This is an optimization exercise on Yosys and OpenROAD, whose aim is small area, a short achievable clock period and few clock cycles, not a production implementation.
At most, simulation tests tie the RTL to the original design; equivalence was not proved.
The series may have gaps, and a smaller design here may also do less where the tests do not look.
Only the layout flow was run in runs 2 to 7; the RTL was not checked for function there.
No activity file was given, so power comes from the tool's default toggle rates.

==> flow/design.v <==
module rv_core (
    input         clk,
    input         rst,
    output [31:0] imem_addr,
    input  [31:0] imem_rdata,
    output [31:0] dmem_addr,
    output [31:0] dmem_wdata,
    output        dmem_we,
    input  [31:0] dmem_rdata
);
top_module core (
    .clk        (clk),
    .reset_F    (rst),
    .reset_D    (rst),
    .reset_E    (rst),
    .reset_M    (rst),
    .reset_W    (rst),
    .pc_sel     (1'b1),
    .en_F       (1'b1),
    .en_D       (1'b1),
    .instr      (imem_rdata),
    .read_data  (dmem_rdata),
    .pc_out     (imem_addr),
    .write_en   (dmem_we),
    .write_data (dmem_wdata),
    .alu_result (dmem_addr)
);
endmodule
module top_module (clk,reset_F,reset_D,reset_E,reset_M,reset_W,pc_sel
					,en_F,en_D,instr,read_data,pc_out,write_en
					,write_data,alu_result);
input clk,reset_F,reset_D,reset_E,reset_M,reset_W,pc_sel,en_F,en_D;
input [31:0] instr,read_data;
output [31:0] pc_out,write_data,alu_result;
output write_en;
wire alu_sel,reg_write,jalr_sel,bne_beq_sel,jump,branch,mem_write;
wire [1:0] result_sel,imm_sel;
wire [2:0] alu_control;
wire [31:0] instrD;
control_unit c1(.instr(instrD),
				.result_sel(result_sel),
				.mem_write(mem_write),
				.alu_sel(alu_sel),
				.imm_sel(imm_sel),
				.reg_write(reg_write),
				.alu_control(alu_control),
				.jalr_sel(jalr_sel),
				.bne_beq_sel(bne_beq_sel),
				.jump(jump),
				.branch(branch));
datapath d1(.instr(instr),
			.instrD(instrD),
			.read_data(read_data),
			.clk(clk),
			.reset_F(reset_F),
			.reset_D(reset_D),
			.reset_E(reset_E),
			.reset_M(reset_M),
			.reset_W(reset_W),
			.pc_sel(pc_sel),
			.en_F(en_F),
			.en_D(en_D),
			.reg_write(reg_write),
			.alu_sel(alu_sel),
			.alu_control(alu_control),
			.result_sel(result_sel),
			.imm_sel(imm_sel),
			.pc_out(pc_out),
			.alu_result_out(alu_result),
			.write_dataM(write_data),
			.jalr_sel(jalr_sel),
			.bne_beq_sel(bne_beq_sel),
			.jump(jump),
			.branch(branch),
			.mem_write(mem_write),
			.mem_writeM(write_en));
endmodule
module datapath (instr,instrD,read_data,clk,reset_F,reset_D,reset_E,reset_M,reset_W,pc_sel,en_F,en_D,reg_write,alu_sel,alu_control,result_sel,imm_sel,pc_out
				,alu_result_out,write_dataM,jalr_sel,bne_beq_sel,jump,branch,mem_write,mem_writeM);
input [31:0] instr;
input [31:0] read_data;
input clk,reset_F,reset_D,reset_E,reset_M,reset_W,pc_sel,en_F,en_D;
input reg_write,alu_sel,jalr_sel,bne_beq_sel,jump,branch,mem_write;
input [2:0] alu_control;
input [1:0] result_sel,imm_sel;
output mem_writeM;
output [31:0] pc_out;
output [31:0] alu_result_out;
output [31:0] write_dataM;
output [31:0] instrD;
wire [31:0] pcF;
wire [31:0] pcD,pc_plus4D,rd1,rd2,immexD;
wire [4:0] rs1D,rs2D,rdD;
assign rs1D = instrD [19:15];
assign rs2D = instrD [24:20];
assign rdD = instrD [11:7];
wire reg_writeE,alu_selE,jalr_selE,bne_beq_selE,mem_writeE,jumpE,branchE;
wire [2:0] alu_controlE;
wire [1:0] result_selE;
wire [31:0] pcE,pc_plus4E,rd1E,rd2E,immexE;
wire [4:0] rs1E,rs2E,rdE;
wire [31:0] write_dataE;
wire reg_writeM;
wire [1:0] result_selM;
wire [31:0] pc_plus4M,alu_resultM;
wire [4:0] rdM;
wire reg_writeW;
wire [1:0] result_selW;
wire [31:0] pc_plus4W,alu_resultW,read_dataW;
wire [4:0] rdW;
wire [1:0] forwardAE,forwardBE;
wire stallF,stallD,flushD,flushE;
wire [31:0] sourceB,sourceA;
wire zero,zero_flag;
wire pc_sel_real;
wire [31:0] pc_next,pc_target,pc_plus4;
wire [31:0] pc_or_reg;     
mux2 pc_mux(.mux_out (pc_next),
			.in0 (pc_plus4),
			.in1 (pc_or_reg),
			.sel (pc_sel_real));
full_adder_behave add_plus_4(.f_sum (pc_plus4),
					         .a (32'd4),
							 .b (pcF));		 
wire [31:0] result;
reg_file reg_file1(.a1 (instrD[19:15]),
				   .a2 (instrD[24:20]),
				   .a3 (rdW),
				   .wd3 (result),
				   .rd1 (rd1),
				   .rd2 (rd2),
				   .clk (clk),
				   .we3 (reg_writeW));
sign_extend extend(.in (instrD[31:7]),
				   .out (immexD),
				   .sel (imm_sel));
mux3 source_forwardingA(.mux_out (sourceA),
						.in0 (rd1E),
						.in1 (result),
						.in2 (alu_resultM),
						.sel (forwardAE));
mux3 source_forwardingB(.mux_out (write_dataE),
						.in0 (rd2E),
						.in1 (result),
						.in2 (alu_resultM),
						.sel (forwardBE));
full_adder_behave add_imm(.f_sum (pc_target),
						  .a (immexE),
					      .b (pcE));						   			   
mux2 reg_out_mux(.mux_out (sourceB),
				 .in0 (write_dataE),
				 .in1 (immexE),
				 .sel (alu_selE));
wire [31:0] alu_res;
ALU alu1(.zero (zero),
		 .ALUout (alu_res),
		 .a (sourceA),
		 .b (sourceB),
		 .ALUControl (alu_controlE));
assign zero_flag = bne_beq_selE ? zero : ~zero;
assign pc_sel_real = pc_sel ? (jumpE | (zero_flag & branchE)) : 1'b0;
mux2 jalr_mux(.mux_out (pc_or_reg),
			  .in0 (pc_target),
			  .in1 (alu_res),
			  .sel (jalr_selE));
mux3 result_mux(.mux_out (result),
				.in0 (alu_resultW),
				.in1 (read_dataW),
				.in2 (pc_plus4W),
				.sel (result_selW));
wire en_F_real = en_F ? stallF : 1'b0;
d_flip_flop #(32) featch(.in(pc_next),
						 .out(pcF),
						 .clk(clk),
						 .reset(reset_F),
						 .en(en_F_real));
wire reset_D_real = reset_D ? 1'b1 : flushD;
wire en_D_real = en_D ? stallD : 1'b0;
wire [95:0] decode_in = {instr,pcF,pc_plus4};
wire [95:0] decode_out;
assign {instrD,pcD,pc_plus4D} = decode_out;
d_flip_flop #(96) decode(.in(decode_in),
						 .out(decode_out),
						 .clk(clk),
						 .reset(reset_D_real),
						 .en(en_D_real));
wire reset_E_real = reset_E ? 1'b1 : flushE;
wire [186:0] excute_in = {reg_write,alu_sel,jalr_sel,bne_beq_sel,alu_control,result_sel,mem_write,rd1,rd2,pcD,rs1D,rs2D,rdD,immexD,pc_plus4D,jump,branch};
wire [186:0] excute_out;
assign {reg_writeE,alu_selE,jalr_selE,bne_beq_selE,alu_controlE,result_selE,mem_writeE,rd1E,rd2E,pcE,rs1E,rs2E,rdE,immexE,pc_plus4E,jumpE,branchE} = excute_out;
d_flip_flop #(187) excute(.in(excute_in),
						  .out(excute_out),
						  .clk(clk),
						  .reset(reset_E_real),
						  .en(1'b0));
wire [104:0] mem_in = {reg_writeE,result_selE,mem_writeE,alu_res,write_dataE,rdE,pc_plus4E};
wire [104:0] mem_out;
assign {reg_writeM,result_selM,mem_writeM,alu_resultM,write_dataM,rdM,pc_plus4M} = mem_out;
d_flip_flop #(105) memory(.in(mem_in),
						  .out(mem_out),
						  .clk(clk),
						  .reset(reset_M),
						  .en(1'b0));
wire [103:0] write_back_in = {reg_writeM,result_selM,alu_resultM,read_data,rdM,pc_plus4M};
wire [103:0] write_back_out;
assign {reg_writeW,result_selW,alu_resultW,read_dataW,rdW,pc_plus4W} = write_back_out;
d_flip_flop #(104) write_back(.in(write_back_in),
							  .out(write_back_out),
							  .clk(clk),
							  .reset(reset_W),
							  .en(1'b0));
hazerd_unit u0(.rs1D(rs1D),
			   .rs2D(rs2D),
			   .rdE(rdE),
			   .rs1E(rs1E),
			   .rs2E(rs2E),
			   .pc_sel(pc_sel_real),
			   .result_selE(result_selE[0]),
			   .rdM(rdM),
			   .reg_writeM(reg_writeM),
			   .rdW(rdW),
			   .reg_writeW(reg_writeW),
			   .forwardAE(forwardAE),
			   .forwardBE(forwardBE),
			   .stallF(stallF),
			   .stallD(stallD),
			   .flushD(flushD),
			   .flushE(flushE));
assign pc_out = pcF;
assign alu_result_out = alu_resultM;
endmodule
module control_unit (instr,result_sel,mem_write,alu_sel,imm_sel,reg_write,alu_control,jalr_sel,bne_beq_sel,jump,branch);
localparam lw 	  = 7'b0000011;
localparam sw 	  = 7'b0100011;
localparam R_type = 7'b0110011;
localparam I_type = 7'b0010011;
localparam jal    = 7'b1101111;
localparam beq    = 7'b1100011;
localparam jalr   = 7'b1100111;
input [31:0] instr;
output reg_write,alu_sel,mem_write,jalr_sel,branch,jump;
output reg bne_beq_sel;
output reg [2:0] alu_control;
output [1:0] result_sel,imm_sel;
wire [6:0] op_code = instr [6:0];
wire [2:0] func3 = instr [14:12];
wire func7_5 = instr [30];
wire [1:0] alu_operation;
reg [11:0] op;
assign reg_write = op [11];
assign imm_sel = op [10:9];
assign alu_sel = op [8];
assign mem_write = op [7];
assign result_sel = op [6:5];
assign branch = op [4];
assign jump = op [3];
assign alu_operation = op [2:1];
assign jalr_sel = op [0];
always@(op_code)    
begin
	case (op_code)
	lw: op = 	 {1'b1,     2'b00,    1'b1,     1'b0,      2'b01,      1'b0,   1'b0,      2'b00,		1'b0};
	sw: op = 	 {1'b0,     2'b01,    1'b1,     1'b1,      2'b00,      1'b0,   1'b0,      2'b00,	    1'b0};
	beq: op =    {1'b0,     2'b10,    1'b0,     1'b0,      2'b00,      1'b1,   1'b0,      2'b01,		1'b0};
	jal: op = 	 {1'b1,     2'b11,    1'b0,     1'b0,      2'b10,      1'b0,   1'b1,      2'b00,		1'b0};
	I_type: op = {1'b1,     2'b00,    1'b1,     1'b0,      2'b00,      1'b0,   1'b0,      2'b10,		1'b0};
	R_type: op = {1'b1,     2'b00,    1'b0,     1'b0,      2'b00,      1'b0,   1'b0,      2'b10,		1'b0};
	jalr: op =   {1'b1,     2'b00,    1'b1,     1'b0,      2'b10,      1'b0,   1'b1,      2'b00,		1'b1};
	default : op = 0;
	endcase
end
always@(*)    
begin
	if (func3 == 3'b001)
		bne_beq_sel = 1'b0;
	else 
		bne_beq_sel = 1'b1;
	if (alu_operation == 2'b0)
		alu_control = 3'b000;    
	else if (alu_operation == 2'b01)
		alu_control = 3'b001;    
	else      
	begin
		case (func3)
		3'b000: 
			begin 
				if ({op_code[5],func7_5} == 2'b11)
					alu_control = 3'b001;      
				else
					alu_control = 3'b000;      
			end
		3'b010: alu_control = 3'b101;        
		3'b110: alu_control = 3'b011;        
		3'b111: alu_control = 3'b010;        
		default : 	alu_control = 3'b000;
		endcase
	end
end
endmodule
module hazerd_unit (rs1D,rs2D,rdE,rs1E,rs2E,pc_sel,result_selE,rdM,reg_writeM,rdW
					,reg_writeW,forwardAE,forwardBE,stallF,stallD,flushD,flushE);
input pc_sel,result_selE,reg_writeM,reg_writeW;
input [4:0] rdE,rdM,rdW,rs1D,rs2D,rs1E,rs2E;
output reg stallF,stallD,flushD,flushE;
output reg [1:0] forwardAE,forwardBE;
always@(*)
begin
	if (((rs1E == rdM) & reg_writeM) & (rs1E != 0)) 
		forwardAE = 2'b10;
	else if (((rs1E == rdW) & reg_writeW) & (rs1E != 0))
		forwardAE = 2'b01;
	else 
		forwardAE = 2'b00;
	if (((rs2E == rdM) & reg_writeM) & (rs2E != 0)) 
		forwardBE = 2'b10;
	else if (((rs2E == rdW) & reg_writeW) & (rs2E != 0))
		forwardBE = 2'b01;
	else 
		forwardBE = 2'b00;
end
wire lwStall;
assign lwStall = result_selE  & ((rs1D == rdE) | (rs2D == rdE));
always@(lwStall or pc_sel)
begin
	stallF = 1'b0;
	stallD = 1'b0;
	flushE = 1'b0;
	flushD = 1'b0;
	if (lwStall == 1'b1)
		begin
			stallF = lwStall;
			stallD = lwStall;
		end	
	if ((lwStall | pc_sel)== 1'b1)
	begin
		flushD = pc_sel;
		flushE = lwStall | pc_sel;
	end
end
endmodule
module ALU (zero,ALUout,a,b,ALUControl);
	output reg zero;
	output reg signed [31:0] ALUout;
	input [2:0] ALUControl;
	input [31:0] a,b;
	always @(*) 
	begin
		case (ALUControl)
		3'b010 : ALUout = a & b;    
		3'b011 : ALUout = a | b;    
		3'b000 : ALUout = a + b;    
		3'b001 : ALUout = a - b;    
		3'b101 : ALUout = ($signed(a)<$signed(b))? 1:0;    
		default : ALUout = 0;
		endcase
		if (ALUout == 0)
			zero = 1;
		else 
			zero = 0;
	end
endmodule
module reg_file (a1,a2,a3,wd3,rd1,rd2,clk,we3);
input clk,we3;
input [4:0] a1,a2,a3;
input [31:0] wd3;
output [31:0] rd1,rd2;
reg [31:0] mem [31:1];
assign rd1 = (a1 == 5'd0) ? 32'd0 : mem [a1];
assign rd2 = (a2 == 5'd0) ? 32'd0 : mem [a2];
always@(negedge clk)
	if (we3 && (a3 != 5'd0))
		mem [a3] <= wd3;
	else
		mem [a3] <= mem [a3];
endmodule
module sign_extend (in,out,sel);
input [31:7] in;
input [1:0] sel;
output reg [31:0] out;
always@(*)
	if (sel == 2'b00)    
		out = {{20{in[31]}}, in[31:20]};
	else if (sel == 2'b01)   
		out = {{20{in[31]}}, in[31:25], in[11:7]};
	else if (sel == 2'b10)		 
		out = {{20{in[31]}}, in[7], in[30:25], in[11:8], 1'b0};
	else       
		out = {{12{in[31]}}, in[19:12], in[20], in[30:21], 1'b0};
endmodule
module mux2 (mux_out,in0,in1,sel);
	output [31:0] mux_out;
	input [31:0] in0,in1;
	input sel;
	assign mux_out = sel ? in1 : in0;
endmodule
module mux3 (mux_out,in0,in1,in2,sel);
	output reg [31:0] mux_out;
	input [31:0] in0,in1,in2;
	input [1:0] sel;
	always@(*)
		case (sel)
		2'b00:	mux_out = in0;
		2'b01:	mux_out = in1;
		2'b10:	mux_out = in2;
		2'b11:	mux_out = 32'd0;
		endcase
endmodule
module full_adder_behave (f_sum,a,b);
	output reg [31:0] f_sum;
	input [31:0] a,b;
	always @ (*)
		f_sum = a + b ;
endmodule
module d_flip_flop #(parameter n = 32)(in,out,clk,reset,en);
input [n-1:0] in;
input clk,reset,en;
output reg [n-1:0] out;
always@(posedge clk)
	if (!en)
	begin
		if (reset)
			out <= 32'd0;
		else
			out <= in;
	end
	else
		out <= out;
endmodule
==> flow/run.sh <==
#!/bin/bash
# synth_recipe.tcl (not shown) runs the flow's synth.tcl, then flattens the netlist and writes it again
# the make line also repeats each setting of config.mk as NAME=value (left out here)
make -C /OpenROAD-flow-scripts/flow DESIGN_CONFIG=/design/flow/config.mk WORK_HOME=/design/flow/orfs CLKGATE_MAP_FILE= SYNTH_SCRIPT=/design/flow/synth_recipe.tcl finish
==> flow/config.mk <==
export PLATFORM = sky130hd
export DESIGN_NAME = rv_core
export DESIGN_NICKNAME = rv_core
export VERILOG_FILES = /design/flow/design.v
export SDC_FILE = /design/flow/constraint.sdc
export NUM_CORES = 8
export LEC_CHECK = 0
export CAP_MARGIN = 20
export CORE_MARGIN = 2
export CORE_UTILIZATION = 40
export SLEW_MARGIN = 20
==> flow/constraint.sdc <==
create_clock -name core_clock -period 8.0 [get_ports {clk}]
set_input_delay 1.6000 -clock core_clock [delete_from_list [all_inputs] [get_ports {clk}]]
set_output_delay 1.6000 -clock core_clock [all_outputs]
set_load 0.01 [all_outputs]
### Routing view, run 1

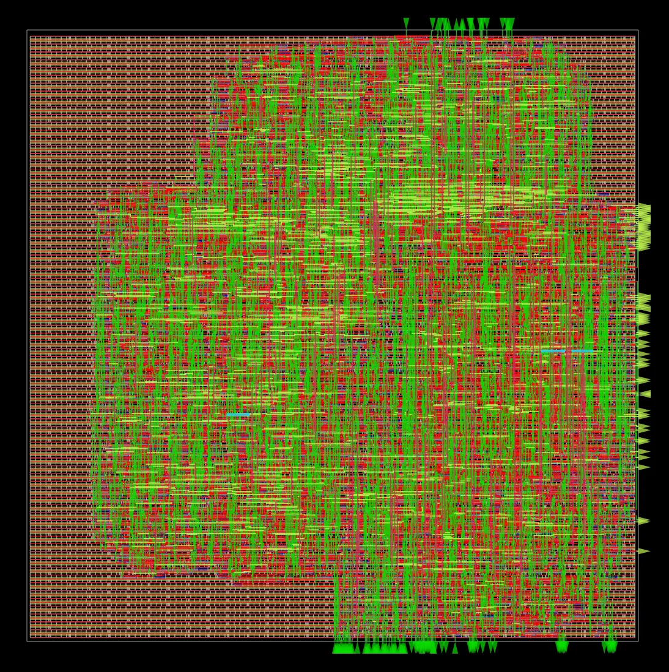
Top Metal Used: met5
vias: 48,005
Total GRT Usage: 25.1%
metal2 WL: 111 mm
metal3 WL: 16.7 mm

### Pin map, run 1

Scale bar: 100 µm. Pins as bars across the die edge, other pins in grey.
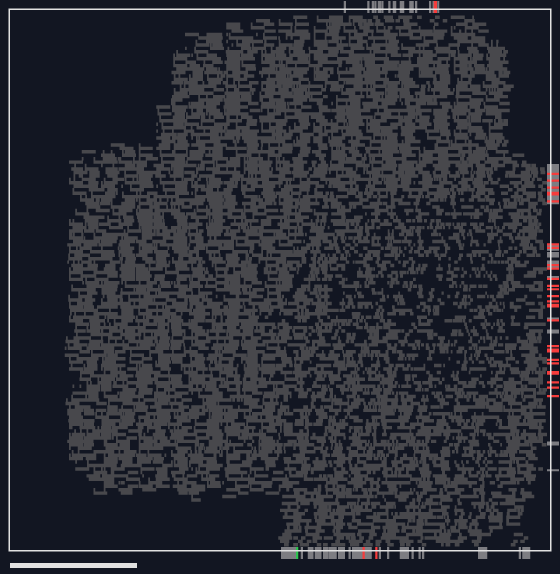
| port | colour | pins | direction | edge |
|---|---|---|---|---|
| `dmem_wdata` | red | 32 | output | 28 right, 2 bottom, 2 top |
| `clk` | green | 1 | input | bottom |
all pins by edge: 81 bottom, 60 right, 22 top
PortBufs: 162
die height: 426 µm

### Signal wires on met2, run 1

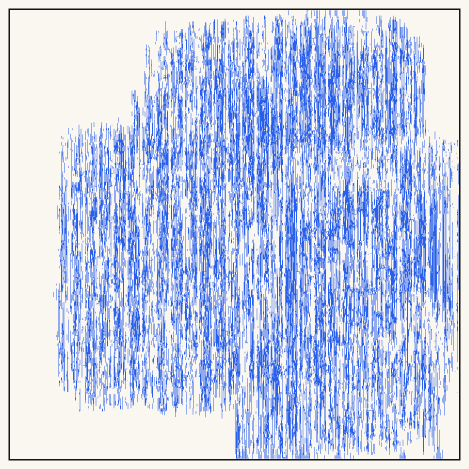
nets with wire on the layer: 5,364
wire length on this layer: 111 mm
main direction: vertical
Detailed Route WL: 228 mm
met2 usage: 40.6%

### The metal 3 layer, run 1

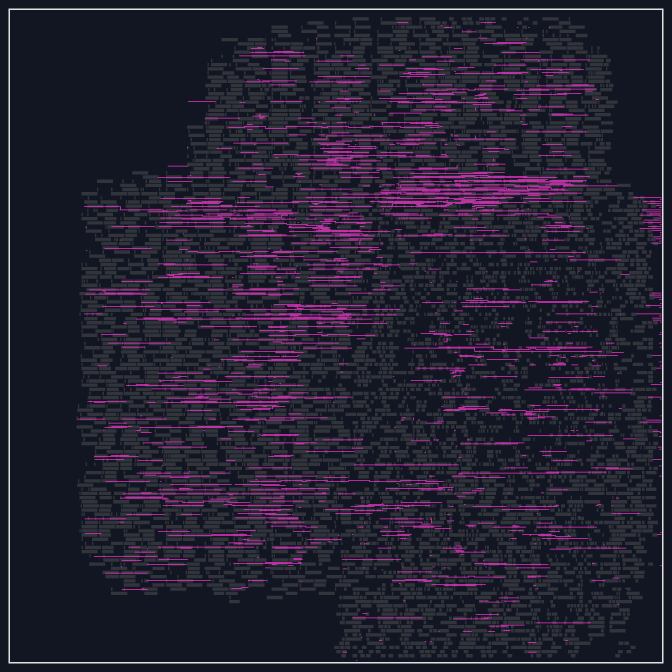
wire length on this layer: 16,700 µm
share of all routed wire: 7.3%
longest straight run: 163 µm
main direction: horizontal
grt met3 use: 5.67%

run 1: layout by cell type (no fill, tap or decap), types with 39 or more instances in the layout:
| master | instances |
|---|---|
| a21oi_1 | 193 |
| a22oi_1 | 39 |
| and2_1 | 69 |
| and3_1 | 96 |
| buf_4 | 141 |
| clkbuf_16 | 166 |
| clkdlybuf4s50_1 | 161 |
| dfxtp_1 | 380 |
| edfxtp_1 | 1118 |
| ha_1 | 130 |
| inv_1 | 1135 |
| mux2i_1 | 181 |
| mux4_2 | 577 |
| nand2_1 | 180 |
| nand2b_1 | 52 |
| nand3_1 | 46 |
| nor2_1 | 321 |
| nor2b_1 | 204 |
| o211ai_1 | 52 |
| o21ai_0 | 121 |
| xnor2_1 | 63 |
run 1: flip-flops by register name, indices dropped and copies added, names as in the netlist:
register	cells
core.d1.reg_file1.mem	992
core.d1.write_back.out	104
core.d1.memory.out	105
core.d1.decode.out	94
core.d1.featch.out	32
core.d1.excute.out	173
run 1: metal layers:
metal  wire [µm]  GRT usage (%)  vias up
li1            -              -    20865
met1       89800           31.6    24707
met2      111000           40.6     1985
met3       16700           5.67      442
met4       10500           13.1        6
met5          41              0        -
run 1: worst reg2reg max path, cell delays in order, from the launching register on:
cell      delay (ns)
dfxtp_1         0.50
xnor2_1         0.16
nand4_1         0.13
nor4_2          0.48
buf_4           0.29
buf_4           0.32
mux2i_1         0.35
o21ai_0         0.21
mux2_2          0.33
ha_1            0.47
inv_2           0.14
or4_1           0.58
o211ai_1        0.42
a31oi_1         0.29
o41ai_2         0.35
mux2i_1         0.12
a211o_1         0.41
nor4_1          0.26
nand3_1         0.17
or4_4           0.63
o211a_4         0.18
buf_12          0.23
and2_1          0.36
run 1: stage by stage:
step	instance area [µm²]	setup WS, ns	power, mW	std cells
6_report	85400	0.384	20.5	8404
5_1_grt	85400	0.00786	21.6	8403
3_3_place_gp	76000	0.523	11.5	7109
4_1_cts	85400	0.429	20.8	8402
2_1_floorplan	71200	0.685	10.7	4837
3_5_place_dp	76000	0.464	11.5	7109
run 1: report_power, final:
part / switching (mW) / leakage, nW / total, mW / internal (mW)
sequential: 0.123 / 13.8 / 8.67 / 8.54
combinational: 1.22 / 11.1 / 2.03 / 0.816
clock: 4.59 / 8.10 / 9.83 / 5.25
total: 5.93 / 32.9 / 20.5 / 14.6
==> qor.csv, run 1 <==
stage,metric,value,unit
setup_path,worst-path fanout max,147,
finish,leading cell category by total area,registers,
setup_path,CP endpoint kind,flip-flop,
synthesis,Post-synth EDFFs,1118,
synthesis,largest family of logic cells by synthesized area,multiplexers,
synthesis,Cell variety after synth,89,
setup_path,FF-to-FF path depth,22,
timing,Final Hold Vio Count,0,
hold_path,worst hold start,core.d1.memory.out[0],
outcome,run status,finished clean,
job,Max-Cap Viols,0,
timing,max_slew headroom,19.4,%
setup_path,Critical R2R Launch,core.d1.write_back.out[35],
setup_path,Crit-path slowest cell,or4_4,
setup_path,Setup CP Type,reg -> reg,
die,num tapcells,2340,
detailed_routing,Antenna Nets Post-Route,0,
synthesis,synth warn,12,
synthesis,Post-Synth Adder-Cell Area,2.37,%
synthesis,Post-Synthesis Cells,4837,
detailed_routing,DR vias/cell,5.71,
pwr,peak supply drop,209,µV
setup_path,kind of cell adding the most delay to the critical path,simple AND/OR/NAND/NOR gates,
global_routing,vias in the first global route,50323,
setup_path,crit-path cells,"xnor2_1, nand4_1, nor4_2, buf_4, buf_4, mux2i_1, o21ai_0, mux2_2, ha_1, inv_2, or4_1, o211ai_1, a31oi_1, o41ai_2, mux2i_1, a211o_1, nor4_1, nand3_1, or4_4, o211a_4, buf_12, and2_1",
timing,"Slew Viols, Final",0,
finish,final core utilization,48.4,%
setup_path,Critical Path RT,8.58,ns
die,total core area,176000,µm²
synthesis,most frequent cells after synthesis,"edfxtp_1 (1,118), mux4_2 (577), dfxtp_1 (382)",
timing,setup TNS,0,ns
detailed_routing,# DRC,0,
clock_network,"Reg clk slew, reported paths",0.06,ns
clock_network,CTS buffer count,163,
setup_path,worst flop-to-flop path endpoint,core.d1.decode.out[50],
synthesis,"flops & latches, synth",1500,
synthesis,Synth Area in XOR/XNOR,1.20,%
global_routing,GR Overflow Total,0,
synthesis,post-synth top area cell,edfxtp_1,
hold_path,Hold Crit Depth,1,
detailed_routing,first drt pass iteration count,6,
setup_path,Critical Path AT,8.19,ns
synthesis,top_reg_cell synth,edfxtp_1,
finish,clk cell area share,11.0,%
finish,sequential share of cell area,48.3,%
clock_network,Sink Count,1500,
synthesis,Mapped Area,71200,µm²
Testbench counts for the RTL of run 1, summed over its fixed seeds: cycles 125,688.
==> run 2: a larger rewrite; changed files in full <==
==> flow/design.v <==
module rv_core (
    input         clk,
    input         rst,
    output [31:0] imem_addr,
    input  [31:0] imem_rdata,
    output [31:0] dmem_addr,
    output [31:0] dmem_wdata,
    output        dmem_we,
    input  [31:0] dmem_rdata
);
integer k;
genvar  i;
reg  [31:2] pcF;
reg  [31:0] irD;
reg  [31:2] pcD;
reg         validD;
reg  [31:0] aE, bE, sdE;
reg         cinE;
reg         selSumE, selSltE, selOrE, selAndE, selSdE;
reg         brE, bneE, predE, jalrE, ldE, stE, wenE;
reg  [4:0]  rdE;
reg  [31:0] aluM, sdM;
reg         stM, wenM, ldM;
reg  [4:0]  rdM;
wire [31:0] resM = ldM ? dmem_rdata : aluM;
wire [31:0] rfq [0:31];
assign rfq[0] = 32'd0;
generate
    for (i = 1; i < 32; i = i + 1) begin : g_rf
        reg [31:0] q;
        always @(posedge clk)
            if (wenM && rdM == i)
                q <= resM;
        assign rfq[i] = q;
    end
endgenerate
wire [6:0] op  = irD[6:0];
wire [2:0] f3  = irD[14:12];
wire [4:0] rs1 = irD[19:15];
wire [4:0] rs2 = irD[24:20];
wire [4:0] rd  = irD[11:7];
wire isJal   = op[6] & op[3];
wire isJalr  = op[6] & ~op[3] & op[2];
wire isBr    = op[6] & ~op[2];
wire isAlu   = ~op[6] & op[4];
wire isLoad  = ~op[6] & ~op[4] & ~op[5];
wire isStore = ~op[6] & ~op[4] & op[5];
wire usesRs1 = ~isJal;
wire usesRs2 = op[5] & ~op[2];
wire writes  = ~op[5] | op[4] | op[2];
wire wenD    = writes & (rd != 5'd0);
wire [31:0] immI = {{20{irD[31]}}, irD[31:20]};
wire [31:0] immS = {{20{irD[31]}}, irD[31:25], irD[11:7]};
wire [31:0] immB = {{20{irD[31]}}, irD[7], irD[30:25], irD[11:8], 1'b0};
wire [31:0] immJ = {{12{irD[31]}}, irD[19:12], irD[20], irD[30:21], 1'b0};
wire [31:0] dec1 = 32'd1 << rs1;
wire [31:0] dec2 = 32'd1 << rs2;
reg  [31:0] rfA, rfB;
always @* begin
    rfA = 32'd0;
    rfB = 32'd0;
    for (k = 1; k < 32; k = k + 1) begin
        rfA = rfA | (rfq[k] & {32{dec1[k]}});
        rfB = rfB | (rfq[k] & {32{dec2[k]}});
    end
end
wire [31:0] aluOut;
wire bAE = wenE & (rdE == rs1);
wire bAM = wenM & (rdM == rs1);
wire bBE = wenE & (rdE == rs2);
wire bBM = wenM & (rdM == rs2);
wire [31:0] valA = bAE ? aluOut : bAM ? resM : rfA;
wire [31:0] valB = bBE ? aluOut : bBM ? resM : rfB;
wire stall = validD & ldE & ((bAE & usesRs1) | (bBE & usesRs2));
wire x1busy = (wenE & (rdE == 5'd1)) | (wenM & (rdM == 5'd1));
wire predD  = isJal | (isBr & irD[31]) | (isJalr & (rs1 == 5'd1) & ~x1busy);
wire [31:0] tbase = isJalr ? rfq[1] : {pcD, 2'b00};
wire [31:0] timm  = isJal ? immJ : isBr ? immB : immI;
wire [31:0] tgtD  = tbase + timm;
wire redirE;
wire redirD = validD & predD & ~stall;
wire goE    = validD & ~stall & ~redirE;
wire invB    = isAlu & ~f3[2] & (f3[1] | (op[5] & irD[30]));
wire useImm  = ~op[6] & ~(op[5] & op[4]) | isJalr;
wire [31:0] immIS = isStore ? immS : immI;
wire [31:0] bSel  = useImm ? immIS : valB;
wire [31:0] sum = aE + bE + {31'd0, cinE};
wire lt = (aE[31] == bE[31]) ? aE[31] : sum[31];
assign aluOut = ({32{selSumE}} & sum)
              | {31'd0, selSltE & lt}
              | ({32{selOrE}}  & (aE | bE))
              | ({32{selAndE}} & (aE & bE))
              | ({32{selSdE}}  & sdE);
wire eq    = (aE == bE);
wire taken = eq ^ bneE;
assign redirE = (brE & (taken ^ predE)) | jalrE;
wire [31:2] tgtE = brE ? sdE[31:2] : sum[31:2];
always @(posedge clk) begin
    if (rst)
        pcF <= 30'd0;
    else if (redirE)
        pcF <= tgtE;
    else if (stall)
        pcF <= pcF;
    else if (redirD)
        pcF <= tgtD[31:2];
    else
        pcF <= pcF + 30'd1;
    if (!stall) begin
        irD <= imem_rdata;
        pcD <= pcF;
    end
    validD <= ~rst & ~redirE & (stall | ~redirD);
    aE      <= valA;
    bE      <= bSel ^ {32{invB}};
    cinE    <= invB;
    sdE     <= isStore ? valB : (isBr & ~predD) ? tgtD : {pcF, 2'b00};
    selSumE <= ~op[6] & ~op[4] | isAlu & ~f3[2] & ~f3[1];
    selSltE <= isAlu & ~f3[2] & f3[1];
    selOrE  <= isAlu & f3[2] & ~f3[0];
    selAndE <= isAlu & f3[2] & f3[0];
    selSdE  <= op[6];
    bneE    <= f3[0];
    predE   <= predD;
    rdE     <= rd;
    if (rst) begin
        brE <= 1'b0; jalrE <= 1'b0; ldE <= 1'b0; stE <= 1'b0; wenE <= 1'b0;
    end else begin
        brE   <= goE & isBr;
        jalrE <= goE & isJalr & ~predD;
        ldE   <= goE & isLoad & wenD;
        stE   <= goE & isStore;
        wenE  <= goE & wenD;
    end
    aluM <= aluOut;
    sdM  <= sdE;
    rdM  <= rdE;
    ldM  <= ldE;
    if (rst) begin
        stM <= 1'b0; wenM <= 1'b0;
    end else begin
        stM  <= stE;
        wenM <= wenE;
    end
end
assign imem_addr  = {pcF, 2'b00};
assign dmem_addr  = aluM;
assign dmem_wdata = sdM;
assign dmem_we    = stM;
endmodule
### The metal 3 layer, run 2

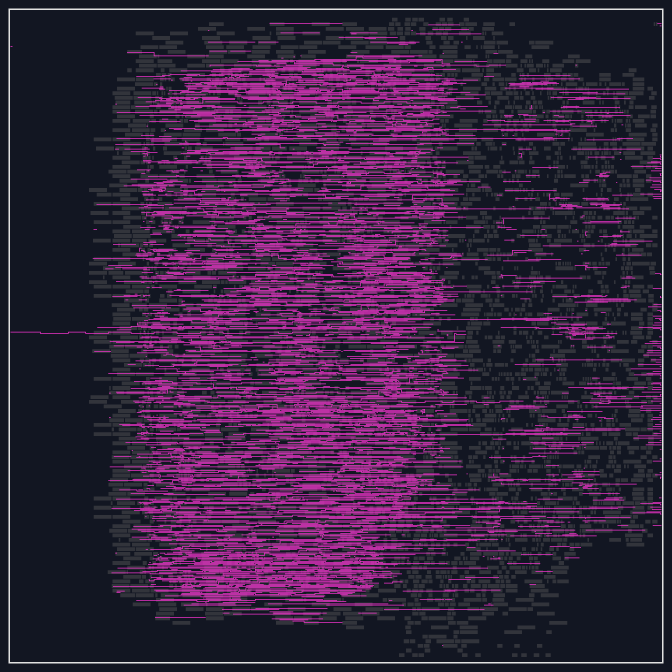
share of all routed wire: 17%
main direction: horizontal
wire length on this layer: 48.9 mm
nets with wire on the layer: 804
longest straight run: 184 µm
grt met3 use: 16.9%
vias: 50,168

==> run 2 against run 1 <==
Still clean on timing, DRC and antenna; flip-flop and latch count shrank 231; wire length grew 25%; non-clock buffer count shrank 21; core utilization shrank 1.8 points; clock-buffer cell count shrank 12; critical path type unchanged.
==> qor.csv, run 2 <==
stage,metric,value,unit,change
job,Max-Cap Viols,0,,unchanged
global_routing,vias in the first global route,46761,,"was 50,323"
pwr,Psw,4.97,mW,was 5.93 mW
synthesis,"flops & latches, synth",1269,,"was 1,500"
synthesis,most frequent cells after synthesis,"edfxtp_1 (1,052), a22oi_1 (648), nand2_1 (436)",,"was edfxtp_1 (1,118), mux4_2 (577), dfxtp_1 (382)"
die,total core area,144000,µm²,"was 176,000 µm²"
detailed_routing,first drt pass iteration count,8,,was 6
synthesis,synth warn,1,,was 12
setup_path,Critical Path AT,6.41,ns,was 8.19 ns
detailed_routing,metal2 WL,115,mm,was 111 mm
setup_path,worst-path fanout max,31,,was 147
clock_network,"Reg clk slew, reported paths",0.06,ns,about the same
pwr,logic gate share of total power,16.4,%,was 9.9%
synthesis,Post-synth EDFFs,1052,,"was 1,118"
setup_path,Critical Path RT,8.67,ns,was 8.58 ns
setup_path,kind of cell adding the most delay to the critical path,compound AO/OA/AOI/OAI gates,,was simple AND/OR/NAND/NOR gates
detailed_routing,M1 WL,94.9,mm,was 89.8 mm
timing,Final WS setup,2.26,ns,was 0.384 ns
synthesis,Cell variety after synth,95,,was 89
pwr,net switching fraction of the power,28.7,%,was 28.9%
placed_design,Place WS,2.31,ns,was 0.464 ns
setup_path,CP endpoint kind,flip-flop,,unchanged
detailed_routing,Antenna Nets Post-Route,0,,unchanged
pwr,P_int,12.4,mW,was 14.6 mW
synthesis,post-synth top area cell,edfxtp_1,,unchanged
setup_path,crit-path cells,"inv_1, nor2_4, nand2_1, inv_1, ha_1, a211oi_1, o211ai_1, nand4_1, o31ai_1, buf_4, a22oi_1, a21boi_1, o21ai_0, nor2b_1, mux2i_1, nor3_1",,"was xnor2_1, nand4_1, nor4_2, buf_4, buf_4, mux2i_1, o21ai_0, mux2_2, ha_1, inv_2, or4_1, o211ai_1, a31oi_1, o41ai_2, mux2i_1, a211o_1, nor4_1, nand3_1, or4_4, o211a_4, buf_12, and2_1"
global_routing,GR Overflow Total,0,,unchanged
die,die height,385,µm,was 426 µm
outcome,run status,finished clean,,unchanged
timing,setup TNS,0,ns,unchanged
detailed_routing,DR vias/cell,7.28,,was 5.71
timing,"Slew Viols, Final",0,,unchanged
finish,"commonest non-fill, non-tap cell in the layout",edfxtp_1,,was inv_1
detailed_routing,Detailed Route WL,286,mm,was 228 mm
timing,Final Hold Vio Count,0,,unchanged
synthesis,top_reg_cell synth,edfxtp_1,,unchanged
finish,highest-count cells in the layout ignoring fill and taps,"edfxtp_1 (1,052), a22oi_1 (648), nand2_1 (436)",,"was inv_1 (1,135), edfxtp_1 (1,118), mux4_2 (577)"
clock_network,Sink Count,1269,,"was 1,500"
placed_design,PortBufs,158,,was 162
pwr,power share of the clock group,37.4,%,was 47.9%
### Routing view, run 2

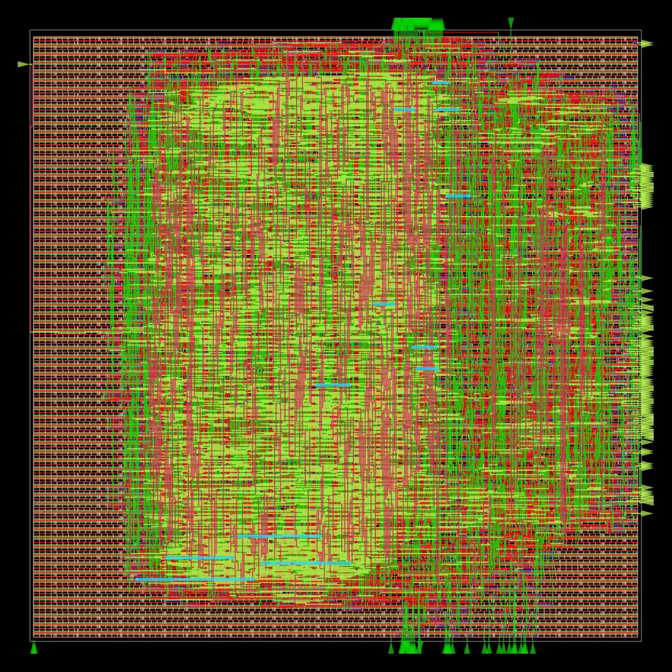
metal3 WL: 48.9 mm
Total GRT Usage: 37.6%

[run 2: cell count changes in the layout (fill, tap and decap cells not counted), sizes merged, moves of 129 or more]
cell | previous run | this run
mux4 | 577 | 0
a22oi | 39 | 648
a221oi | 10 | 139
dfxtp | 382 | 217
mux2i | 181 | 42
nor2b | 205 | 16
inv | 1155 | 117
nand2 | 181 | 436
[run 2: cell type report]
cell class                      count  area [µm²]  area share, %
Inverter                          113         425          0.635
Tap cell                         1903        2380           3.55
Clock buffer                      172        3760           5.61
Timing Repair Buffer              311        2800           4.17
Sequential cell                  1269       35900           53.6
Clock inverter                     70         713           1.06
Antenna cell                        7        17.5         0.0261
Multi-Input combinational cell   3046       21000           31.3
[run 2: final timing paths]
path	end	from	cells after the start	slack (ns)
max	pcF[25]	irD[6]	16	2.26
min	ldM	ldE	0	0.38
max reg2reg	pcF[25]	irD[6]	16	2.26
min reg2reg	ldM	ldE	0	0.38
[run 2: cell families (layout without fill, tap and decap cells)]
family,after synthesis,count (layout),share of synthesized area [%]
buf+inv,456,666,3.16
compound gates,1551,1551,19.8
xor+xnor,111,111,1.67
fa+ha+maj,99,99,2.17
other cells,1,9,0.00645
flops,1269,1269,61.9
simple gates,1197,1197,9.73
mux,86,86,1.60
[run 2: routing by layer]
metal  vias up  track usage (%)
li1      19181                -
met1     24147             45.4
met2      5240             53.6
met3      1575             16.9
met4        25             25.5
met5         -            0.877
[run 2: power groups by stage]
| stage | Combinational (mW) | Sequential [mW] | Clock (mW) |
|---|---|---|---|
| 6_report | 2.84 | 8.02 | 6.47 |
| 4_1_cts | 2.71 | 8.01 | 6.45 |
| 3_5_place_dp | 2.70 | 8.15 | 0 |
| 2_1_floorplan | 1.50 | 8.08 | 0 |
| 3_3_place_gp | 2.68 | 8.15 | 0 |
| 5_1_grt | 2.95 | 8.03 | 6.71 |
[run 2: metrics by stage]
stage | hold WS (ns) | area, µm² | cells | utilization (%) | power [mW]
floorplan | 0.331 | 58100 | 4771 | - | 9.57
global placement | 0.376 | 62400 | 6639 | 43.4 | 10.8
detailed placement | 0.370 | 62500 | 6641 | 43.4 | 10.8
CTS | 0.379 | 67000 | 6883 | 46.6 | 17.2
global route | 0.386 | 67000 | 6884 | 46.6 | 17.7
finish | 0.378 | 67000 | 6891 | 46.6 | 17.3
### PDN straps and rails, run 2

Scale bar: 100 µm. Pins as bars on the die edge.
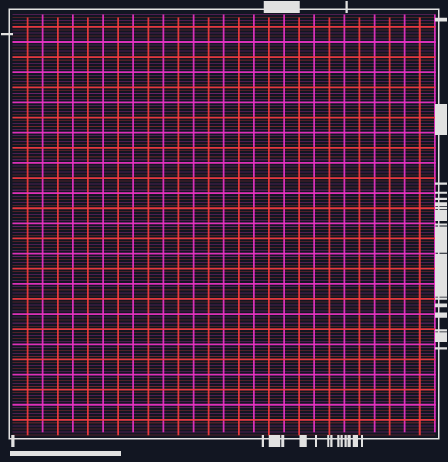

==> run 2 -> run 3 <==
--- a/flow/config.mk
+++ b/flow/config.mk
@@ -8,4 +8,5 @@
 export CAP_MARGIN = 20
 export CORE_MARGIN = 2
 export CORE_UTILIZATION = 40
+export SETUP_SLACK_MARGIN = 5
 export SLEW_MARGIN = 20
### PDN straps and rails, run 3

Scale bar: 100 µm. Pins as bars on the die edge.
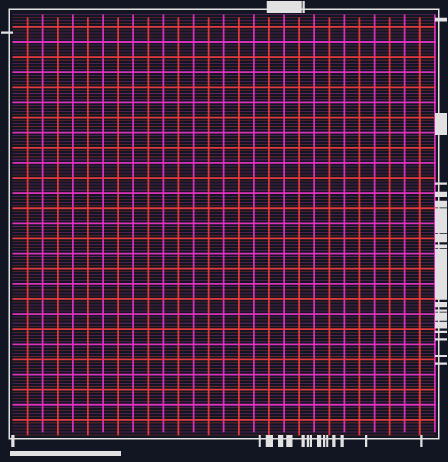
| net | colour |
|---|---|
| VDD | magenta |
| VSS | red |
rows: 139
met5 straps: 27
met1 rails: 140
met4 straps: 28
peak supply drop: 189 µV
Die Width: 385 µm
total core area: 144,000 µm²

==> run 3 against run 2 <==
Still clean; sequential power hardly changed; via count is 8.6% higher; worst setup slack better by 1.9 ns; highest routed layer unchanged.
==> qor.csv, run 3 <==
stage,metric,value,unit,change
outcome,run status,finished clean,,unchanged
placed_design,placed cell area,62600,µm²,"was 62,500 µm²"
job,Max-Cap Viols,0,,unchanged
synthesis,most frequent cells after synthesis,"edfxtp_1 (1,052), a22oi_1 (648), nand2_1 (436)",,unchanged
detailed_routing,DR vias/cell,7.40,,was 7.28
synthesis,post-synth top area cell,edfxtp_1,,unchanged
synthesis,"flops & latches, synth",1269,,unchanged
global_routing,global-route wire length before repair,416,mm,was 383 mm
setup_path,R2R Setup Slk,4.13,ns,was 2.26 ns
setup_path,CP endpoint kind,flip-flop,,unchanged
clock_network,Sink Count,1269,,unchanged
synthesis,Post-Synthesis Cells,4770,,unchanged
timing,Final Hold Vio Count,0,,unchanged
setup_path,worst flop-to-flop path endpoint,pcF[25],,unchanged
setup_path,Setup CP Type,reg -> reg,,unchanged
setup_path,Critical Path AT,4.56,ns,was 6.41 ns
finish,"commonest non-fill, non-tap cell in the layout",edfxtp_1,,unchanged
global_routing,GR Overflow Total,0,,unchanged
setup_path,crit path capture,pcF[25],,unchanged
hold_path,worst hold start,ldE,,unchanged
global_routing,vias in the first global route,49730,,"was 46,761"
finish,highest-count cells in the layout ignoring fill and taps,"edfxtp_1 (1,052), a22oi_1 (601), nand2_1 (410)",,"was edfxtp_1 (1,052), a22oi_1 (648), nand2_1 (436)"
synthesis,Mapped Area,58100,µm²,unchanged
detailed_routing,metal3 WL,58.1,mm,was 48.9 mm
synthesis,top_reg_cell synth,edfxtp_1,,unchanged
synthesis,Post-synth EDFFs,1052,,unchanged
finish,Fillers,11860,,"was 12,810"
timing,final hold slack,0.359,ns,was 0.378 ns
timing,max_slew headroom,18.2,%,was 12.5%
synthesis,Syn Area/Cell,12.2,µm²,unchanged
hold_path,Hold Crit Class,reg -> reg,,unchanged
detailed_routing,Top Metal Used,met5,,unchanged
setup_path,FF-to-FF path depth,17,,was 16
setup_path,Crit. Startpoint,irD[6],,unchanged
synthesis,synth warn,1,,unchanged
finish,max reg flops,992,,unchanged
clock_network,CTS buffer count,136,,unchanged
finish,register area,36100,µm²,"was 35,900 µm²"
placed_design,dpl cells,6637,,"was 6,641"
detailed_routing,first drt pass iteration count,13,,was 8
timing,setup TNS,0,ns,unchanged
clock_network,"Reg clk slew, reported paths",0.06,ns,about the same
detailed_routing,M1 WL,98.6,mm,was 94.9 mm
placed_design,PortBufs,158,,unchanged
global_routing,Total GRT Usage,41.2,%,was 37.6%
placed_design,Place WS,2.80,ns,was 2.31 ns
setup_path,worst-path fanout max,11,,was 31
detailed_routing,Antenna Nets Post-Route,0,,unchanged
pwr,Pwr Total,18.3,mW,was 17.3 mW
setup_path,Critical Path RT,8.69,ns,was 8.67 ns
finish,fin area,76100,µm²,"was 67,000 µm²"
finish,final core utilization,52.9,%,was 46.6%
timing,"Slew Viols, Final",0,,unchanged
synthesis,ys async rst share,0,%,unchanged
global_routing,initial antenna violation count,17,,was 18
finish,fin cells,7358,,"was 6,891"
placed_design,DP Wirelength,168,mm,was 166 mm
setup_path,Critical R2R Launch,irD[6],,unchanged
finish,Largest Register,g_rf.q,,unchanged
timing,Final WS setup,4.13,ns,was 2.26 ns
finish,area of the multi-input gates,24400,µm²,"was 21,000 µm²"
detailed_routing,# DRC,0,,unchanged
### The metal 3 layer, run 3

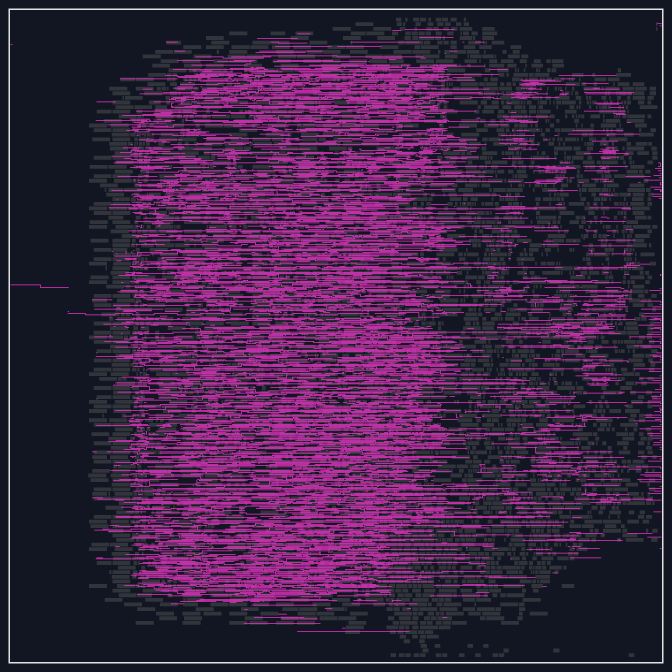
grt met3 use: 21.2%
Detailed Route WL: 318 mm
vias: 54,468

==> run 3: worst min-delay path by stage <==
stage	endpoint	slack (ns)	cells past startpoint
global placement	ldM	0.34	0
finish	ldM	0.36	0
floorplan	ldM	0.33	0
CTS	ldM	0.36	0
detailed placement	ldM	0.34	0
global route	ldM	0.38	0
==> run 3: layout make-up <==
cell class / count / area share [%]
clock inverters: 72 / 0.942
diodes: 12 / 0.0395
flip-flops and latches: 1269 / 47.4
multi-input cells: 3055 / 32.0
inverters: 113 / 0.574
clock buffers: 169 / 4.94
repair inverters: 1 / 0.0115
well taps: 1903 / 3.13
repair buffers: 764 / 10.9
==> run 3: timing repair <==
| action | in CTS | in global routing |
|---|---|---|
| gates resized for setup | 971 | 356 |
| pin swaps | 222 | 224 |
| gates cloned | 20 | 6 |
| endpoints found under the setup margin | 352 | 204 |
| buffers inserted | 334 | 108 |
==> run 3: cell families (layout without fill, tap and decap cells) <==
group	count (synthesis)	count (layout)	synth area share [%]
buf+inv	456	1119	3.16
fa+ha+maj	99	99	2.17
simple gates	1197	1206	9.73
other cells	1	14	0.00645
flops	1269	1269	61.9
mux	86	86	1.60
compound gates	1551	1551	19.8
xor+xnor	111	111	1.67
==> run 3: layer usage <==
layer	up-vias	track usage, %
li1	20149	-
met5	-	1.30
met3	2062	21.2
met1	26060	46.7
met2	6153	57.7
met4	44	33.2
==> run 3: report_power, final <==
part	total (mW)	internal [mW]	leakage [nW]	switching [mW]
combinational	3.82	1.35	13.6	2.47
clock	6.47	3.65	2.19	2.82
sequential	8.00	7.82	11.5	0.188
total	18.3	12.8	27.3	5.49
==> run 3: critical path, cell delays in order, from the launching register on <==
cell      delay, ns
edfxtp_1       0.43
buf_6          0.20
nand2b_4       0.07
nor2_4         0.20
mux2_4         0.36
ha_4           0.24
a211oi_4       0.34
o211ai_1       0.12
buf_4          0.19
nand4_1        0.20
o31ai_4        0.12
a22oi_2        0.34
buf_4          0.19
a21boi_4       0.06
o21ai_4        0.26
nor2b_4        0.20
mux2i_1        0.19
nor3_1         0.06
==> run 3 -> run 4 <==
--- a/flow/config.mk
+++ b/flow/config.mk
@@ -5,6 +5,7 @@
 export SDC_FILE = /design/flow/constraint.sdc
 export NUM_CORES = 8
 export LEC_CHECK = 0
+export ABC_CLOCK_PERIOD_IN_PS = 3000
 export CAP_MARGIN = 20
 export CORE_MARGIN = 2
 export CORE_UTILIZATION = 40
==> run 4 against run 3 <==
Critical path depth stayed put; die area unchanged; global-route usage is the same; flip-flop and latch count unchanged; area after synthesis is the same; synthesized cell count stayed put; sequential power about the same; critical endpoint unchanged.
==> qor.csv, run 4 <==
stage,metric,value,unit,change
finish,max reg flops,992,,unchanged
setup_path,cell mode on critical path,buf_4,,unchanged
clock_network,Sink Count,1269,,unchanged
global_routing,GR Overflow Total,0,,unchanged
synthesis,share of the synthesized area in the top cell type,54.4,%,unchanged
die,total core area,144000,µm²,unchanged
detailed_routing,# DRC,0,,unchanged
timing,Final WS setup,4.13,ns,unchanged
pwr,Pwr Total,18.3,mW,unchanged
finish,"commonest non-fill, non-tap cell in the layout",edfxtp_1,,unchanged
timing,"Slew Viols, Final",0,,unchanged
finish,fin area,76100,µm²,unchanged
clock_network,CTS buffer count,136,,unchanged
timing,max_slew headroom,18.2,%,unchanged
setup_path,Critical Path RT,8.69,ns,about the same
timing,setup TNS,0,ns,unchanged
placed_design,Place WS,2.80,ns,unchanged
synthesis,Post-synth EDFFs,1052,,unchanged
outcome,run status,finished clean,,unchanged
setup_path,worst-path fanout max,11,,unchanged
synthesis,Post-Synth Adder-Cell Area,2.17,%,unchanged
synthesis,most frequent cells after synthesis,"edfxtp_1 (1,052), a22oi_1 (648), nand2_1 (436)",,unchanged
setup_path,Crit-path slowest cell,edfxtp_1,,unchanged
setup_path,Setup CP Type,reg -> reg,,unchanged
global_routing,global-route wire length before repair,416,mm,unchanged
synthesis,Mapped Area,58100,µm²,unchanged
synthesis,Cell variety after synth,95,,unchanged
global_routing,initial antenna violation count,17,,unchanged
placed_design,placed cell area,62600,µm²,unchanged
synthesis,synth warn,1,,unchanged
setup_path,Critical Path AT,4.56,ns,about the same
detailed_routing,vias,54468,,unchanged
finish,highest-count cells in the layout ignoring fill and taps,"edfxtp_1 (1,052), a22oi_1 (601), nand2_1 (410)",,unchanged
setup_path,CP peak stage delay,0.43,ns,about the same
setup_path,CP endpoint kind,flip-flop,,unchanged
synthesis,"flops & latches, synth",1269,,unchanged
detailed_routing,Detailed Route WL,318,mm,unchanged
placed_design,dpl cells,6637,,unchanged
finish,final core utilization,52.9,%,unchanged
finish,Largest Register,g_rf.q,,unchanged
placed_design,DP Wirelength,168,mm,unchanged
synthesis,Synth Area in Compound Gates,19.8,%,unchanged
synthesis,post-synth top area cell,edfxtp_1,,unchanged
detailed_routing,DR vias/cell,7.40,,unchanged
detailed_routing,first drt pass iteration count,13,,unchanged
setup_path,crit-path cells,"buf_6, nand2b_4, nor2_4, mux2_4, ha_4, a211oi_4, o211ai_1, buf_4, nand4_1, o31ai_4, a22oi_2, buf_4, a21boi_4, o21ai_4, nor2b_4, mux2i_1, nor3_1",,unchanged
synthesis,Syn Area/Cell,12.2,µm²,unchanged
die,die area,148000,µm²,unchanged
detailed_routing,Antenna Nets Post-Route,0,,unchanged
synthesis,Synth Area in XOR/XNOR,1.67,%,unchanged
synthesis,ys async rst share,0,%,unchanged
pwr,peak supply drop,189,µV,unchanged
synthesis,largest family of logic cells by synthesized area,compound AO/OA/AOI/OAI gates,,unchanged
clock_network,"Reg clk slew, reported paths",0.06,ns,about the same
synthesis,mux contribution to synthesized area,1.60,%,unchanged
timing,Final Hold Vio Count,0,,unchanged
synthesis,Post-Synthesis Cells,4770,,unchanged
hold_path,Hold Crit Class,reg -> reg,,unchanged
synthesis,simple-gate share of the synthesized area,9.73,%,unchanged
finish,Fillers,11860,,unchanged
-- run 4: path summary, 6_finish.rpt --
| kind | to | start | slack, ns | cells past startpoint |
|---|---|---|---|---|
| worst min register to register | ldM | ldE | 0.36 | 0 |
| worst max register to register | pcF[25] | irD[6] | 4.13 | 17 |
| worst min-delay path | ldM | ldE | 0.36 | 0 |
| worst max-delay path | pcF[25] | irD[6] | 4.13 | 17 |
-- run 4: cell families (layout without fill, tap and decap cells) --
kind of cell / count (synthesis) / count (layout)
mux: 86 / 86
fa+ha+maj: 99 / 99
flops: 1269 / 1269
other cells: 1 / 14
compound gates: 1551 / 1551
simple gates: 1197 / 1206
buf+inv: 456 / 1119
xor+xnor: 111 / 111
-- run 4: where the power goes --
group	switching, mW	internal (mW)
clock	2.82	3.65
sequential	0.188	7.82
combinational	2.47	1.35
total	5.49	12.8
-- run 4: repair_timing --
| action | 4_1_cts | 5_1_grt |
|---|---|---|
| pin swaps | 222 | 224 |
| cloned | 20 | 6 |
| resized for setup | 971 | 356 |
| endpoints found under the setup margin | 352 | 204 |
| setup buffers | 334 | 108 |
| endpoints found under the hold margin | 0 | 0 |
-- run 4: metal layers --
metal | up-vias | global-route usage (%) | part of all wire, %
met5 | - | 1.30 | 0.23
met4 | 44 | 33.2 | 11
met3 | 2062 | 21.2 | 18
met2 | 6153 | 57.7 | 39
met1 | 26060 | 46.7 | 31
li1 | 20149 | - | -
-- run 4: worst max-delay path: cells and delay by family (launching register included) --
kind | cells | cell delay [ns]
AOI/OAI and AO/OA | 6 | 1.24
and+or+nand+nor | 5 | 0.73
buffers and inverters | 3 | 0.58
muxes | 2 | 0.55
DFF | 1 | 0.43
adders and majority gates | 1 | 0.24
-- run 4: area by class of cell --
cell class,instances,area [µm²],share of cell area [%]
antenna,12,30.0,0.0395
clock buffer,169,3760,4.94
clock inverter,72,717,0.942
inverter,113,437,0.574
multi-input combinational,3055,24400,32.0
sequential,1269,36100,47.4
tap,1903,2380,3.13
timing repair buffer,764,8290,10.9
timing repair inverter,1,8.76,0.0115
### Routing view, run 4

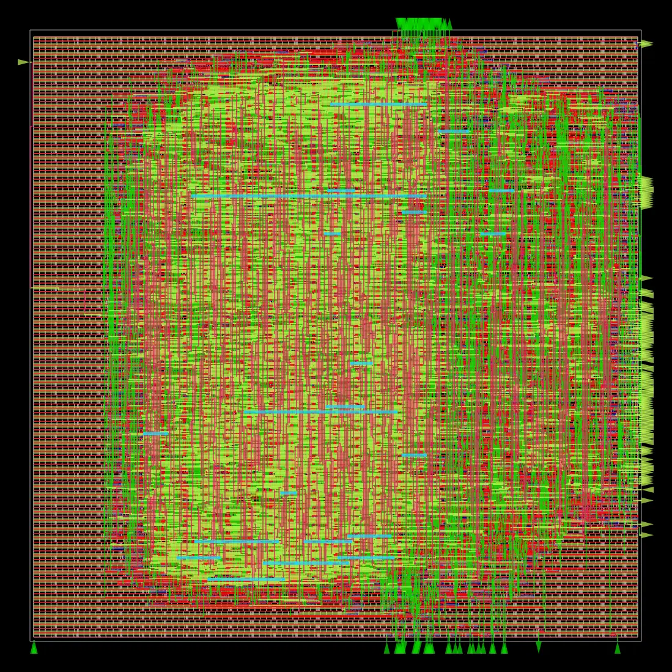
metal3 WL: 58.1 mm
Total GRT Usage: 41.2%
M1 WL: 98.6 mm

### Pin map, run 4

Scale bar: 100 µm. Pins as bars across the die edge, other pins in grey.
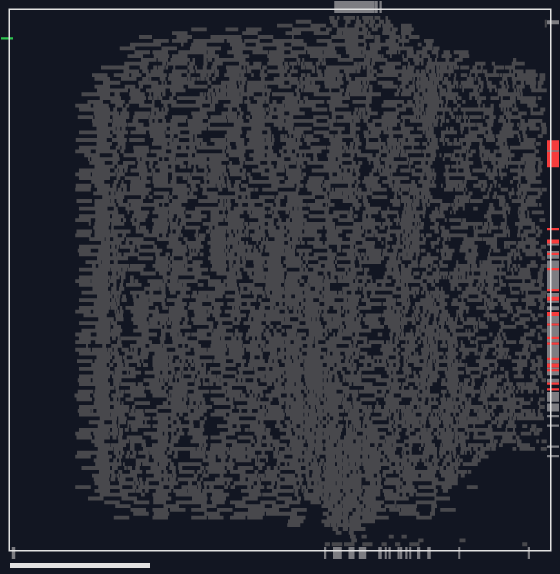
| port | colour | pins | direction | edge |
|---|---|---|---|---|
| `dmem_wdata` | red | 32 | output | right |
| `clk` | green | 1 | input | left |
all pins by edge: 97 right, 33 top, 32 bottom, 1 left
die height: 385 µm
PortBufs: 158

### Signal wires on met2, run 4

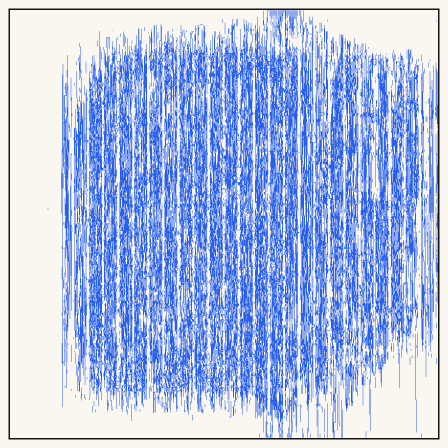

--- run 5 (changed files replaced; the others as in run 4) ---
==> flow/design.v <==
module rv_core (
    input         clk,
    input         rst,
    output [31:0] imem_addr,
    input  [31:0] imem_rdata,
    output [31:0] dmem_addr,
    output [31:0] dmem_wdata,
    output        dmem_we,
    input  [31:0] dmem_rdata
);
integer k;
genvar  i;
reg  [31:2] pcF;
reg  [31:0] aX, bX, sdX;
reg         cinX;
reg         selSumX, selSltX, selOrX, selAndX, selSdX;
reg         brX, bneX, predX, jalrX, ldX, stX, wenX;
reg  [4:0]  rdX;
reg  [31:0] aluM, sdM;
reg         stM, wenM, ldM;
reg  [4:0]  rdM;
wire [31:0] resM = ldM ? dmem_rdata : aluM;
wire [31:0] rfq [0:31];
assign rfq[0] = 32'd0;
generate
    for (i = 1; i < 32; i = i + 1) begin : g_rf
        reg [31:0] q;
        always @(posedge clk)
            if (wenM && rdM == i)
                q <= resM;
        assign rfq[i] = q;
    end
endgenerate
wire [31:0] ir  = imem_rdata;
wire [6:0]  op  = ir[6:0];
wire [2:0]  f3  = ir[14:12];
wire [4:0]  rs1 = ir[19:15];
wire [4:0]  rs2 = ir[24:20];
wire [4:0]  rd  = ir[11:7];
wire isJal   = op[6] & op[3];
wire isJalr  = op[6] & ~op[3] & op[2];
wire isBr    = op[6] & ~op[2];
wire isAlu   = ~op[6] & op[4];
wire isLoad  = ~op[6] & ~op[4] & ~op[5];
wire isStore = ~op[6] & ~op[4] & op[5];
wire usesRs1 = ~isJal;
wire usesRs2 = op[5] & ~op[2];
wire writes  = ~op[5] | op[4] | op[2];
wire wenF    = writes & (rd != 5'd0);
wire [31:0] immI = {{20{ir[31]}}, ir[31:20]};
wire [31:0] immS = {{20{ir[31]}}, ir[31:25], ir[11:7]};
wire [31:2] immB = {{20{ir[31]}}, ir[7], ir[30:25], ir[11:9]};
wire [31:2] immJ = {{12{ir[31]}}, ir[19:12], ir[20], ir[30:22]};
wire [31:0] dec1 = 32'd1 << rs1;
wire [31:0] dec2 = 32'd1 << rs2;
reg  [31:0] rfA, rfB;
always @* begin
    rfA = 32'd0;
    rfB = 32'd0;
    for (k = 1; k < 32; k = k + 1) begin
        rfA = rfA | (rfq[k] & {32{dec1[k]}});
        rfB = rfB | (rfq[k] & {32{dec2[k]}});
    end
end
wire [31:0] aluOut;
wire bAX = wenX & (rdX == rs1);
wire bAM = wenM & (rdM == rs1);
wire bBX = wenX & (rdX == rs2);
wire bBM = wenM & (rdM == rs2);
wire [31:0] valA = bAX ? aluOut : bAM ? resM : rfA;
wire [31:0] valB = bBX ? aluOut : bBM ? resM : rfB;
wire stall = ldX & ((bAX & usesRs1) | (bBX & usesRs2));
wire x1busy = (wenX & (rdX == 5'd1)) | (wenM & (rdM == 5'd1));
wire isRet  = isJalr & (rs1 == 5'd1) & (ir[31:20] == 12'd0) & ~x1busy;
wire predF  = isJal | (isBr & ir[31]) | isRet;
wire [31:2] pcInc = pcF + 30'd1;
wire [31:2] tgtF  = pcF + (isJal ? immJ : immB);
wire redirX;
wire goX = ~stall & ~redirX;
wire invB    = isAlu & ~f3[2] & (f3[1] | (op[5] & ir[30]));
wire useImm  = ~op[6] & ~(op[5] & op[4]) | isJalr;
wire [31:0] immIS = isStore ? immS : immI;
wire [31:0] bSel  = useImm ? immIS : valB;
wire [31:0] sum = aX + bX + {31'd0, cinX};
wire lt = (aX[31] == bX[31]) ? aX[31] : sum[31];
assign aluOut = ({32{selSumX}} & sum)
              | {31'd0, selSltX & lt}
              | ({32{selOrX}}  & (aX | bX))
              | ({32{selAndX}} & (aX & bX))
              | ({32{selSdX}}  & sdX);
wire eq    = (aX == bX);
wire taken = eq ^ bneX;
assign redirX = (brX & (taken ^ predX)) | jalrX;
wire [31:2] tgtX = brX ? sdX[31:2] : sum[31:2];
always @(posedge clk) begin
    if (rst)
        pcF <= 30'd0;
    else if (redirX)
        pcF <= tgtX;
    else if (stall)
        pcF <= pcF;
    else if (predF)
        pcF <= isRet ? rfq[1][31:2] : tgtF;
    else
        pcF <= pcInc;
    aX      <= valA;
    bX      <= bSel ^ {32{invB}};
    cinX    <= invB;
    sdX     <= isStore ? valB : (isBr & ~predF) ? {tgtF, 2'b00} : {pcInc, 2'b00};
    selSumX <= ~op[6] & ~op[4] | isAlu & ~f3[2] & ~f3[1];
    selSltX <= isAlu & ~f3[2] & f3[1];
    selOrX  <= isAlu & f3[2] & ~f3[0];
    selAndX <= isAlu & f3[2] & f3[0];
    selSdX  <= op[6];
    bneX    <= f3[0];
    predX   <= predF;
    rdX     <= rd;
    if (rst) begin
        brX <= 1'b0; jalrX <= 1'b0; ldX <= 1'b0; stX <= 1'b0; wenX <= 1'b0;
    end else begin
        brX   <= goX & isBr;
        jalrX <= goX & isJalr & ~isRet;
        ldX   <= goX & isLoad & wenF;
        stX   <= goX & isStore;
        wenX  <= goX & wenF;
    end
    aluM <= aluOut;
    sdM  <= sdX;
    rdM  <= rdX;
    ldM  <= ldX;
    if (rst) begin
        stM <= 1'b0; wenM <= 1'b0;
    end else begin
        stM  <= stX;
        wenM <= wenX;
    end
end
assign imem_addr  = {pcF, 2'b00};
assign dmem_addr  = aluM;
assign dmem_wdata = sdM;
assign dmem_we    = stM;
endmodule
==> flow/config.mk <==
export PLATFORM = sky130hd
export DESIGN_NAME = rv_core
export DESIGN_NICKNAME = rv_core
export VERILOG_FILES = /design/flow/design.v
export SDC_FILE = /design/flow/constraint.sdc
export NUM_CORES = 8
export LEC_CHECK = 0
export CAP_MARGIN = 20
export CORE_MARGIN = 2
export CORE_UTILIZATION = 40
export SETUP_SLACK_MARGIN = 5
export SLEW_MARGIN = 20
### Signal wires on met2, run 5

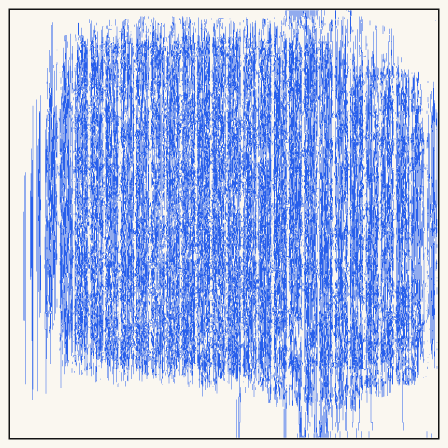
nets with wire on the layer: 5,152
longest straight run: 252 µm
wire length on this layer: 135 mm
main direction: vertical
share of all routed wire: 37%
vias: 58,528
met2 usage: 63.2%
Detailed Route WL: 364 mm

==> run 5 against run 4 <==
Sequential share of layout area down 4.6 points; final area up 5.2%; worst setup slack worse by 0.28 ns; largest cell class unchanged; still clean on timing, DRC and antenna; first-iteration DRC count up 23%; global-route usage up 5.8 points; power up 1.7%; critical path depth down 2; critical path type is now in -> reg.
==> qor.csv, run 5 <==
stage,metric,value,unit,change
global_routing,global-route wire length before repair,458,mm,was 416 mm
timing,max_slew headroom,12.3,%,was 18.2%
setup_path,Buf/Inv on CP,3,,unchanged
clock_network,Sink Count,1208,,"was 1,269"
clock_network,"Reg clk slew, reported paths",0.06,ns,about the same
setup_path,Crit-path slowest cell,a221o_1,,was edfxtp_1
setup_path,R2R Setup Slk,4.09,ns,was 4.13 ns
setup_path,CP endpoint kind,flip-flop,,unchanged
finish,Fillers,11028,,"was 11,860"
setup_path,Setup CP Type,in -> reg,,was reg -> reg
setup_path,CP peak stage delay,0.41,ns,was 0.43 ns
setup_path,FF-to-FF path depth,11,,was 17
pwr,P_int,12.7,mW,was 12.8 mW
die,total core area,140000,µm²,"was 144,000 µm²"
setup_path,Critical Path AT,4.84,ns,was 4.56 ns
synthesis,synth warn,1,,unchanged
finish,max reg flops,992,,unchanged
timing,"Slew Viols, Final",0,,unchanged
timing,Final Hold Vio Count,0,,unchanged
finish,fin cells,7666,,"was 7,358"
global_routing,gr busiest metal,met2,,unchanged
global_routing,initial antenna violation count,34,,was 17
global_routing,grt met3 use,30.2,%,was 21.2%
hold_path,Hold EP,sdM[1],,was ldM
placed_design,Place WS,1.66,ns,was 2.80 ns
placed_design,dpl cells,6626,,"was 6,637"
detailed_routing,Antenna Nets Post-Route,0,,unchanged
global_routing,met1 GRT Util,49.3,%,was 46.7%
placed_design,PortBufs,158,,unchanged
finish,"commonest non-fill, non-tap cell in the layout",edfxtp_1,,unchanged
placed_design,placed cell area,61900,µm²,"was 62,600 µm²"
synthesis,Cell variety after synth,91,,was 95
finish,Largest Register,g_rf.q,,unchanged
setup_path,crit-path cells,"buf_6, buf_6, and2_4, mux2_4, ha_4, a21o_1, a221o_1, a41oi_4, o21a_1, o211a_1, o31a_1, buf_6, o211ai_1, a41oi_4, mux2i_1",,"was buf_6, nand2b_4, nor2_4, mux2_4, ha_4, a211oi_4, o211ai_1, buf_4, nand4_1, o31ai_4, a22oi_2, buf_4, a21boi_4, o21ai_4, nor2b_4, mux2i_1, nor3_1"
finish,highest-count cells in the layout ignoring fill and taps,"edfxtp_1 (992), a22oi_1 (563), buf_4 (510)",,"was edfxtp_1 (1,052), a22oi_1 (601), nand2_1 (410)"
synthesis,ys async rst share,0,%,unchanged
finish,fin area,80100,µm²,"was 76,100 µm²"
hold_path,Hold Crit Depth,0,,unchanged
timing,Final WS setup,3.84,ns,was 4.13 ns
setup_path,Critical R2R Launch,aX[21],,was irD[6]
global_routing,Total GRT Usage,47.0,%,was 41.2%
synthesis,Post-synth EDFFs,992,,"was 1,052"
pwr,Psw,5.90,mW,was 5.49 mW
pwr,logic gate share of total power,23.4,%,was 20.9%
detailed_routing,first drt pass iteration count,22,,was 13
pwr,Reg power frac,41.5,%,was 43.7%
global_routing,vias in the first global route,51457,,"was 49,730"
synthesis,Post-Synthesis Cells,4776,,"was 4,770"
synthesis,share of the synthesized area in the top cell type,52.7,%,was 54.4%
synthesis,Syn Area/Cell,11.8,µm²,was 12.2 µm²
synthesis,"flops & latches, synth",1208,,"was 1,269"
outcome,run status,finished clean,,unchanged
setup_path,worst-path fanout max,7,,was 11
setup_path,Crit. Startpoint,imem_rdata[6],,was irD[6]
hold_path,worst hold start,sdX[1],,was ldE
### PDN straps and rails, run 5

Scale bar: 100 µm. Pins as bars on the die edge.
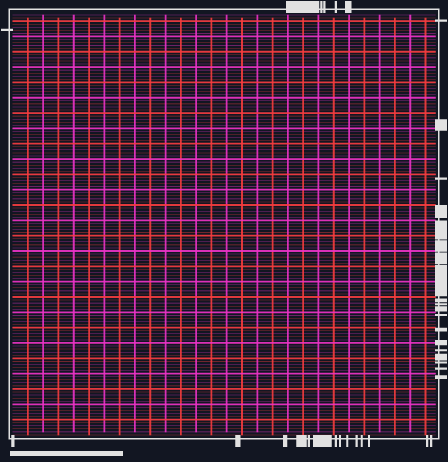
Die Width: 380 µm
die height: 380 µm

run 5: changes by cell type after synthesis, sizes merged, moves of 18 or more:
cell and delta:
a21oi -30, a221oi -77, a22o -77, a22oi +132
and3 +32, clkbuf -18, edfxtp -60, nand2 +28
nand3 +20, nand4 -55, nor3 -31, nor4 +37
o21ai +33, o22ai -32
run 5: cell families (layout without fill, tap and decap cells):
logic type,after synthesis,after routing,synth area share (%)
and+or+nand+nor,1282,1316,10.9
DFF,1208,1208,60.4
buffers and inverters,457,1406,3.34
xor gates and xnor gates,118,118,1.83
other,1,32,0.00664
muxes,79,79,1.49
AOI/OAI and AO/OA,1534,1534,19.9
adders and majority gates,97,97,2.19
run 5: worst reg2reg max path: stages (launching register included):
cell	delay, ns
dfxtp_1	0.42
inv_1	0.07
ha_1	0.40
nor4_1	0.30
nand4_1	0.18
nor2_1	0.41
xnor2_1	0.20
a21o_2	0.39
buf_4	0.47
nand2_1	0.15
a21oi_2	0.56
o32ai_1	0.18
run 5: power groups by stage:
stage               Combinational, mW  Clock (mW)  Sequential (mW)
detailed placement               3.17           0             7.83
floorplan                        1.70           0             7.77
global route                     4.36        6.70             7.73
global placement                 3.15           0             7.83
finish                           4.35        6.54             7.72
CTS                              3.75        6.44             7.70
run 5: cell type report:
type,instances,area [µm²],share of cell area (%)
diodes,30,75.1,0.0938
clock buffers,166,3600,4.49
clock inverters,72,897,1.12
inverters,121,465,0.581
multi-input cells,3146,26500,33.1
flip-flops and latches,1208,34300,42.8
well taps,1876,2350,2.93
repair buffers,1046,11900,14.9
repair inverters,1,5.00,0.00625
run 5: repair_timing:
action                                  in CTS  in global routing
gates cloned                                47                 14
setup buffers                              516                194
gates resized for setup                   1136                472
pin swaps                                  333                317
hold endpoints to repair                     0                  0
endpoints found under the setup margin     242                182
run 5: stage by stage:
| stage | utilization (%) | total power [mW] |
|---|---|---|
| 2_1_floorplan | - | 9.47 |
| 3_3_place_gp | 44.3 | 11.0 |
| 3_5_place_dp | 44.3 | 11.0 |
| 4_1_cts | 54.1 | 17.9 |
| 5_1_grt | 57.2 | 18.8 |
| 6_report | 57.2 | 18.6 |
run 5: per-layer routing:
| layer | part of all wire (%) | vias to the layer above |
|---|---|---|
| met5 | 0.80 | - |
| met4 | 13 | 75 |
| met3 | 19 | 2833 |
| met2 | 37 | 7199 |
| met1 | 29 | 27701 |
| li1 | - | 20720 |
==> run 5 -> run 6 <==
--- a/flow/config.mk
+++ b/flow/config.mk
@@ -8,5 +8,5 @@
 export CAP_MARGIN = 20
 export CORE_MARGIN = 2
 export CORE_UTILIZATION = 40
-export SETUP_SLACK_MARGIN = 5
+export SETUP_SLACK_MARGIN = 3.5
 export SLEW_MARGIN = 20
==> run 6 against run 5 <==
Critical endpoint is now bX[27]; core utilization fell by 9.2 points; sequential power barely moved; combinational power fell by 21%; synthesized cell count did not move; final cell count fell by 7.9%; sequential share of layout area rose by 8.0 points; power fell by 6.3%.
==> qor.csv, run 6 <==
stage,metric,value,unit,change
finish,register area,34100,µm²,"was 34,300 µm²"
detailed_routing,# DRC,0,,unchanged
die,num tapcells,1876,,unchanged
finish,clock buffer count,162,,was 166
finish,sequential share of cell area,50.8,%,was 42.8%
finish,Non-CTS inverters,121,,was 122
synthesis,most frequent cells after synthesis,"edfxtp_1 (992), a22oi_1 (780), nand2_1 (464)",,unchanged
finish,multi-input gate share of total cell area,31.9,%,was 33.1%
placed_design,Place WS,1.43,ns,was 1.66 ns
synthesis,Post-synth EDFFs,992,,unchanged
finish,leading cell category by total area,registers,,unchanged
finish,#MultiIn Comb,3119,,"was 3,146"
global_routing,global-route wire length before repair,403,mm,was 458 mm
die,total core area,140000,µm²,unchanged
global_routing,pin count of the biggest net entering global routing,51,,was 52
synthesis,Cell variety after synth,91,,unchanged
pwr,peak supply drop,220,µV,was 250 µV
finish,area of the multi-input gates,21500,µm²,"was 26,500 µm²"
clock_network,Sink Count,1208,,unchanged
global_routing,Total GRT Usage,40.4,%,was 47.0%
timing,Final Hold Vio Count,0,,unchanged
setup_path,Critical Path RT,8.65,ns,was 8.68 ns
die,Die Width,380,µm,unchanged
finish,Non-clk bufs,471,,"was 1,046"
placed_design,PortBufs,158,,unchanged
synthesis,share of the synthesized area in the top cell type,52.7,%,unchanged
synthesis,ys async rst share,0,%,unchanged
finish,Largest Register,g_rf.q,,unchanged
setup_path,Setup CP Type,in -> reg,,unchanged
die,die height,380,µm,unchanged
global_routing,GR Overflow Total,0,,unchanged
timing,setup TNS,0,ns,unchanged
detailed_routing,Antenna Nets Post-Route,0,,unchanged
global_routing,vias in the first global route,47750,,"was 51,457"
finish,Non-clock buffer share,6.50,%,was 14.9%
outcome,run status,finished clean,,unchanged
die,die area,144000,µm²,unchanged
finish,share of layout cells above drive strength 1,14.6,%,was 37.3%
synthesis,Mapped Area,56500,µm²,unchanged
global_routing,initial antenna violation count,28,,was 34
synthesis,top_reg_cell synth,edfxtp_1,,unchanged
finish,max reg flops,992,,unchanged
detailed_routing,DR vias/cell,7.41,,was 7.63
finish,highest-count cells in the layout ignoring fill and taps,"edfxtp_1 (992), a22oi_1 (780), nand2_1 (463)",,"was edfxtp_1 (992), a22oi_1 (563), buf_4 (510)"
job,Max-Cap Viols,0,,unchanged
synthesis,Syn Area/Cell,11.8,µm²,unchanged
placed_design,DP Wirelength,182,mm,was 175 mm
timing,max_slew headroom,3.23,%,was 12.3%
hold_path,Hold Crit Class,reg -> reg,,unchanged
timing,Final WS setup,3.28,ns,was 3.84 ns
setup_path,Critical Path AT,5.37,ns,was 4.84 ns
hold_path,worst hold start,sdX[13],,was sdX[1]
synthesis,post-synth top area cell,edfxtp_1,,unchanged
clock_network,CTS buffer count,131,,was 133
synthesis,Post-Synthesis Cells,4776,,unchanged
setup_path,worst-path fanout max,14,,was 7
synthesis,synth warn,1,,unchanged
clock_network,"Reg clk slew, reported paths",0.06,ns,about the same
finish,"commonest non-fill, non-tap cell in the layout",edfxtp_1,,unchanged
finish,Fillers,12499,,"was 11,028"
finish,antenna cell count,23,,was 30
setup_path,CP endpoint kind,flip-flop,,unchanged
finish,clk cell area share,6.50,%,was 5.61%
finish,sequential cells,1208,,unchanged
-- run 6: cell counts after synthesis --
No cell type changed its count.
-- run 6: report_power, final --
| group | internal (mW) | total, mW | switching, mW |
|---|---|---|---|
| Sequential | 7.48 | 7.71 | 0.233 |
| Clock | 3.63 | 6.30 | 2.67 |
| Combinational | 0.995 | 3.42 | 2.42 |
-- run 6: final timing paths --
kind	cells after the start	slack [ns]	to
worst max-delay path	13	3.28	bX[27]
worst min-delay path	0	0.37	sdM[13]
worst max register to register	12	3.62	pcF[26]
worst min register to register	0	0.37	sdM[13]
-- run 6: cell families (layout without fill, tap and decap cells) --
kind of cell               count (synthesis)  count (layout)  share of synthesized area (%)
AOI/OAI and AO/OA                       1534            1534                           19.9
xor gates and xnor gates                 118             118                           1.83
adders and majority gates                 97              97                           2.19
buffers and inverters                    457             832                           3.34
DFF                                     1208            1208                           60.4
muxes                                     79              79                           1.49
other                                      1              25                        0.00664
and+or+nand+nor                         1282            1289                           10.9
-- run 6: timing repair --
action	in CTS	in global routing
cloned	2	5
gates resized for setup	69	68
pin swaps	20	26
hold buffers	0	0
endpoints found under the setup margin	121	88
buffers inserted	63	53
-- run 6: through the flow --
step | std cells | total power [mW] | area [µm²] | hold WS [ns] | util (%)
detailed placement | 6671 | 11.0 | 61100 | 0.368 | 43.7
global route | 7036 | 17.7 | 67100 | 0.380 | 48.0
finish | 7058 | 17.4 | 67200 | 0.370 | 48.0
floorplan | 4777 | 9.38 | 56500 | 0.332 | -
global placement | 6671 | 10.9 | 61100 | 0.363 | 43.7
CTS | 6976 | 17.1 | 66300 | 0.372 | 47.4
-- run 6: routing by layer --
layer | routed length [µm] | part of all wire, % | global-route usage [%]
met5 | 326 | 0.11 | 0.132
met4 | 35700 | 12 | 34.7
met3 | 53800 | 18 | 19.9
met2 | 120000 | 39 | 56.4
met1 | 95700 | 31 | 46.0
-- run 6: critical path: stages --
cell	delay, ns
clkdlybuf4s50_1	0.45
buf_4	0.23
nor2b_4	0.46
buf_4	0.24
and2_4	0.42
buf_4	0.38
a22oi_1	0.17
nand2_1	0.12
nor4_1	0.05
nand3_1	0.31
o211ai_1	0.29
and3_1	0.25
a2111o_1	0.33
### Signal wires on met2, run 6

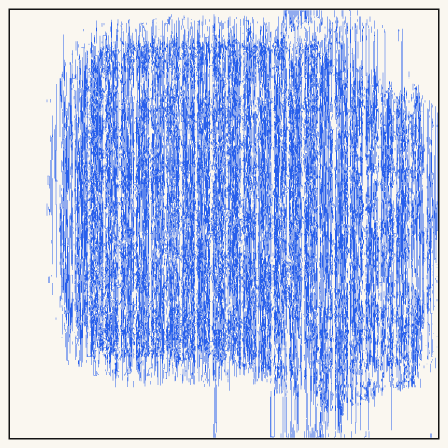
Detailed Route WL: 306 mm
met2 usage: 56.4%
vias: 52,327

### Pin map, run 6

Scale bar: 100 µm. Pins as bars across the die edge, other pins in grey.
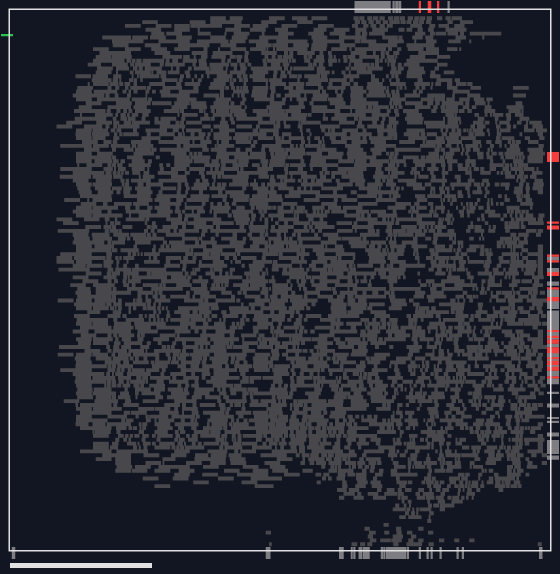
| port | colour | pins | direction | edge |
|---|---|---|---|---|
| `dmem_wdata` | red | 32 | output | 28 right, 4 top |
| `clk` | green | 1 | input | left |
all pins by edge: 83 right, 43 bottom, 36 top, 1 left

--- run 7 (changed files replaced; the others as in run 6) ---
==> flow/design.v <==
module rv_core (
    input         clk,
    input         rst,
    output [31:0] imem_addr,
    input  [31:0] imem_rdata,
    output [31:0] dmem_addr,
    output [31:0] dmem_wdata,
    output        dmem_we,
    input  [31:0] dmem_rdata
);
genvar i;
function [32:0] ks32;
    input [31:0] a;
    input [31:0] b;
    input        cin;
    reg   [31:0] g, p, gn, pn;
    integer l, j;
    begin
        g = a & b;
        p = a ^ b;
        g[0] = g[0] | (p[0] & cin);
        for (l = 0; l < 5; l = l + 1) begin
            for (j = 0; j < 32; j = j + 1) begin
                if (j >= (1 << l)) begin
                    gn[j] = g[j] | (p[j] & g[j - (1 << l)]);
                    pn[j] = p[j] & p[j - (1 << l)];
                end else begin
                    gn[j] = g[j];
                    pn[j] = p[j];
                end
            end
            g = gn;
            p = pn;
        end
        ks32 = {g[31], (a ^ b) ^ {g[30:0], cin}};
    end
endfunction
function [29:0] inc30;
    input [29:0] a;
    reg   [29:0] c, cn;
    integer l, j;
    begin
        c = a;
        for (l = 0; l < 5; l = l + 1) begin
            for (j = 0; j < 30; j = j + 1)
                cn[j] = (j >= (1 << l)) ? (c[j] & c[j - (1 << l)]) : c[j];
            c = cn;
        end
        inc30 = a ^ {c[28:0], 1'b1};
    end
endfunction
reg  [31:2] pcF;
reg  [31:0] irD;
reg  [31:2] pcD;
reg  [11:2] tLoD;        
reg         cLoD;        
reg         predTD;      
reg         predRD;      
reg         validD;
reg  [31:1] sel1D, sel2D;        
reg         bAXD, bAMD, bBXD, bBMD;   
reg  [31:0] aX, bX, sdX;
reg         cinX;
reg         selSumX, selSltX, selOrX, selAndX, selSdX;
reg         brX, bneX, predX, jmpX, ldX, stX, wenX;
reg  [4:0]  rdX;
reg  [31:0] aluM, sdM;
reg         stM, wenM, ldM;
reg  [4:0]  rdM;
wire [31:0] resM = ldM ? dmem_rdata : aluM;
wire [32*32-1:0] rfv;
assign rfv[31:0] = 32'd0;
generate
    for (i = 1; i < 32; i = i + 1) begin : g_rf
        reg [31:0] q;
        always @(posedge clk)
            if (wenM && rdM == i)
                q <= resM;
        assign rfv[32*i +: 32] = q;
    end
endgenerate
wire [31:0] x1 = rfv[63:32];
wire [6:0]  op  = irD[6:0];
wire [2:0]  f3  = irD[14:12];
wire [4:0]  rdD = irD[11:7];
wire isJal   = op[6] & op[3];
wire isJalr  = op[6] & ~op[3] & op[2];
wire isBr    = op[6] & ~op[2];
wire isAlu   = ~op[6] & op[4];
wire isLoad  = ~op[6] & ~op[4] & ~op[5];
wire isStore = ~op[6] & ~op[4] & op[5];
wire usesRs1 = ~isJal;
wire usesRs2 = op[5] & ~op[2];
wire dWrites = ~op[5] | op[4] | op[2];
wire wenD    = validD & dWrites & (rdD != 5'd0);
wire [31:0] ir = imem_rdata;
wire [4:0] rs1F = ir[19:15];
wire [4:0] rs2F = ir[24:20];
wire fJal  = ir[6] & ir[3];
wire fJalr = ir[6] & ~ir[3] & ir[2];
wire fBr   = ir[6] & ~ir[2];
wire fUse1 = ~fJal;
wire fUse2 = ir[5] & ~ir[2];
wire sgn   = ir[31];
wire [11:2] offLo = {ir[3] ? ir[20] : ir[7], ir[30:25], ir[3] ? ir[24:22] : ir[11:9]};
wire x1busy = (wenD & (rdD == 5'd1)) | (wenX & (rdX == 5'd1)) | (wenM & (rdM == 5'd1));
wire ffF    = &pcF[11:2];           
wire [31:2] pcInc = inc30(pcF);
wire [32:0] tgfSum = ks32({22'd0, pcF[11:2]}, {22'd0, offLo}, 1'b0);
wire [11:2] tLo = tgfSum[9:0];
wire        cLo = tgfSum[10];
wire [31:0] dec1F, dec2F;
dec5 u_d1 (.a(rs1F), .y(dec1F));
dec5 u_d2 (.a(rs2F), .y(dec2F));
wire [31:0] immI  = {{20{irD[31]}}, irD[31:20]};
wire [31:0] immS  = {{20{irD[31]}}, irD[31:25], irD[11:7]};
wire [31:0] immJ  = {{12{irD[31]}}, irD[19:12], irD[20], irD[30:21], 1'b0};
wire [31:2] linkD = inc30(pcD);
wire [29:0] hiInc = inc30({10'd0, pcD[31:12]});
wire [29:0] hiDec = ~inc30({10'd0, ~pcD[31:12]});
wire [31:12] pcDHiInc = hiInc[19:0];
wire [31:12] pcDHiDec = hiDec[19:0];
wire crossD = cLoD ^ irD[31];
wire fitsJD = (irD[19:12] == {8{irD[31]}});
wire longJD = isJal & ~fitsJD;
wire [31:12] tHiD = ~crossD ? pcD[31:12] : irD[31] ? pcDHiDec : pcDHiInc;
wire [31:2] tgtD = {tHiD, tLoD};
wire [31:0] rfA, rfB;
rf_read u_r1 (.q(rfv), .sel({sel1D, 1'b0}), .y(rfA));
rf_read u_r2 (.q(rfv), .sel({sel2D, 1'b0}), .y(rfB));
wire [31:0] aluOut;
wire sAld = bAMD & ldM;
wire sAal = bAMD & ~ldM;
wire sApc = ~bAMD & isJal;
wire sArf = ~bAMD & ~isJal;
wire [31:0] slowA = ({32{sAld}} & dmem_rdata) | ({32{sAal}} & aluM)
                  | ({32{sApc}} & {pcD, 2'b00}) | ({32{sArf}} & rfA);
wire [31:0] slowB = ({32{bBMD & ldM}} & dmem_rdata) | ({32{bBMD & ~ldM}} & aluM)
                  | ({32{~bBMD}} & rfB);
wire [31:0] valA, valB;
late_mux #(32) u_ba (.d(slowA), .f(aluOut), .s(bAXD), .y(valA));
late_mux #(32) u_bb (.d(slowB), .f(aluOut), .s(bBXD), .y(valB));
wire stall = validD & ldX & (bAXD | bBXD);
wire redirX;
wire redirD = validD & predTD & crossD & ~longJD & ~stall & ~redirX;
wire goX = validD & ~stall & ~redirX;
wire invB    = isAlu & ~f3[2] & (f3[1] | (op[5] & irD[30]));
wire useImm  = ~op[6] & ~(op[5] & op[4]) | op[2];
wire [31:0] immISJ = isStore ? immS : op[3] ? immJ : immI;
wire sBld = bBMD & ldM & ~useImm;
wire sBal = bBMD & ~ldM & ~useImm;
wire sBrf = ~bBMD & ~useImm;
wire [31:0] bPre  = ({32{sBld}} & dmem_rdata) | ({32{sBal}} & aluM)
                  | ({32{sBrf}} & rfB) | ({32{useImm}} & immISJ);
wire [31:0] bSlow = bPre ^ {32{invB}};
wire [31:0] bFast = aluOut ^ {32{invB}};
wire [31:0] bNext;
late_mux #(32) u_bn (.d(bSlow), .f(bFast), .s(bBXD & ~useImm), .y(bNext));
wire [32:0] aluSum = ks32(aX, bX, cinX);
wire [31:0] sum = aluSum[31:0];
wire lt = (aX[31] == bX[31]) ? aX[31] : sum[31];
wire [31:0] aluSlow = {31'd0, selSltX & lt}
                    | ({32{selOrX}}  & (aX | bX))
                    | ({32{selAndX}} & (aX & bX))
                    | ({32{selSdX}}  & sdX);
late_mux #(32) u_res (.d(aluSlow), .f(sum), .s(selSumX), .y(aluOut));
wire eq    = (aX == bX);
wire taken = eq ^ bneX;
assign redirX = (brX & (taken ^ predX)) | jmpX;
wire [31:2] tgtX = brX ? sdX[31:2] : sum[31:2];
wire        slowSel = redirX | stall | redirD;
wire [31:2] pcSlow  = redirX ? tgtX : stall ? pcF : redirD ? tgtD : pcInc;
wire        predT, isRet, retSel, takeT;
fpred u_fp (.op({ir[6], ir[3], ir[2]}), .sgn(sgn), .rs1(rs1F), .x1busy(x1busy),
            .ff(ffF), .slow(slowSel), .predT(predT), .isRet(isRet),
            .takeT(takeT), .retSel(retSel));
wire [31:2] pcRet;
late_mux #(30) u_pcr (.d(pcSlow), .f(x1[31:2]), .s(retSel), .y(pcRet));
wire [11:2] pcLo;
late_mux #(10) u_pc (.d(pcRet[11:2]), .f(tLo), .s(takeT), .y(pcLo));
wire [31:2] pcNext = {pcRet[31:12], pcLo};
wire nAX1 = wenD & (rdD == rs1F) & fUse1;
wire nAM1 = wenX & (rdX == rs1F) & fUse1;
wire nAX2 = wenD & (rdD == rs2F) & fUse2;
wire nAM2 = wenX & (rdX == rs2F) & fUse2;
always @(posedge clk) begin
    if (rst)
        pcF <= 30'd0;
    else
        pcF <= pcNext;
    if (stall) begin
        bAXD <= 1'b0;
        bBXD <= 1'b0;
        bAMD <= bAXD;
        bBMD <= bBXD;
    end else begin
        irD    <= ir;
        pcD    <= pcF;
        tLoD   <= tLo;
        cLoD   <= cLo;
        predTD <= predT;
        predRD <= isRet;
        sel1D  <= dec1F[31:1];
        sel2D  <= dec2F[31:1];
        bAXD   <= nAX1;
        bAMD   <= nAM1;
        bBXD   <= nAX2;
        bBMD   <= nAM2;
    end
    validD <= ~rst & ~redirX & ~redirD;
    aX      <= valA;
    bX      <= bNext;
    cinX    <= invB;
    sdX     <= isStore ? valB : (isBr & ~predTD) ? {tgtD, 2'b00} : {linkD, 2'b00};
    selSumX <= ~op[6] & ~op[4] | isAlu & ~f3[2] & ~f3[1];
    selSltX <= isAlu & ~f3[2] & f3[1];
    selOrX  <= isAlu & f3[2] & ~f3[0];
    selAndX <= isAlu & f3[2] & f3[0];
    selSdX  <= op[6];
    bneX    <= f3[0];
    predX   <= predTD;
    rdX     <= rdD;
    if (rst) begin
        brX <= 1'b0; jmpX <= 1'b0; ldX <= 1'b0; stX <= 1'b0; wenX <= 1'b0;
    end else begin
        brX  <= goX & isBr;
        jmpX <= goX & ((isJalr & ~(predRD & (irD[31:20] == 12'd0))) | (isJal & (~predTD | longJD)));
        ldX  <= goX & isLoad & wenD;
        stX  <= goX & isStore;
        wenX <= goX & wenD;
    end
    aluM <= aluOut;
    sdM  <= sdX;
    rdM  <= rdX;
    ldM  <= ldX;
    if (rst) begin
        stM <= 1'b0; wenM <= 1'b0;
    end else begin
        stM  <= stX;
        wenM <= wenX;
    end
end
assign imem_addr  = {pcF, 2'b00};
assign dmem_addr  = aluM;
assign dmem_wdata = sdM;
assign dmem_we    = stM;
endmodule
module dec5 (
    input  [4:0]  a,
    output [31:0] y
);
wire [3:0] lo = 4'b0001 << a[1:0];
wire [7:0] hi = 8'b00000001 << a[4:2];
genvar i;
generate
    for (i = 0; i < 32; i = i + 1) begin : g_y
        assign y[i] = lo[i % 4] & hi[i / 4];
    end
endgenerate
endmodule
module rf_read (
    input  [32*32-1:0] q,
    input  [31:0]      sel,
    output [31:0]      y
);
reg [31:0] acc;
integer k;
always @* begin
    acc = 32'd0;
    for (k = 1; k < 32; k = k + 1)
        acc = acc | (q[32*k +: 32] & {32{sel[k]}});
end
assign y = acc;
endmodule
module late_mux #(parameter N = 32) (
    input  [N-1:0] d,
    input  [N-1:0] f,
    input          s,
    output [N-1:0] y
);
assign y = s ? f : d;
endmodule
module fpred (
    input  [2:0] op,         
    input        sgn,        
    input  [4:0] rs1,
    input        x1busy,
    input        ff,
    input        slow,
    output       predT,
    output       isRet,
    output       takeT,
    output       retSel
);
assign predT  = op[2] & (op[1] | (~op[0] & sgn)) & ~ff;
assign isRet  = op[2] & ~op[1] & op[0] & (rs1 == 5'd1) & ~x1busy;
assign takeT  = predT & ~slow;
assign retSel = isRet & ~slow;
endmodule
module ks_add #(parameter N = 32) (
    input  [N-1:0] a,
    input  [N-1:0] b,
    input          cin,
    output [N-1:0] s,
    output         cout
);
localparam L = $clog2(N);
wire [N-1:0] p0 = a ^ b;
wire [N-1:0] g0 = a & b;
wire [N-1:0] gl [0:L];
wire [N-1:0] pl [0:L];
assign gl[0] = {g0[N-1:1], g0[0] | (p0[0] & cin)};
assign pl[0] = p0;
genvar l, j;
generate
    for (l = 0; l < L; l = l + 1) begin : g_lvl
        for (j = 0; j < N; j = j + 1) begin : g_bit
            if (j >= (1 << l)) begin : g_op
                assign gl[l+1][j] = gl[l][j] | (pl[l][j] & gl[l][j - (1 << l)]);
                assign pl[l+1][j] = pl[l][j] & pl[l][j - (1 << l)];
            end else begin : g_pass
                assign gl[l+1][j] = gl[l][j];
                assign pl[l+1][j] = pl[l][j];
            end
        end
    end
endgenerate
assign s    = p0 ^ {gl[L][N-2:0], cin};
assign cout = gl[L][N-1];
endmodule
module inc_pp #(parameter N = 30) (
    input  [N-1:0] a,
    output [N-1:0] s
);
localparam L = $clog2(N);
wire [N-1:0] al [0:L];
assign al[0] = a;
genvar l, j;
generate
    for (l = 0; l < L; l = l + 1) begin : g_lvl
        for (j = 0; j < N; j = j + 1) begin : g_bit
            if (j >= (1 << l)) begin : g_op
                assign al[l+1][j] = al[l][j] & al[l][j - (1 << l)];
            end else begin : g_pass
                assign al[l+1][j] = al[l][j];
            end
        end
    end
endgenerate
assign s = a ^ {al[L][N-2:0], 1'b1};
endmodule
module dec_pp #(parameter N = 12) (
    input  [N-1:0] a,
    output [N-1:0] s
);
wire [N-1:0] t;
inc_pp #(N) u (.a(~a), .s(t));
assign s = ~t;
endmodule
==> flow/config.mk <==
export PLATFORM = sky130hd
export DESIGN_NAME = rv_core
export DESIGN_NICKNAME = rv_core
export VERILOG_FILES = /design/flow/design.v
export SDC_FILE = /design/flow/constraint.sdc
export NUM_CORES = 8
export LEC_CHECK = 0
export CAP_MARGIN = 20
export CORE_MARGIN = 2
export CORE_UTILIZATION = 40
export SETUP_SLACK_MARGIN = 5
export SLEW_MARGIN = 20
### Routing view, run 7

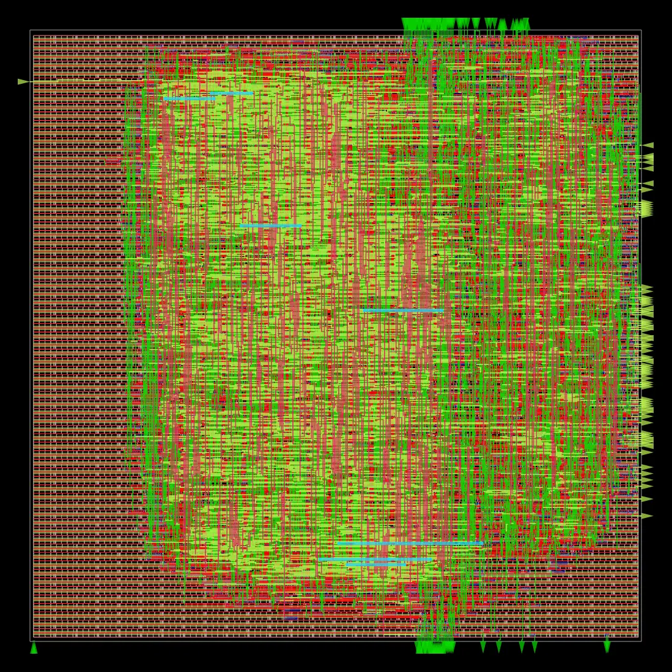
Total GRT Usage: 37.8%
Detailed Route WL: 302 mm
metal3 WL: 51.2 mm

==> run 7 against run 6 <==
Worst hold slack worse by 0.0018 ns; critical path type is now reg -> reg; largest power group unchanged; global-route usage is 2.6 points lower; clock skew is 0.00061 ns higher; wire length is 1.2% lower; critical path depth stayed put; still clean on timing, DRC and antenna; core utilization is 1.6 points higher; area after synthesis is 6.9% higher; power is 9.0% higher; sequential power is about 10% higher; sequential share of layout area is 0.92 points higher.
==> qor.csv, run 7 <==
stage,metric,value,unit,change
outcome,run status,finished clean,,unchanged
clock_network,H-tree Lvls,4,,unchanged
timing,RSZ-0062 raised after global routing,true,,unchanged
global_routing,global-route wire length before repair,401,mm,was 403 mm
setup_path,Critical Path RT,8.66,ns,was 8.65 ns
setup_path,Crit-path slowest cell,or3_4,,was nor2b_4
global_routing,pin count of the biggest net entering global routing,77,,was 51
synthesis,most frequent cells after synthesis,"edfxtp_1 (1,127), a22oi_1 (422), clkbuf_1 (263)",,"was edfxtp_1 (992), a22oi_1 (780), nand2_1 (464)"
setup_path,Startpoint Class,flip-flop,,was input port
timing,max_slew headroom,22.2,%,was 3.23%
finish,max reg flops,992,,unchanged
hold_path,worst hold start,ldX,,was sdX[13]
placed_design,Final GP Congestion,0.968,,was 1.02
clock_network,CTS tree,yes,,unchanged
synthesis,Cell variety after synth,98,,was 91
synthesis,"Seq/Total Area, Yosys",63.4,%,was 60.4%
setup_path,Critical Path AT,3.96,ns,was 5.37 ns
pwr,Power Density,255,nW/µm²,was 259 nW/µm²
finish,Fillers,12938,,"was 12,499"
hold_path,Hold Crit Class,reg -> reg,,unchanged
timing,Tcrit/Tclk final,41.2,%,was 59.0%
setup_path,CP endpoint kind,flip-flop,,unchanged
setup_path,cell mode on critical path,fa_2,,was buf_4
detailed_routing,Antenna Nets Post-Route,0,,unchanged
finish,highest-count cells in the layout ignoring fill and taps,"edfxtp_1 (1,127), a22oi_1 (417), buf_4 (326)",,"was edfxtp_1 (992), a22oi_1 (780), nand2_1 (463)"
clock_network,CTS buffer count,140,,was 131
clock_network,clock latency on the worst-skew pair,0.81,ns,was 0.78 ns
setup_path,crit-path cells,"fa_2, inv_2, fa_2, nor2b_4, o2111ai_4, a21oi_4, or3_4, o21ai_4, nor3b_4, o31ai_2, buf_4, a211oi_1, a21oi_1",,"was clkdlybuf4s50_1, buf_4, nor2b_4, buf_4, and2_4, buf_4, a22oi_1, nand2_1, nor4_1, nand3_1, o211ai_1, and3_1, a2111o_1"
setup_path,Crit. Startpoint,cinX,,was imem_rdata[20]
clock_network,CTS Buffer Depth,3,,unchanged
timing,worst-margin pin slew,1.16,ns,was 1.44 ns
placed_design,PortBufs,158,,unchanged
setup_path,Setup CP Type,reg -> reg,,was in -> reg
job,Max-Cap Viols,0,,unchanged
timing,Final Hold Vio Count,0,,unchanged
die,total core area,150000,µm²,"was 140,000 µm²"
timing,Tmin final,3.30,ns,was 4.72 ns
die,Die Width,393,µm,was 380 µm
finish,share of layout cells above drive strength 1,23.3,%,was 14.6%
setup_path,Critical R2R Launch,cinX,,was aX[0]
global_routing,initial antenna violation count,12,,was 28
synthesis,"top cells by area, synth","edfxtp_1 (56%), dfxtp_1 (7.3%), a22oi_1 (5.2%), a221oi_1 (3.8%), a22o_1 (3.7%)",,"was edfxtp_1 (53%), a22oi_1 (10%), dfxtp_1 (7.7%), nand2_1 (3.1%), ha_1 (2.1%)"
synthesis,top-count cell post-synth,edfxtp_1,,unchanged
die,Rows,142,,was 137
clock_network,"Reg clk slew, reported paths",0.06,ns,about the same
synthesis,Mapped Area,60400,µm²,"was 56,500 µm²"
timing,"Slew Viols, Final",0,,unchanged
synthesis,synth warn,2,,was 1
finish,Largest Register,g_rf.q,,unchanged
synthesis,ys async rst share,0,%,unchanged
setup_path,Buf/Inv on CP,2,,was 4
finish,Layout Nets,5261,,"was 5,215"
clock_network,CTS Hold Bufs,0,,unchanged
timing,Layout Skew,0.0390,ns,was 0.0384 ns
finish,Layout area overhead,23.2,%,was 18.9%
finish,"commonest non-fill, non-tap cell in the layout",edfxtp_1,,unchanged
setup_path,worst-path fanout max,4,,was 14
synthesis,share of the synthesized area in the top cell type,56.0,%,was 52.7%
synthesis,"flops & latches, synth",1348,,"was 1,208"
pwr,peak supply drop,209,µV,was 220 µV
setup_path,kind of cell adding the most delay to the critical path,compound AO/OA/AOI/OAI gates,,was simple AND/OR/NAND/NOR gates
detailed_routing,first drt pass iteration count,10,,was 13
detailed_routing,# DRC,0,,unchanged
pwr,leak pwr,25.4,nW,was 24.1 nW
clock_network,root buffer cell,clkbuf_16,,unchanged
die,starting density of the core,40.3,%,was 40.4%
timing,Achievable Freq,0.303,GHz,was 0.212 GHz
global_routing,vias in the first global route,49041,,"was 47,750"
detailed_routing,DR vias/cell,7.33,,was 7.41
detailed_routing,DR iter-0 viols,11542,,"was 12,142"
detailed_routing,Avg WL per Cell,41.6,µm,was 43.3 µm
placed_design,Place WS,2.44,ns,was 1.43 ns
die,die height,393,µm,was 380 µm
timing,Final WS setup,4.70,ns,was 3.28 ns
placed_design,DP Wirelength,169,mm,was 182 mm
clock_network,Sink Count,1348,,"was 1,208"
die,die area,154000,µm²,"was 144,000 µm²"
synthesis,Post-Synthesis Cells,4744,,"was 4,776"
die,# IOs,163,,unchanged
timing,endpoints failing setup,0,,unchanged
synthesis,top_reg_cell synth,edfxtp_1,,unchanged
synthesis,Syn Area/Cell,12.7,µm²,was 11.8 µm²
global_routing,GR Overflow Total,0,,unchanged
timing,setup TNS,0,ns,unchanged
synthesis,Post-synth EDFFs,1127,,was 992
synthesis,post-synth top area cell,edfxtp_1,,unchanged
setup_path,CP peak stage delay,0.47,ns,was 0.46 ns
### Signal wires on met2, run 7

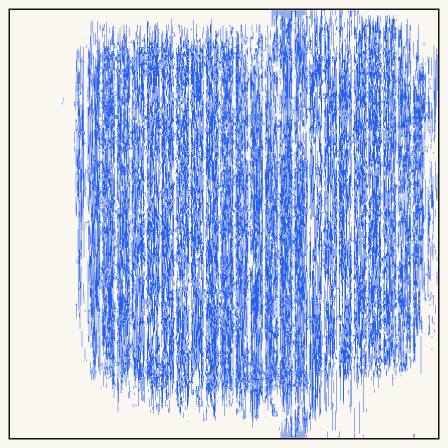
main direction: vertical
longest straight run: 116 µm
share of all routed wire: 41%
nets with wire on the layer: 4,517
wire length on this layer: 124 mm
met2 usage: 54.5%
vias: 53,207

run 7: changes by cell type in the layout (fill, tap and decap cells not counted), sizes merged, moves of 102 or more:
cell,previous run,this run
nand2,464,205
buf,314,458
a22o,41,258
clkdlybuf4s50,150,48
a221oi,62,264
edfxtp,992,1127
a22oi,780,422
nand4,45,156
run 7: layer usage:
metal | global-route usage [%] | wire length (µm)
met4 | 26.0 | 27600
met2 | 54.5 | 124000
met1 | 45.7 | 98500
met3 | 16.2 | 51200
met5 | 0.606 | 344
run 7: worst paths after layout:
path                            slack, ns  cells past startpoint      end
worst max-delay path                 4.70                     13  sdX[24]
worst min-delay path                 0.37                      0      ldM
worst max register to register       4.70                     13  sdX[24]
worst min register to register       0.37                      0      ldM
run 7: stage by stage:
stage                     instance area, µm²  power (mW)  std cells  hold slack (ns)  util (%)
after floorplan                        60600        9.99       4745            0.331         -
after global placement                 64800        11.2       6737            0.339      43.2
after detailed placement               64800        11.2       6737            0.341      43.2
after CTS                              72100        18.3       7126            0.361      48.1
after global routing                   74400        19.4       7246            0.367      49.6
final                                  74400        19.0       7255            0.369      49.6
run 7: cell families after synthesis:
logic type	after synthesis	share of synthesized area (%)
other cells	1	0.00621
buf+inv	444	2.92
mux	63	1.12
compound gates	1580	19.7
simple gates	1079	9.02
xor+xnor	148	2.15
fa+ha+maj	81	1.72
flops	1348	63.4
run 7: cell type report:
type / count / area, µm² / area share (%)
Clock buffer: 183 / 3910 / 5.26
Antenna cell: 11 / 27.5 / 0.0370
Tap cell: 2016 / 2520 / 3.39
Timing Repair Buffer: 574 / 5090 / 6.84
Multi-Input combinational cell: 2955 / 23200 / 31.2
Inverter: 95 / 373 / 0.501
Sequential cell: 1348 / 38500 / 51.7
Clock inverter: 73 / 812 / 1.09
run 7: power by group:
part           internal [mW]  switching [mW]  total [mW]  leakage (nW)
clock network           3.97            2.89        6.86          2.31
registers               8.24           0.268        8.51          12.5
logic                   1.29            2.32        3.62          10.6
total                   13.5            5.48        19.0          25.4
run 7: what timing repair did:
item | 4_1_cts | 5_1_grt
cloned | 3 | 1
resized for setup | 715 | 324
buffers inserted | 130 | 117
pin swaps | 84 | 155
endpoints found under the setup margin | 320 | 191
==> run 7 -> run 8 <==
--- a/flow/design.v
+++ b/flow/design.v
@@ -297,63 +297,3 @@
 assign takeT  = predT & ~slow;
 assign retSel = isRet & ~slow;
 endmodule
-module ks_add #(parameter N = 32) (
-    input  [N-1:0] a,
-    input  [N-1:0] b,
-    input          cin,
-    output [N-1:0] s,
-    output         cout
-);
-localparam L = $clog2(N);
-wire [N-1:0] p0 = a ^ b;
-wire [N-1:0] g0 = a & b;
-wire [N-1:0] gl [0:L];
-wire [N-1:0] pl [0:L];
-assign gl[0] = {g0[N-1:1], g0[0] | (p0[0] & cin)};
-assign pl[0] = p0;
-genvar l, j;
-generate
-    for (l = 0; l < L; l = l + 1) begin : g_lvl
-        for (j = 0; j < N; j = j + 1) begin : g_bit
-            if (j >= (1 << l)) begin : g_op
-                assign gl[l+1][j] = gl[l][j] | (pl[l][j] & gl[l][j - (1 << l)]);
-                assign pl[l+1][j] = pl[l][j] & pl[l][j - (1 << l)];
-            end else begin : g_pass
-                assign gl[l+1][j] = gl[l][j];
-                assign pl[l+1][j] = pl[l][j];
-            end
-        end
-    end
-endgenerate
-assign s    = p0 ^ {gl[L][N-2:0], cin};
-assign cout = gl[L][N-1];
-endmodule
-module inc_pp #(parameter N = 30) (
-    input  [N-1:0] a,
-    output [N-1:0] s
-);
-localparam L = $clog2(N);
-wire [N-1:0] al [0:L];
-assign al[0] = a;
-genvar l, j;
-generate
-    for (l = 0; l < L; l = l + 1) begin : g_lvl
-        for (j = 0; j < N; j = j + 1) begin : g_bit
-            if (j >= (1 << l)) begin : g_op
-                assign al[l+1][j] = al[l][j] & al[l][j - (1 << l)];
-            end else begin : g_pass
-                assign al[l+1][j] = al[l][j];
-            end
-        end
-    end
-endgenerate
-assign s = a ^ {al[L][N-2:0], 1'b1};
-endmodule
-module dec_pp #(parameter N = 12) (
-    input  [N-1:0] a,
-    output [N-1:0] s
-);
-wire [N-1:0] t;
-inc_pp #(N) u (.a(~a), .s(t));
-assign s = ~t;
-endmodule
### Pin map, run 8

Scale bar: 100 µm. Pins as bars across the die edge, other pins in grey.
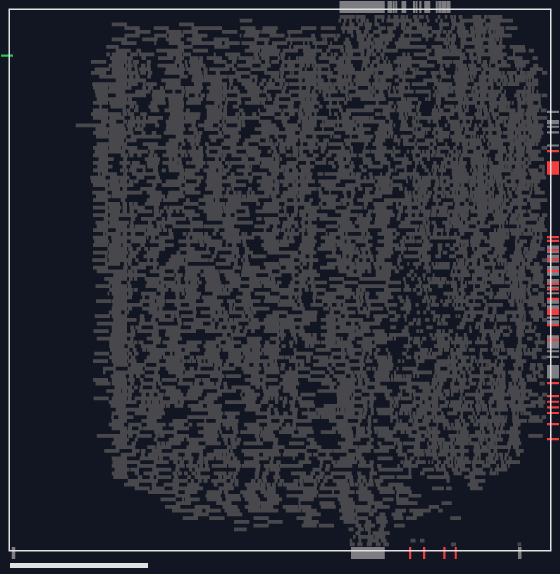
| port | colour | pins | direction | edge |
|---|---|---|---|---|
| `clk` | green | 1 | input | left |
| `dmem_wdata` | red | 32 | output | 28 right, 4 bottom |
die height: 393 µm
Die Width: 393 µm

==> run 8 against run 7 <==
Worst setup slack stayed put; non-clock buffer count did not move; first-iteration DRC count stayed put; clock-buffer cell count unchanged; synthesized cell count did not move; flip-flop and latch count did not move; critical endpoint unchanged; highest routed layer unchanged.
==> qor.csv, run 8 <==
stage,metric,value,unit,change
clock_network,"Reg clk slew, reported paths",0.06,ns,about the same
detailed_routing,Avg WL per Cell,41.6,µm,unchanged
setup_path,Critical Path RT,8.66,ns,about the same
timing,worst-margin pin slew,1.16,ns,unchanged
synthesis,Synth Area in Compound Gates,19.7,%,unchanged
die,Rows,142,,unchanged
placed_design,DP Wirelength,169,mm,unchanged
detailed_routing,vias,53207,,unchanged
clock_network,CTS buffer count,140,,unchanged
finish,highest-count cells in the layout ignoring fill and taps,"edfxtp_1 (1,127), a22oi_1 (417), buf_4 (326)",,unchanged
global_routing,Total GRT Usage,37.8,%,unchanged
synthesis,Post-Synth Adder-Cell Area,1.72,%,unchanged
timing,"Slew Viols, Final",0,,unchanged
clock_network,clock latency on the worst-skew pair,0.81,ns,about the same
pwr,P_int,13.5,mW,unchanged
clock_network,root buffer cell,clkbuf_16,,unchanged
outcome,run status,finished clean,,unchanged
synthesis,Post-Synthesis Cells,4744,,unchanged
global_routing,pin count of the biggest net entering global routing,77,,unchanged
setup_path,Setup CP Type,reg -> reg,,unchanged
synthesis,"top cells by area, synth","edfxtp_1 (56%), dfxtp_1 (7.3%), a22oi_1 (5.2%), a221oi_1 (3.8%), a22o_1 (3.7%)",,unchanged
detailed_routing,# DRC,0,,unchanged
synthesis,"Seq/Total Area, Yosys",63.4,%,unchanged
clock_network,CTS tree,yes,,unchanged
pwr,power share of the clock group,36.2,%,about the same
timing,Layout Skew,0.0390,ns,unchanged
pwr,leak pwr,25.4,nW,unchanged
placed_design,PortBufs,158,,unchanged
placed_design,Place WS,2.44,ns,unchanged
synthesis,Syn Area/Cell,12.7,µm²,unchanged
synthesis,post-synth top area cell,edfxtp_1,,unchanged
synthesis,Cell variety after synth,98,,unchanged
synthesis,Mapped Area,60400,µm²,unchanged
synthesis,largest family of logic cells by synthesized area,compound AO/OA/AOI/OAI gates,,unchanged
finish,fin area,74400,µm²,unchanged
timing,Tcrit/Tclk final,41.2,%,unchanged
global_routing,GR Overflow Total,0,,unchanged
clock_network,H-tree Lvls,4,,unchanged
setup_path,CP endpoint kind,flip-flop,,unchanged
timing,RSZ-0062 raised after global routing,true,,unchanged
setup_path,worst-path fanout max,4,,unchanged
timing,Tmin final,3.30,ns,unchanged
pwr,Pwr Total,19.0,mW,unchanged
finish,share of layout cells above drive strength 1,23.3,%,unchanged
finish,final core utilization,49.6,%,unchanged
pwr,peak supply drop,209,µV,unchanged
pwr,Power Density,255,nW/µm²,unchanged
detailed_routing,first drt pass iteration count,10,,unchanged
synthesis,top-count cell post-synth,edfxtp_1,,unchanged
finish,max reg flops,992,,unchanged
timing,setup TNS,0,ns,unchanged
global_routing,vias in the first global route,49041,,unchanged
setup_path,crit-path cells,"fa_2, inv_2, fa_2, nor2b_4, o2111ai_4, a21oi_4, or3_4, o21ai_4, nor3b_4, o31ai_2, buf_4, a211oi_1, a21oi_1",,unchanged
setup_path,cell mode on critical path,fa_2,,unchanged
setup_path,Crit-path slowest cell,or3_4,,unchanged
Testbench counts for the RTL of run 8, summed over its fixed seeds: cycles 104,436.
### The metal 3 layer, run 8

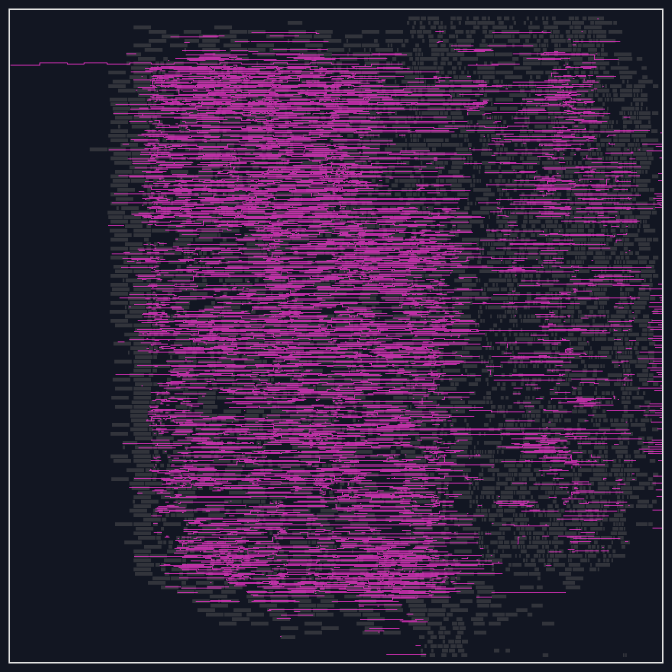
longest straight run: 205 µm
wire length on this layer: 51.2 mm
main direction: horizontal
nets with wire on the layer: 981
grt met3 use: 16.2%

[run 8: cell counts in the layout (fill, tap and decap cells not counted)]
No cell type changed its count.
[run 8: critical path, delay by kind of cell, from the launching register on]
| family | cells | cell delay [ns] |
|---|---|---|
| flops | 1 | 0.32 |
| compound gates | 6 | 0.98 |
| fa+ha+maj | 2 | 0.77 |
| buf+inv | 2 | 0.25 |
| simple gates | 3 | 0.84 |
[run 8: per-layer routing]
metal | global-route usage [%] | up-vias | routed length, µm
met1 | 45.7 | 25713 | 98500
met2 | 54.5 | 5744 | 124000
met5 | 0.606 | - | 344
li1 | - | 20018 | -
met3 | 16.2 | 1717 | 51200
met4 | 26.0 | 15 | 27600
[run 8: logic make-up (layout without fill, tap and decap cells)]
logic type / Yosys count / after routing
AND/OR/NAND/NOR: 1079 / 1081
buffers and inverters: 444 / 925
flip-flops: 1348 / 1348
multiplexers: 63 / 63
other: 1 / 13
adder cells (fa/ha/maj): 81 / 81
AO/OA/AOI/OAI: 1580 / 1580
XOR/XNOR: 148 / 148
[run 8: worst paths after layout]
| path | from | cells past startpoint | end | slack (ns) |
|---|---|---|---|---|
| min | ldX | 0 | ldM | 0.37 |
| max | cinX | 13 | sdX[24] | 4.70 |
| min reg2reg | ldX | 0 | ldM | 0.37 |
| max reg2reg | cinX | 13 | sdX[24] | 4.70 |
[run 8: area by class of cell]
cell class,instances,area share [%]
multi-input combinational,2955,31.2
clock inverter,73,1.09
tap,2016,3.39
sequential,1348,51.7
clock buffer,183,5.26
antenna,11,0.0370
inverter,95,0.501
timing repair buffer,574,6.84
[run 8: what timing repair did]
| item | in CTS | in global routing |
|---|---|---|
| hold buffers | 0 | 0 |
| resized for setup | 715 | 324 |
| cloned | 3 | 1 |
| setup endpoints to repair | 320 | 191 |
| buffers inserted | 130 | 117 |
| pin swaps | 84 | 155 |
[run 8: stage by stage]
| step | hold slack [ns] | instances |
|---|---|---|
| after global routing | 0.367 | 7246 |
| after CTS | 0.361 | 7126 |
| after floorplan | 0.331 | 4745 |
| final | 0.369 | 7255 |
| after detailed placement | 0.341 | 6737 |
| after global placement | 0.339 | 6737 |
[run 8: power by group through the flow]
stage	logic, mW	registers [mW]	clock network [mW]
2_1_floorplan	1.45	8.53	0
3_3_place_gp	2.57	8.66	0
5_1_grt	3.72	8.52	7.12
4_1_cts	3.01	8.49	6.84
3_5_place_dp	2.59	8.65	0
6_report	3.62	8.51	6.86
==> run 8 -> run 9 <==
--- a/flow/design.v
+++ b/flow/design.v
@@ -102,13 +102,13 @@
 wire fUse1 = ~fJal;
 wire fUse2 = ir[5] & ~ir[2];
 wire sgn   = ir[31];
-wire [11:2] offLo = {ir[3] ? ir[20] : ir[7], ir[30:25], ir[3] ? ir[24:22] : ir[11:9]};
 wire x1busy = (wenD & (rdD == 5'd1)) | (wenX & (rdX == 5'd1)) | (wenM & (rdM == 5'd1));
 wire ffF    = &pcF[11:2];           
 wire [31:2] pcInc = inc30(pcF);
-wire [32:0] tgfSum = ks32({22'd0, pcF[11:2]}, {22'd0, offLo}, 1'b0);
-wire [11:2] tLo = tgfSum[9:0];
-wire        cLo = tgfSum[10];
+wire [32:0] tgfJ = ks32({22'd0, pcF[11:2]}, {22'd0, ir[20], ir[30:25], ir[24:22]}, 1'b0);
+wire [32:0] tgfB = ks32({22'd0, pcF[11:2]}, {22'd0, ir[7],  ir[30:25], ir[11:9]},  1'b0);
+wire [11:2] tLo = ir[3] ? tgfJ[9:0] : tgfB[9:0];
+wire        cLo = ir[3] ? tgfJ[10]  : tgfB[10];
 wire [31:0] dec1F, dec2F;
 dec5 u_d1 (.a(rs1F), .y(dec1F));
 dec5 u_d2 (.a(rs2F), .y(dec2F));
==> flow/flow/run.sh (new file) <==
#!/bin/bash
# Layout flow: the standard layout (standard.sh), with one change: the
# buffers that buffer_ports puts on every input and output port are
# sky130_fd_sc_hd__buf_4 instead of the cell OpenROAD picks by default (a
# clock-delay buffer, clkdlybuf4s50_1, which adds about 0.4 ns to every path
# from an input or to an output).  make's full output goes to flow.log.
set -euo pipefail
bash standard.sh "BUFFER_PORTS_ARGS=-buffer_cell sky130_fd_sc_hd__buf_4" finish > flow.log 2>&1
==> flow/standard.sh (new file) <==
#!/bin/bash
# synth_recipe.tcl (not shown) runs the flow's synth.tcl, then flattens the netlist and writes it again
# the make line also repeats each setting of config.mk as NAME=value (left out here)
make -C /OpenROAD-flow-scripts/flow DESIGN_CONFIG=/design/flow/config.mk WORK_HOME=/design/flow/orfs CLKGATE_MAP_FILE= SYNTH_SCRIPT=/design/flow/synth_recipe.tcl "${@:-finish}"
--- a/flow/config.mk
+++ b/flow/config.mk
@@ -5,6 +5,7 @@
 export SDC_FILE = /design/flow/constraint.sdc
 export NUM_CORES = 8
 export LEC_CHECK = 0
+export ABC_AREA = 1
 export CAP_MARGIN = 20
 export CORE_MARGIN = 2
 export CORE_UTILIZATION = 40
removed: flow/run.sh
### Pin map, run 9

Scale bar: 100 µm. Pins as bars across the die edge, other pins in grey.
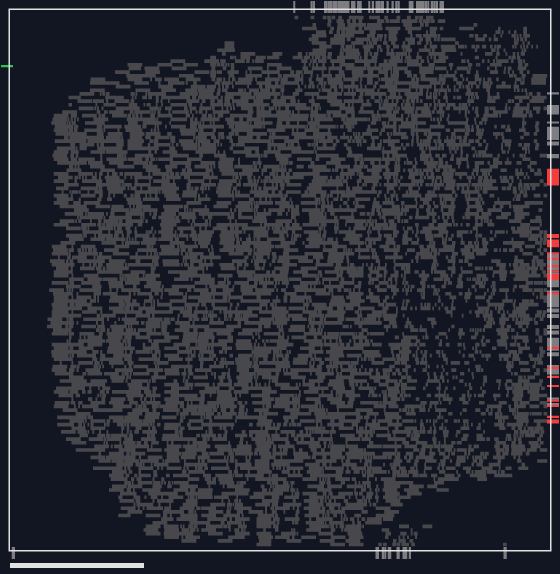
Die Width: 404 µm
die height: 404 µm

### Signal wires on met2, run 9

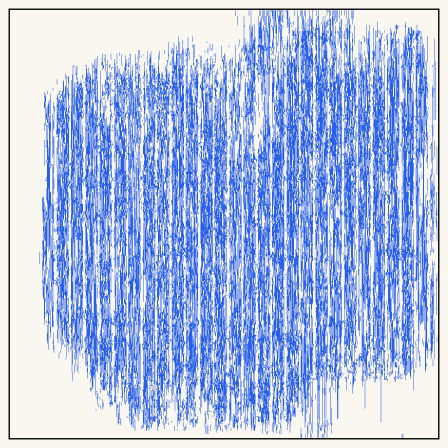
nets with wire on the layer: 5,635
share of all routed wire: 43%
longest straight run: 126 µm
wire length on this layer: 137 mm
Detailed Route WL: 322 mm
vias: 58,825
met2 usage: 57.9%

==> run 9 against run 8 <==
Still clean; worst hold slack lost 0.018 ns; synthesized cell count rose by 42%; combinational power decreased by 19%; wire length grew 6.7%.
==> qor.csv, run 9 <==
stage,metric,value,unit,change
outcome,run status,finished clean,,unchanged
setup_path,R2R Setup Slk,4.88,ns,was 4.70 ns
setup_path,cell mode on critical path,nand2_1,,was fa_2
global_routing,GR Overflow Total,0,,unchanged
pwr,leak pwr,28.0,nW,was 25.4 nW
timing,Final WS setup,4.88,ns,was 4.70 ns
setup_path,Startpoint Class,flip-flop,,unchanged
die,total core area,159000,µm²,"was 150,000 µm²"
finish,share of layout cells above drive strength 1,11.9,%,was 23.3%
finish,Layout Nets,7142,,"was 5,261"
synthesis,"top cells by area, synth","edfxtp_1 (53%), nand2_1 (14%), dfxtp_1 (6.9%), nand4_1 (3.0%), nand3_1 (2.7%)",,"was edfxtp_1 (56%), dfxtp_1 (7.3%), a22oi_1 (5.2%), a221oi_1 (3.8%), a22o_1 (3.7%)"
pwr,power share of the clock group,38.1,%,was 36.2%
synthesis,Synth Area in Compound Gates,9.38,%,was 19.7%
synthesis,most frequent cells after synthesis,"nand2_1 (2,417), edfxtp_1 (1,127), inv_1 (382)",,"was edfxtp_1 (1,127), a22oi_1 (422), clkbuf_1 (263)"
pwr,Power Density,246,nW/µm²,was 255 nW/µm²
synthesis,top-count cell post-synth,nand2_1,,was edfxtp_1
global_routing,initial antenna violation count,22,,was 12
clock_network,CTS tree,yes,,unchanged
timing,Tmin final,3.12,ns,was 3.30 ns
synthesis,Synth Area in XOR/XNOR,1.37,%,was 2.15%
synthesis,share of the synthesized area in the top cell type,52.8,%,was 56.0%
finish,Fillers,14777,,"was 12,938"
setup_path,worst flop-to-flop path endpoint,bX[27],,was sdX[24]
setup_path,Setup CP Type,reg -> reg,,unchanged
synthesis,simple-gate share of the synthesized area,23.4,%,was 9.02%
synthesis,post-synth top area cell,edfxtp_1,,unchanged
finish,multi-input gate share of total cell area,31.9,%,was 31.2%
detailed_routing,DR iter-0 viols,9744,,"was 11,542"
detailed_routing,DR vias/cell,6.40,,was 7.33
synthesis,mux contribution to synthesized area,0.0156,%,was 1.12%
synthesis,Mapped Area,64000,µm²,"was 60,400 µm²"
global_routing,grt met3 use,14.1,%,was 16.2%
die,die area,163000,µm²,"was 154,000 µm²"
clock_network,"Reg clk slew, reported paths",0.06,ns,about the same
die,Rows,146,,was 142
finish,#MultiIn Comb,4691,,"was 2,955"
global_routing,pin count of the biggest net entering global routing,78,,was 77
detailed_routing,Avg WL per Cell,35.0,µm,was 41.6 µm
placed_design,DP Wirelength,196,mm,was 169 mm
synthesis,top_reg_cell synth,edfxtp_1,,unchanged
finish,area of the multi-input gates,23700,µm²,"was 23,200 µm²"
finish,Largest Register,g_rf.q,,unchanged
timing,max_slew headroom,22.8,%,was 22.2%
clock_network,root buffer cell,clkbuf_16,,unchanged
placed_design,PortBufs,158,,unchanged
clock_network,CTS Buffer Depth,3,,unchanged
setup_path,CP peak stage delay,0.71,ns,was 0.47 ns
pwr,peak supply drop,214,µV,was 209 µV
clock_network,CTS Hold Bufs,0,,unchanged
setup_path,Critical R2R Launch,sel2D[18],,was cinX
finish,sequential share of cell area,51.7,%,about the same
die,starting density of the core,40.3,%,about the same
setup_path,Critical Path AT,3.82,ns,was 3.96 ns
placed_design,Final GP Congestion,1.04,,was 0.968
job,Max-Cap Viols,0,,unchanged
clock_network,CTS buffer count,147,,was 140
finish,clk cell area share,6.47,%,was 6.35%
timing,Final Hold Vio Count,0,,unchanged
synthesis,"Seq/Total Area, Yosys",59.8,%,was 63.4%
finish,Layout area overhead,16.0,%,was 23.2%
synthesis,largest family of logic cells by synthesized area,simple AND/OR/NAND/NOR gates,,was compound AO/OA/AOI/OAI gates
timing,RSZ-0062 raised after global routing,true,,unchanged
detailed_routing,# DRC,0,,unchanged
setup_path,crit path capture,bX[27],,was sdX[24]
timing,Layout Skew,0.0351,ns,was 0.0390 ns
pwr,Reg power frac,45.9,%,was 44.8%
finish,antenna cell count,12,,was 11
setup_path,Crit. Startpoint,sel2D[18],,was cinX
synthesis,Post-Synthesis Cells,6751,,"was 4,744"
timing,Tcrit/Tclk final,39.0,%,was 41.2%
pwr,Psw,5.41,mW,was 5.48 mW
timing,setup TNS,0,ns,unchanged
timing,"Slew Viols, Final",0,,unchanged
global_routing,global-route wire length before repair,433,mm,was 401 mm
global_routing,gr busiest metal,met2,,unchanged
timing,Achievable Freq,0.320,GHz,was 0.303 GHz
setup_path,CP endpoint kind,flip-flop,,unchanged
synthesis,Cell variety after synth,67,,was 98
clock_network,Sink Count,1348,,unchanged
finish,register area,38400,µm²,"was 38,500 µm²"
finish,Non-CTS inverters,394,,was 95
synthesis,Post-Synth Adder-Cell Area,1.73,%,was 1.72%
pwr,P_int,12.9,mW,was 13.5 mW
setup_path,FF-to-FF path depth,9,,was 13
finish,Non-clk bufs,408,,was 574
setup_path,Crit-path slowest cell,edfxtp_1,,was or3_4
global_routing,met1 GRT Util,44.5,%,was 45.7%
finish,leading cell category by total area,registers,,unchanged
synthesis,Post-synth EDFFs,1127,,unchanged
timing,endpoints failing setup,0,,unchanged
finish,"commonest non-fill, non-tap cell in the layout",nand2_1,,was edfxtp_1
finish,clock buffer count,181,,was 183
pwr,net switching fraction of the power,29.6,%,was 28.9%
synthesis,synth warn,2,,unchanged
synthesis,"flops & latches, synth",1348,,unchanged
Testbench counts for the RTL of run 9, summed over its fixed seeds: cycles 104,436.
[run 9: changes by cell type after synthesis, sizes merged, moves of 69 or more]
cell    previous run  this run
a21oi            192       300
a221oi           264       113
a22o             258        78
a22oi            422        24
inv               92       389
nand2            204      2422
nand3            138       347
nand4            156       311
nor2             256       350
o21ai            170       239
[run 9: worst max-delay path: cells and delay by family, from the launching register on]
family | cells | cell delay, ns
AOI/OAI and AO/OA | 1 | 0.15
buffers and inverters | 1 | 0.41
and+or+nand+nor | 7 | 1.72
DFF | 1 | 0.71
[run 9: cell families after synthesis]
| logic type | count (synthesis) |
|---|---|
| compound gates | 940 |
| flops | 1348 |
| mux | 1 |
| buf+inv | 717 |
| simple gates | 3559 |
| other cells | 1 |
| xor+xnor | 99 |
| fa+ha+maj | 86 |
[run 9: repair_timing]
action                     CTS  global route
setup buffers               50            17
pin swaps                    8            10
cloned                       4             0
gates resized for setup    124            67
setup endpoints to repair  214            79
[run 9: power groups by stage]
stage,clock network [mW],logic [mW],registers (mW)
3_5_place_dp,0,2.63,8.57
5_1_grt,7.23,3.04,8.40
6_report,6.97,2.92,8.40
2_1_floorplan,0,1.39,8.45
3_3_place_gp,0,2.61,8.57
4_1_cts,6.95,2.74,8.39
[run 9: stage by stage]
stage	instances	util (%)	power, mW	instance area [µm²]	hold slack [ns]
after global routing	9182	46.8	18.7	74300	0.356
after CTS	9165	46.5	18.1	73900	0.351
after global placement	8840	43.0	11.2	68300	0.336
after detailed placement	8842	43.0	11.2	68300	0.336
final	9194	46.8	18.3	74300	0.350
after floorplan	6752	-	9.85	64200	0.331
[run 9: routing by layer]
metal / routed length (µm) / vias up
met1: 107000 / 28004
met5: 157 / -
met4: 31800 / 22
met3: 46400 / 1572
met2: 137000 / 5120
li1: - / 24107
[run 9: worst min path at each step]
| stage | from | to | slack [ns] | cells after the start |
|---|---|---|---|---|
| final | sdX[20] | sdM[20] | 0.35 | 0 |
| after global routing | sdX[20] | sdM[20] | 0.36 | 0 |
| after floorplan | sdX[20] | sdM[20] | 0.33 | 0 |
| after detailed placement | sdX[20] | sdM[20] | 0.34 | 0 |
| after CTS | sdX[20] | sdM[20] | 0.35 | 0 |
| after global placement | ldX | ldM | 0.34 | 0 |

## Gallery

Routing view.
(a)
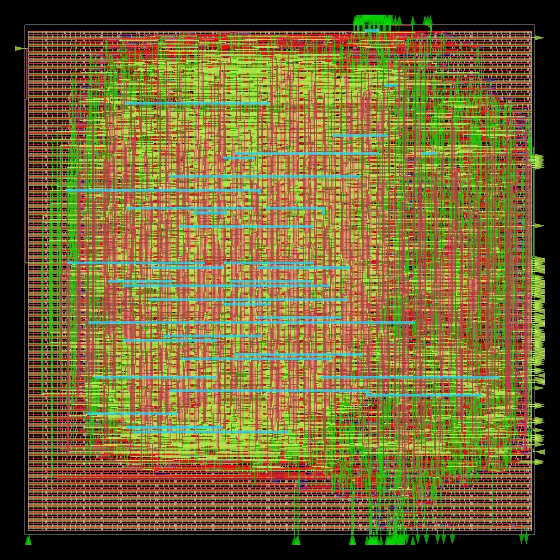
(b)
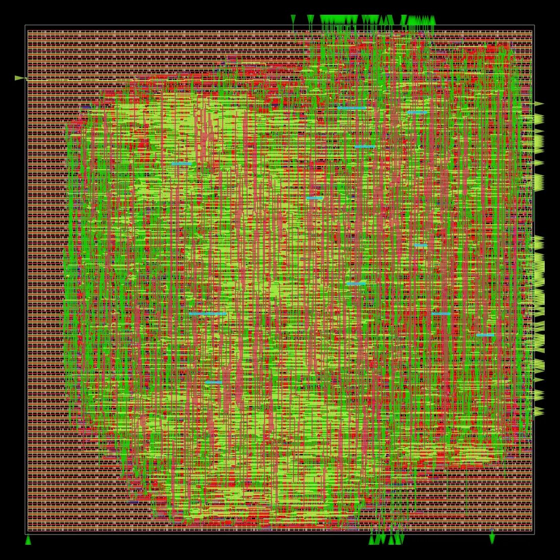
(a) comes from run 5.
(b) comes from run 9.


==> gallery <==
PDN straps and rails.
Scale bar: 100 µm. Pins as bars on the die edge.
panel A
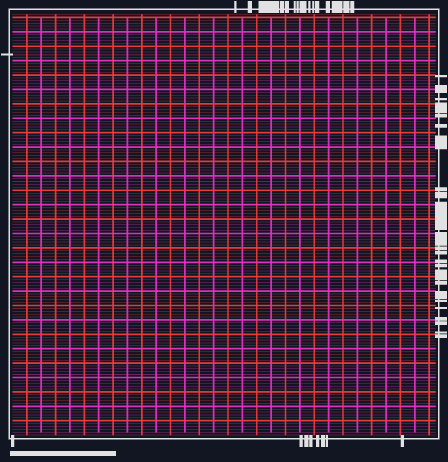
panel B
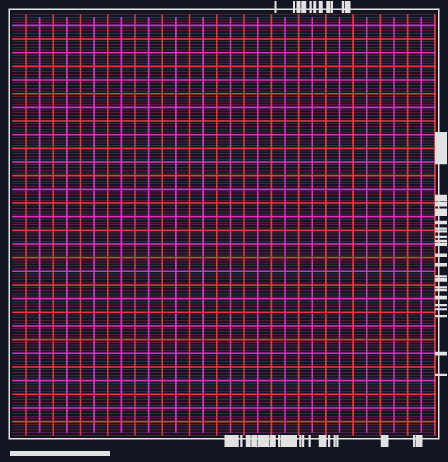
panel A -> run 9
panel B -> run 1

Key to panel B:
| net | colour |
|---|---|
| VSS | red |
| VDD | magenta |
signal pins: 163
met4 straps: 31
met5 straps: 30
rows: 154
met1 rails: 155

[static timing again, ports no longer ideal]
No port has a modelled driver above. Below, the same layouts with a new extraction and two added sets of constraints. Step 1: set_driving_cell puts a clkbuf_16 on clk and a buf_2 on each other input, an assumption about the parent block. Step 2 adds t to the input delays and takes it off the output delays; t is the mean of the earliest and latest rising clock arrival at the registers after step 1. Input paths then give back, and output paths get back, about the clock's delay inside the block. Slacks: ideal ports / drivers / drivers and shift; pairs: ideal ports / drivers.
run	t (ns)	setup WS [ns]	cell pins on the clock port's net
run 2	0.869	2.262 / 2.262 / 2.262	1
run 3	0.881	4.126 / 4.126 / 3.901	1
run 4	0.881	4.126 / 4.126 / 3.901	1
run 5	0.875	3.842 / 3.876 / 3.000	1
run 6	0.839	3.282 / 3.322 / 2.483	1
run 7	0.884	4.702 / 4.702 / 3.957	1
run 8	0.884	4.702 / 4.702 / 3.957	1
run 9	0.892	4.879 / 4.879 / 4.369	1
After both steps setup and hold are still met in every run listed. The setup slack of run 5, which loses most, moves by +0.034 ns with the drivers and by -0.842 ns with both steps.
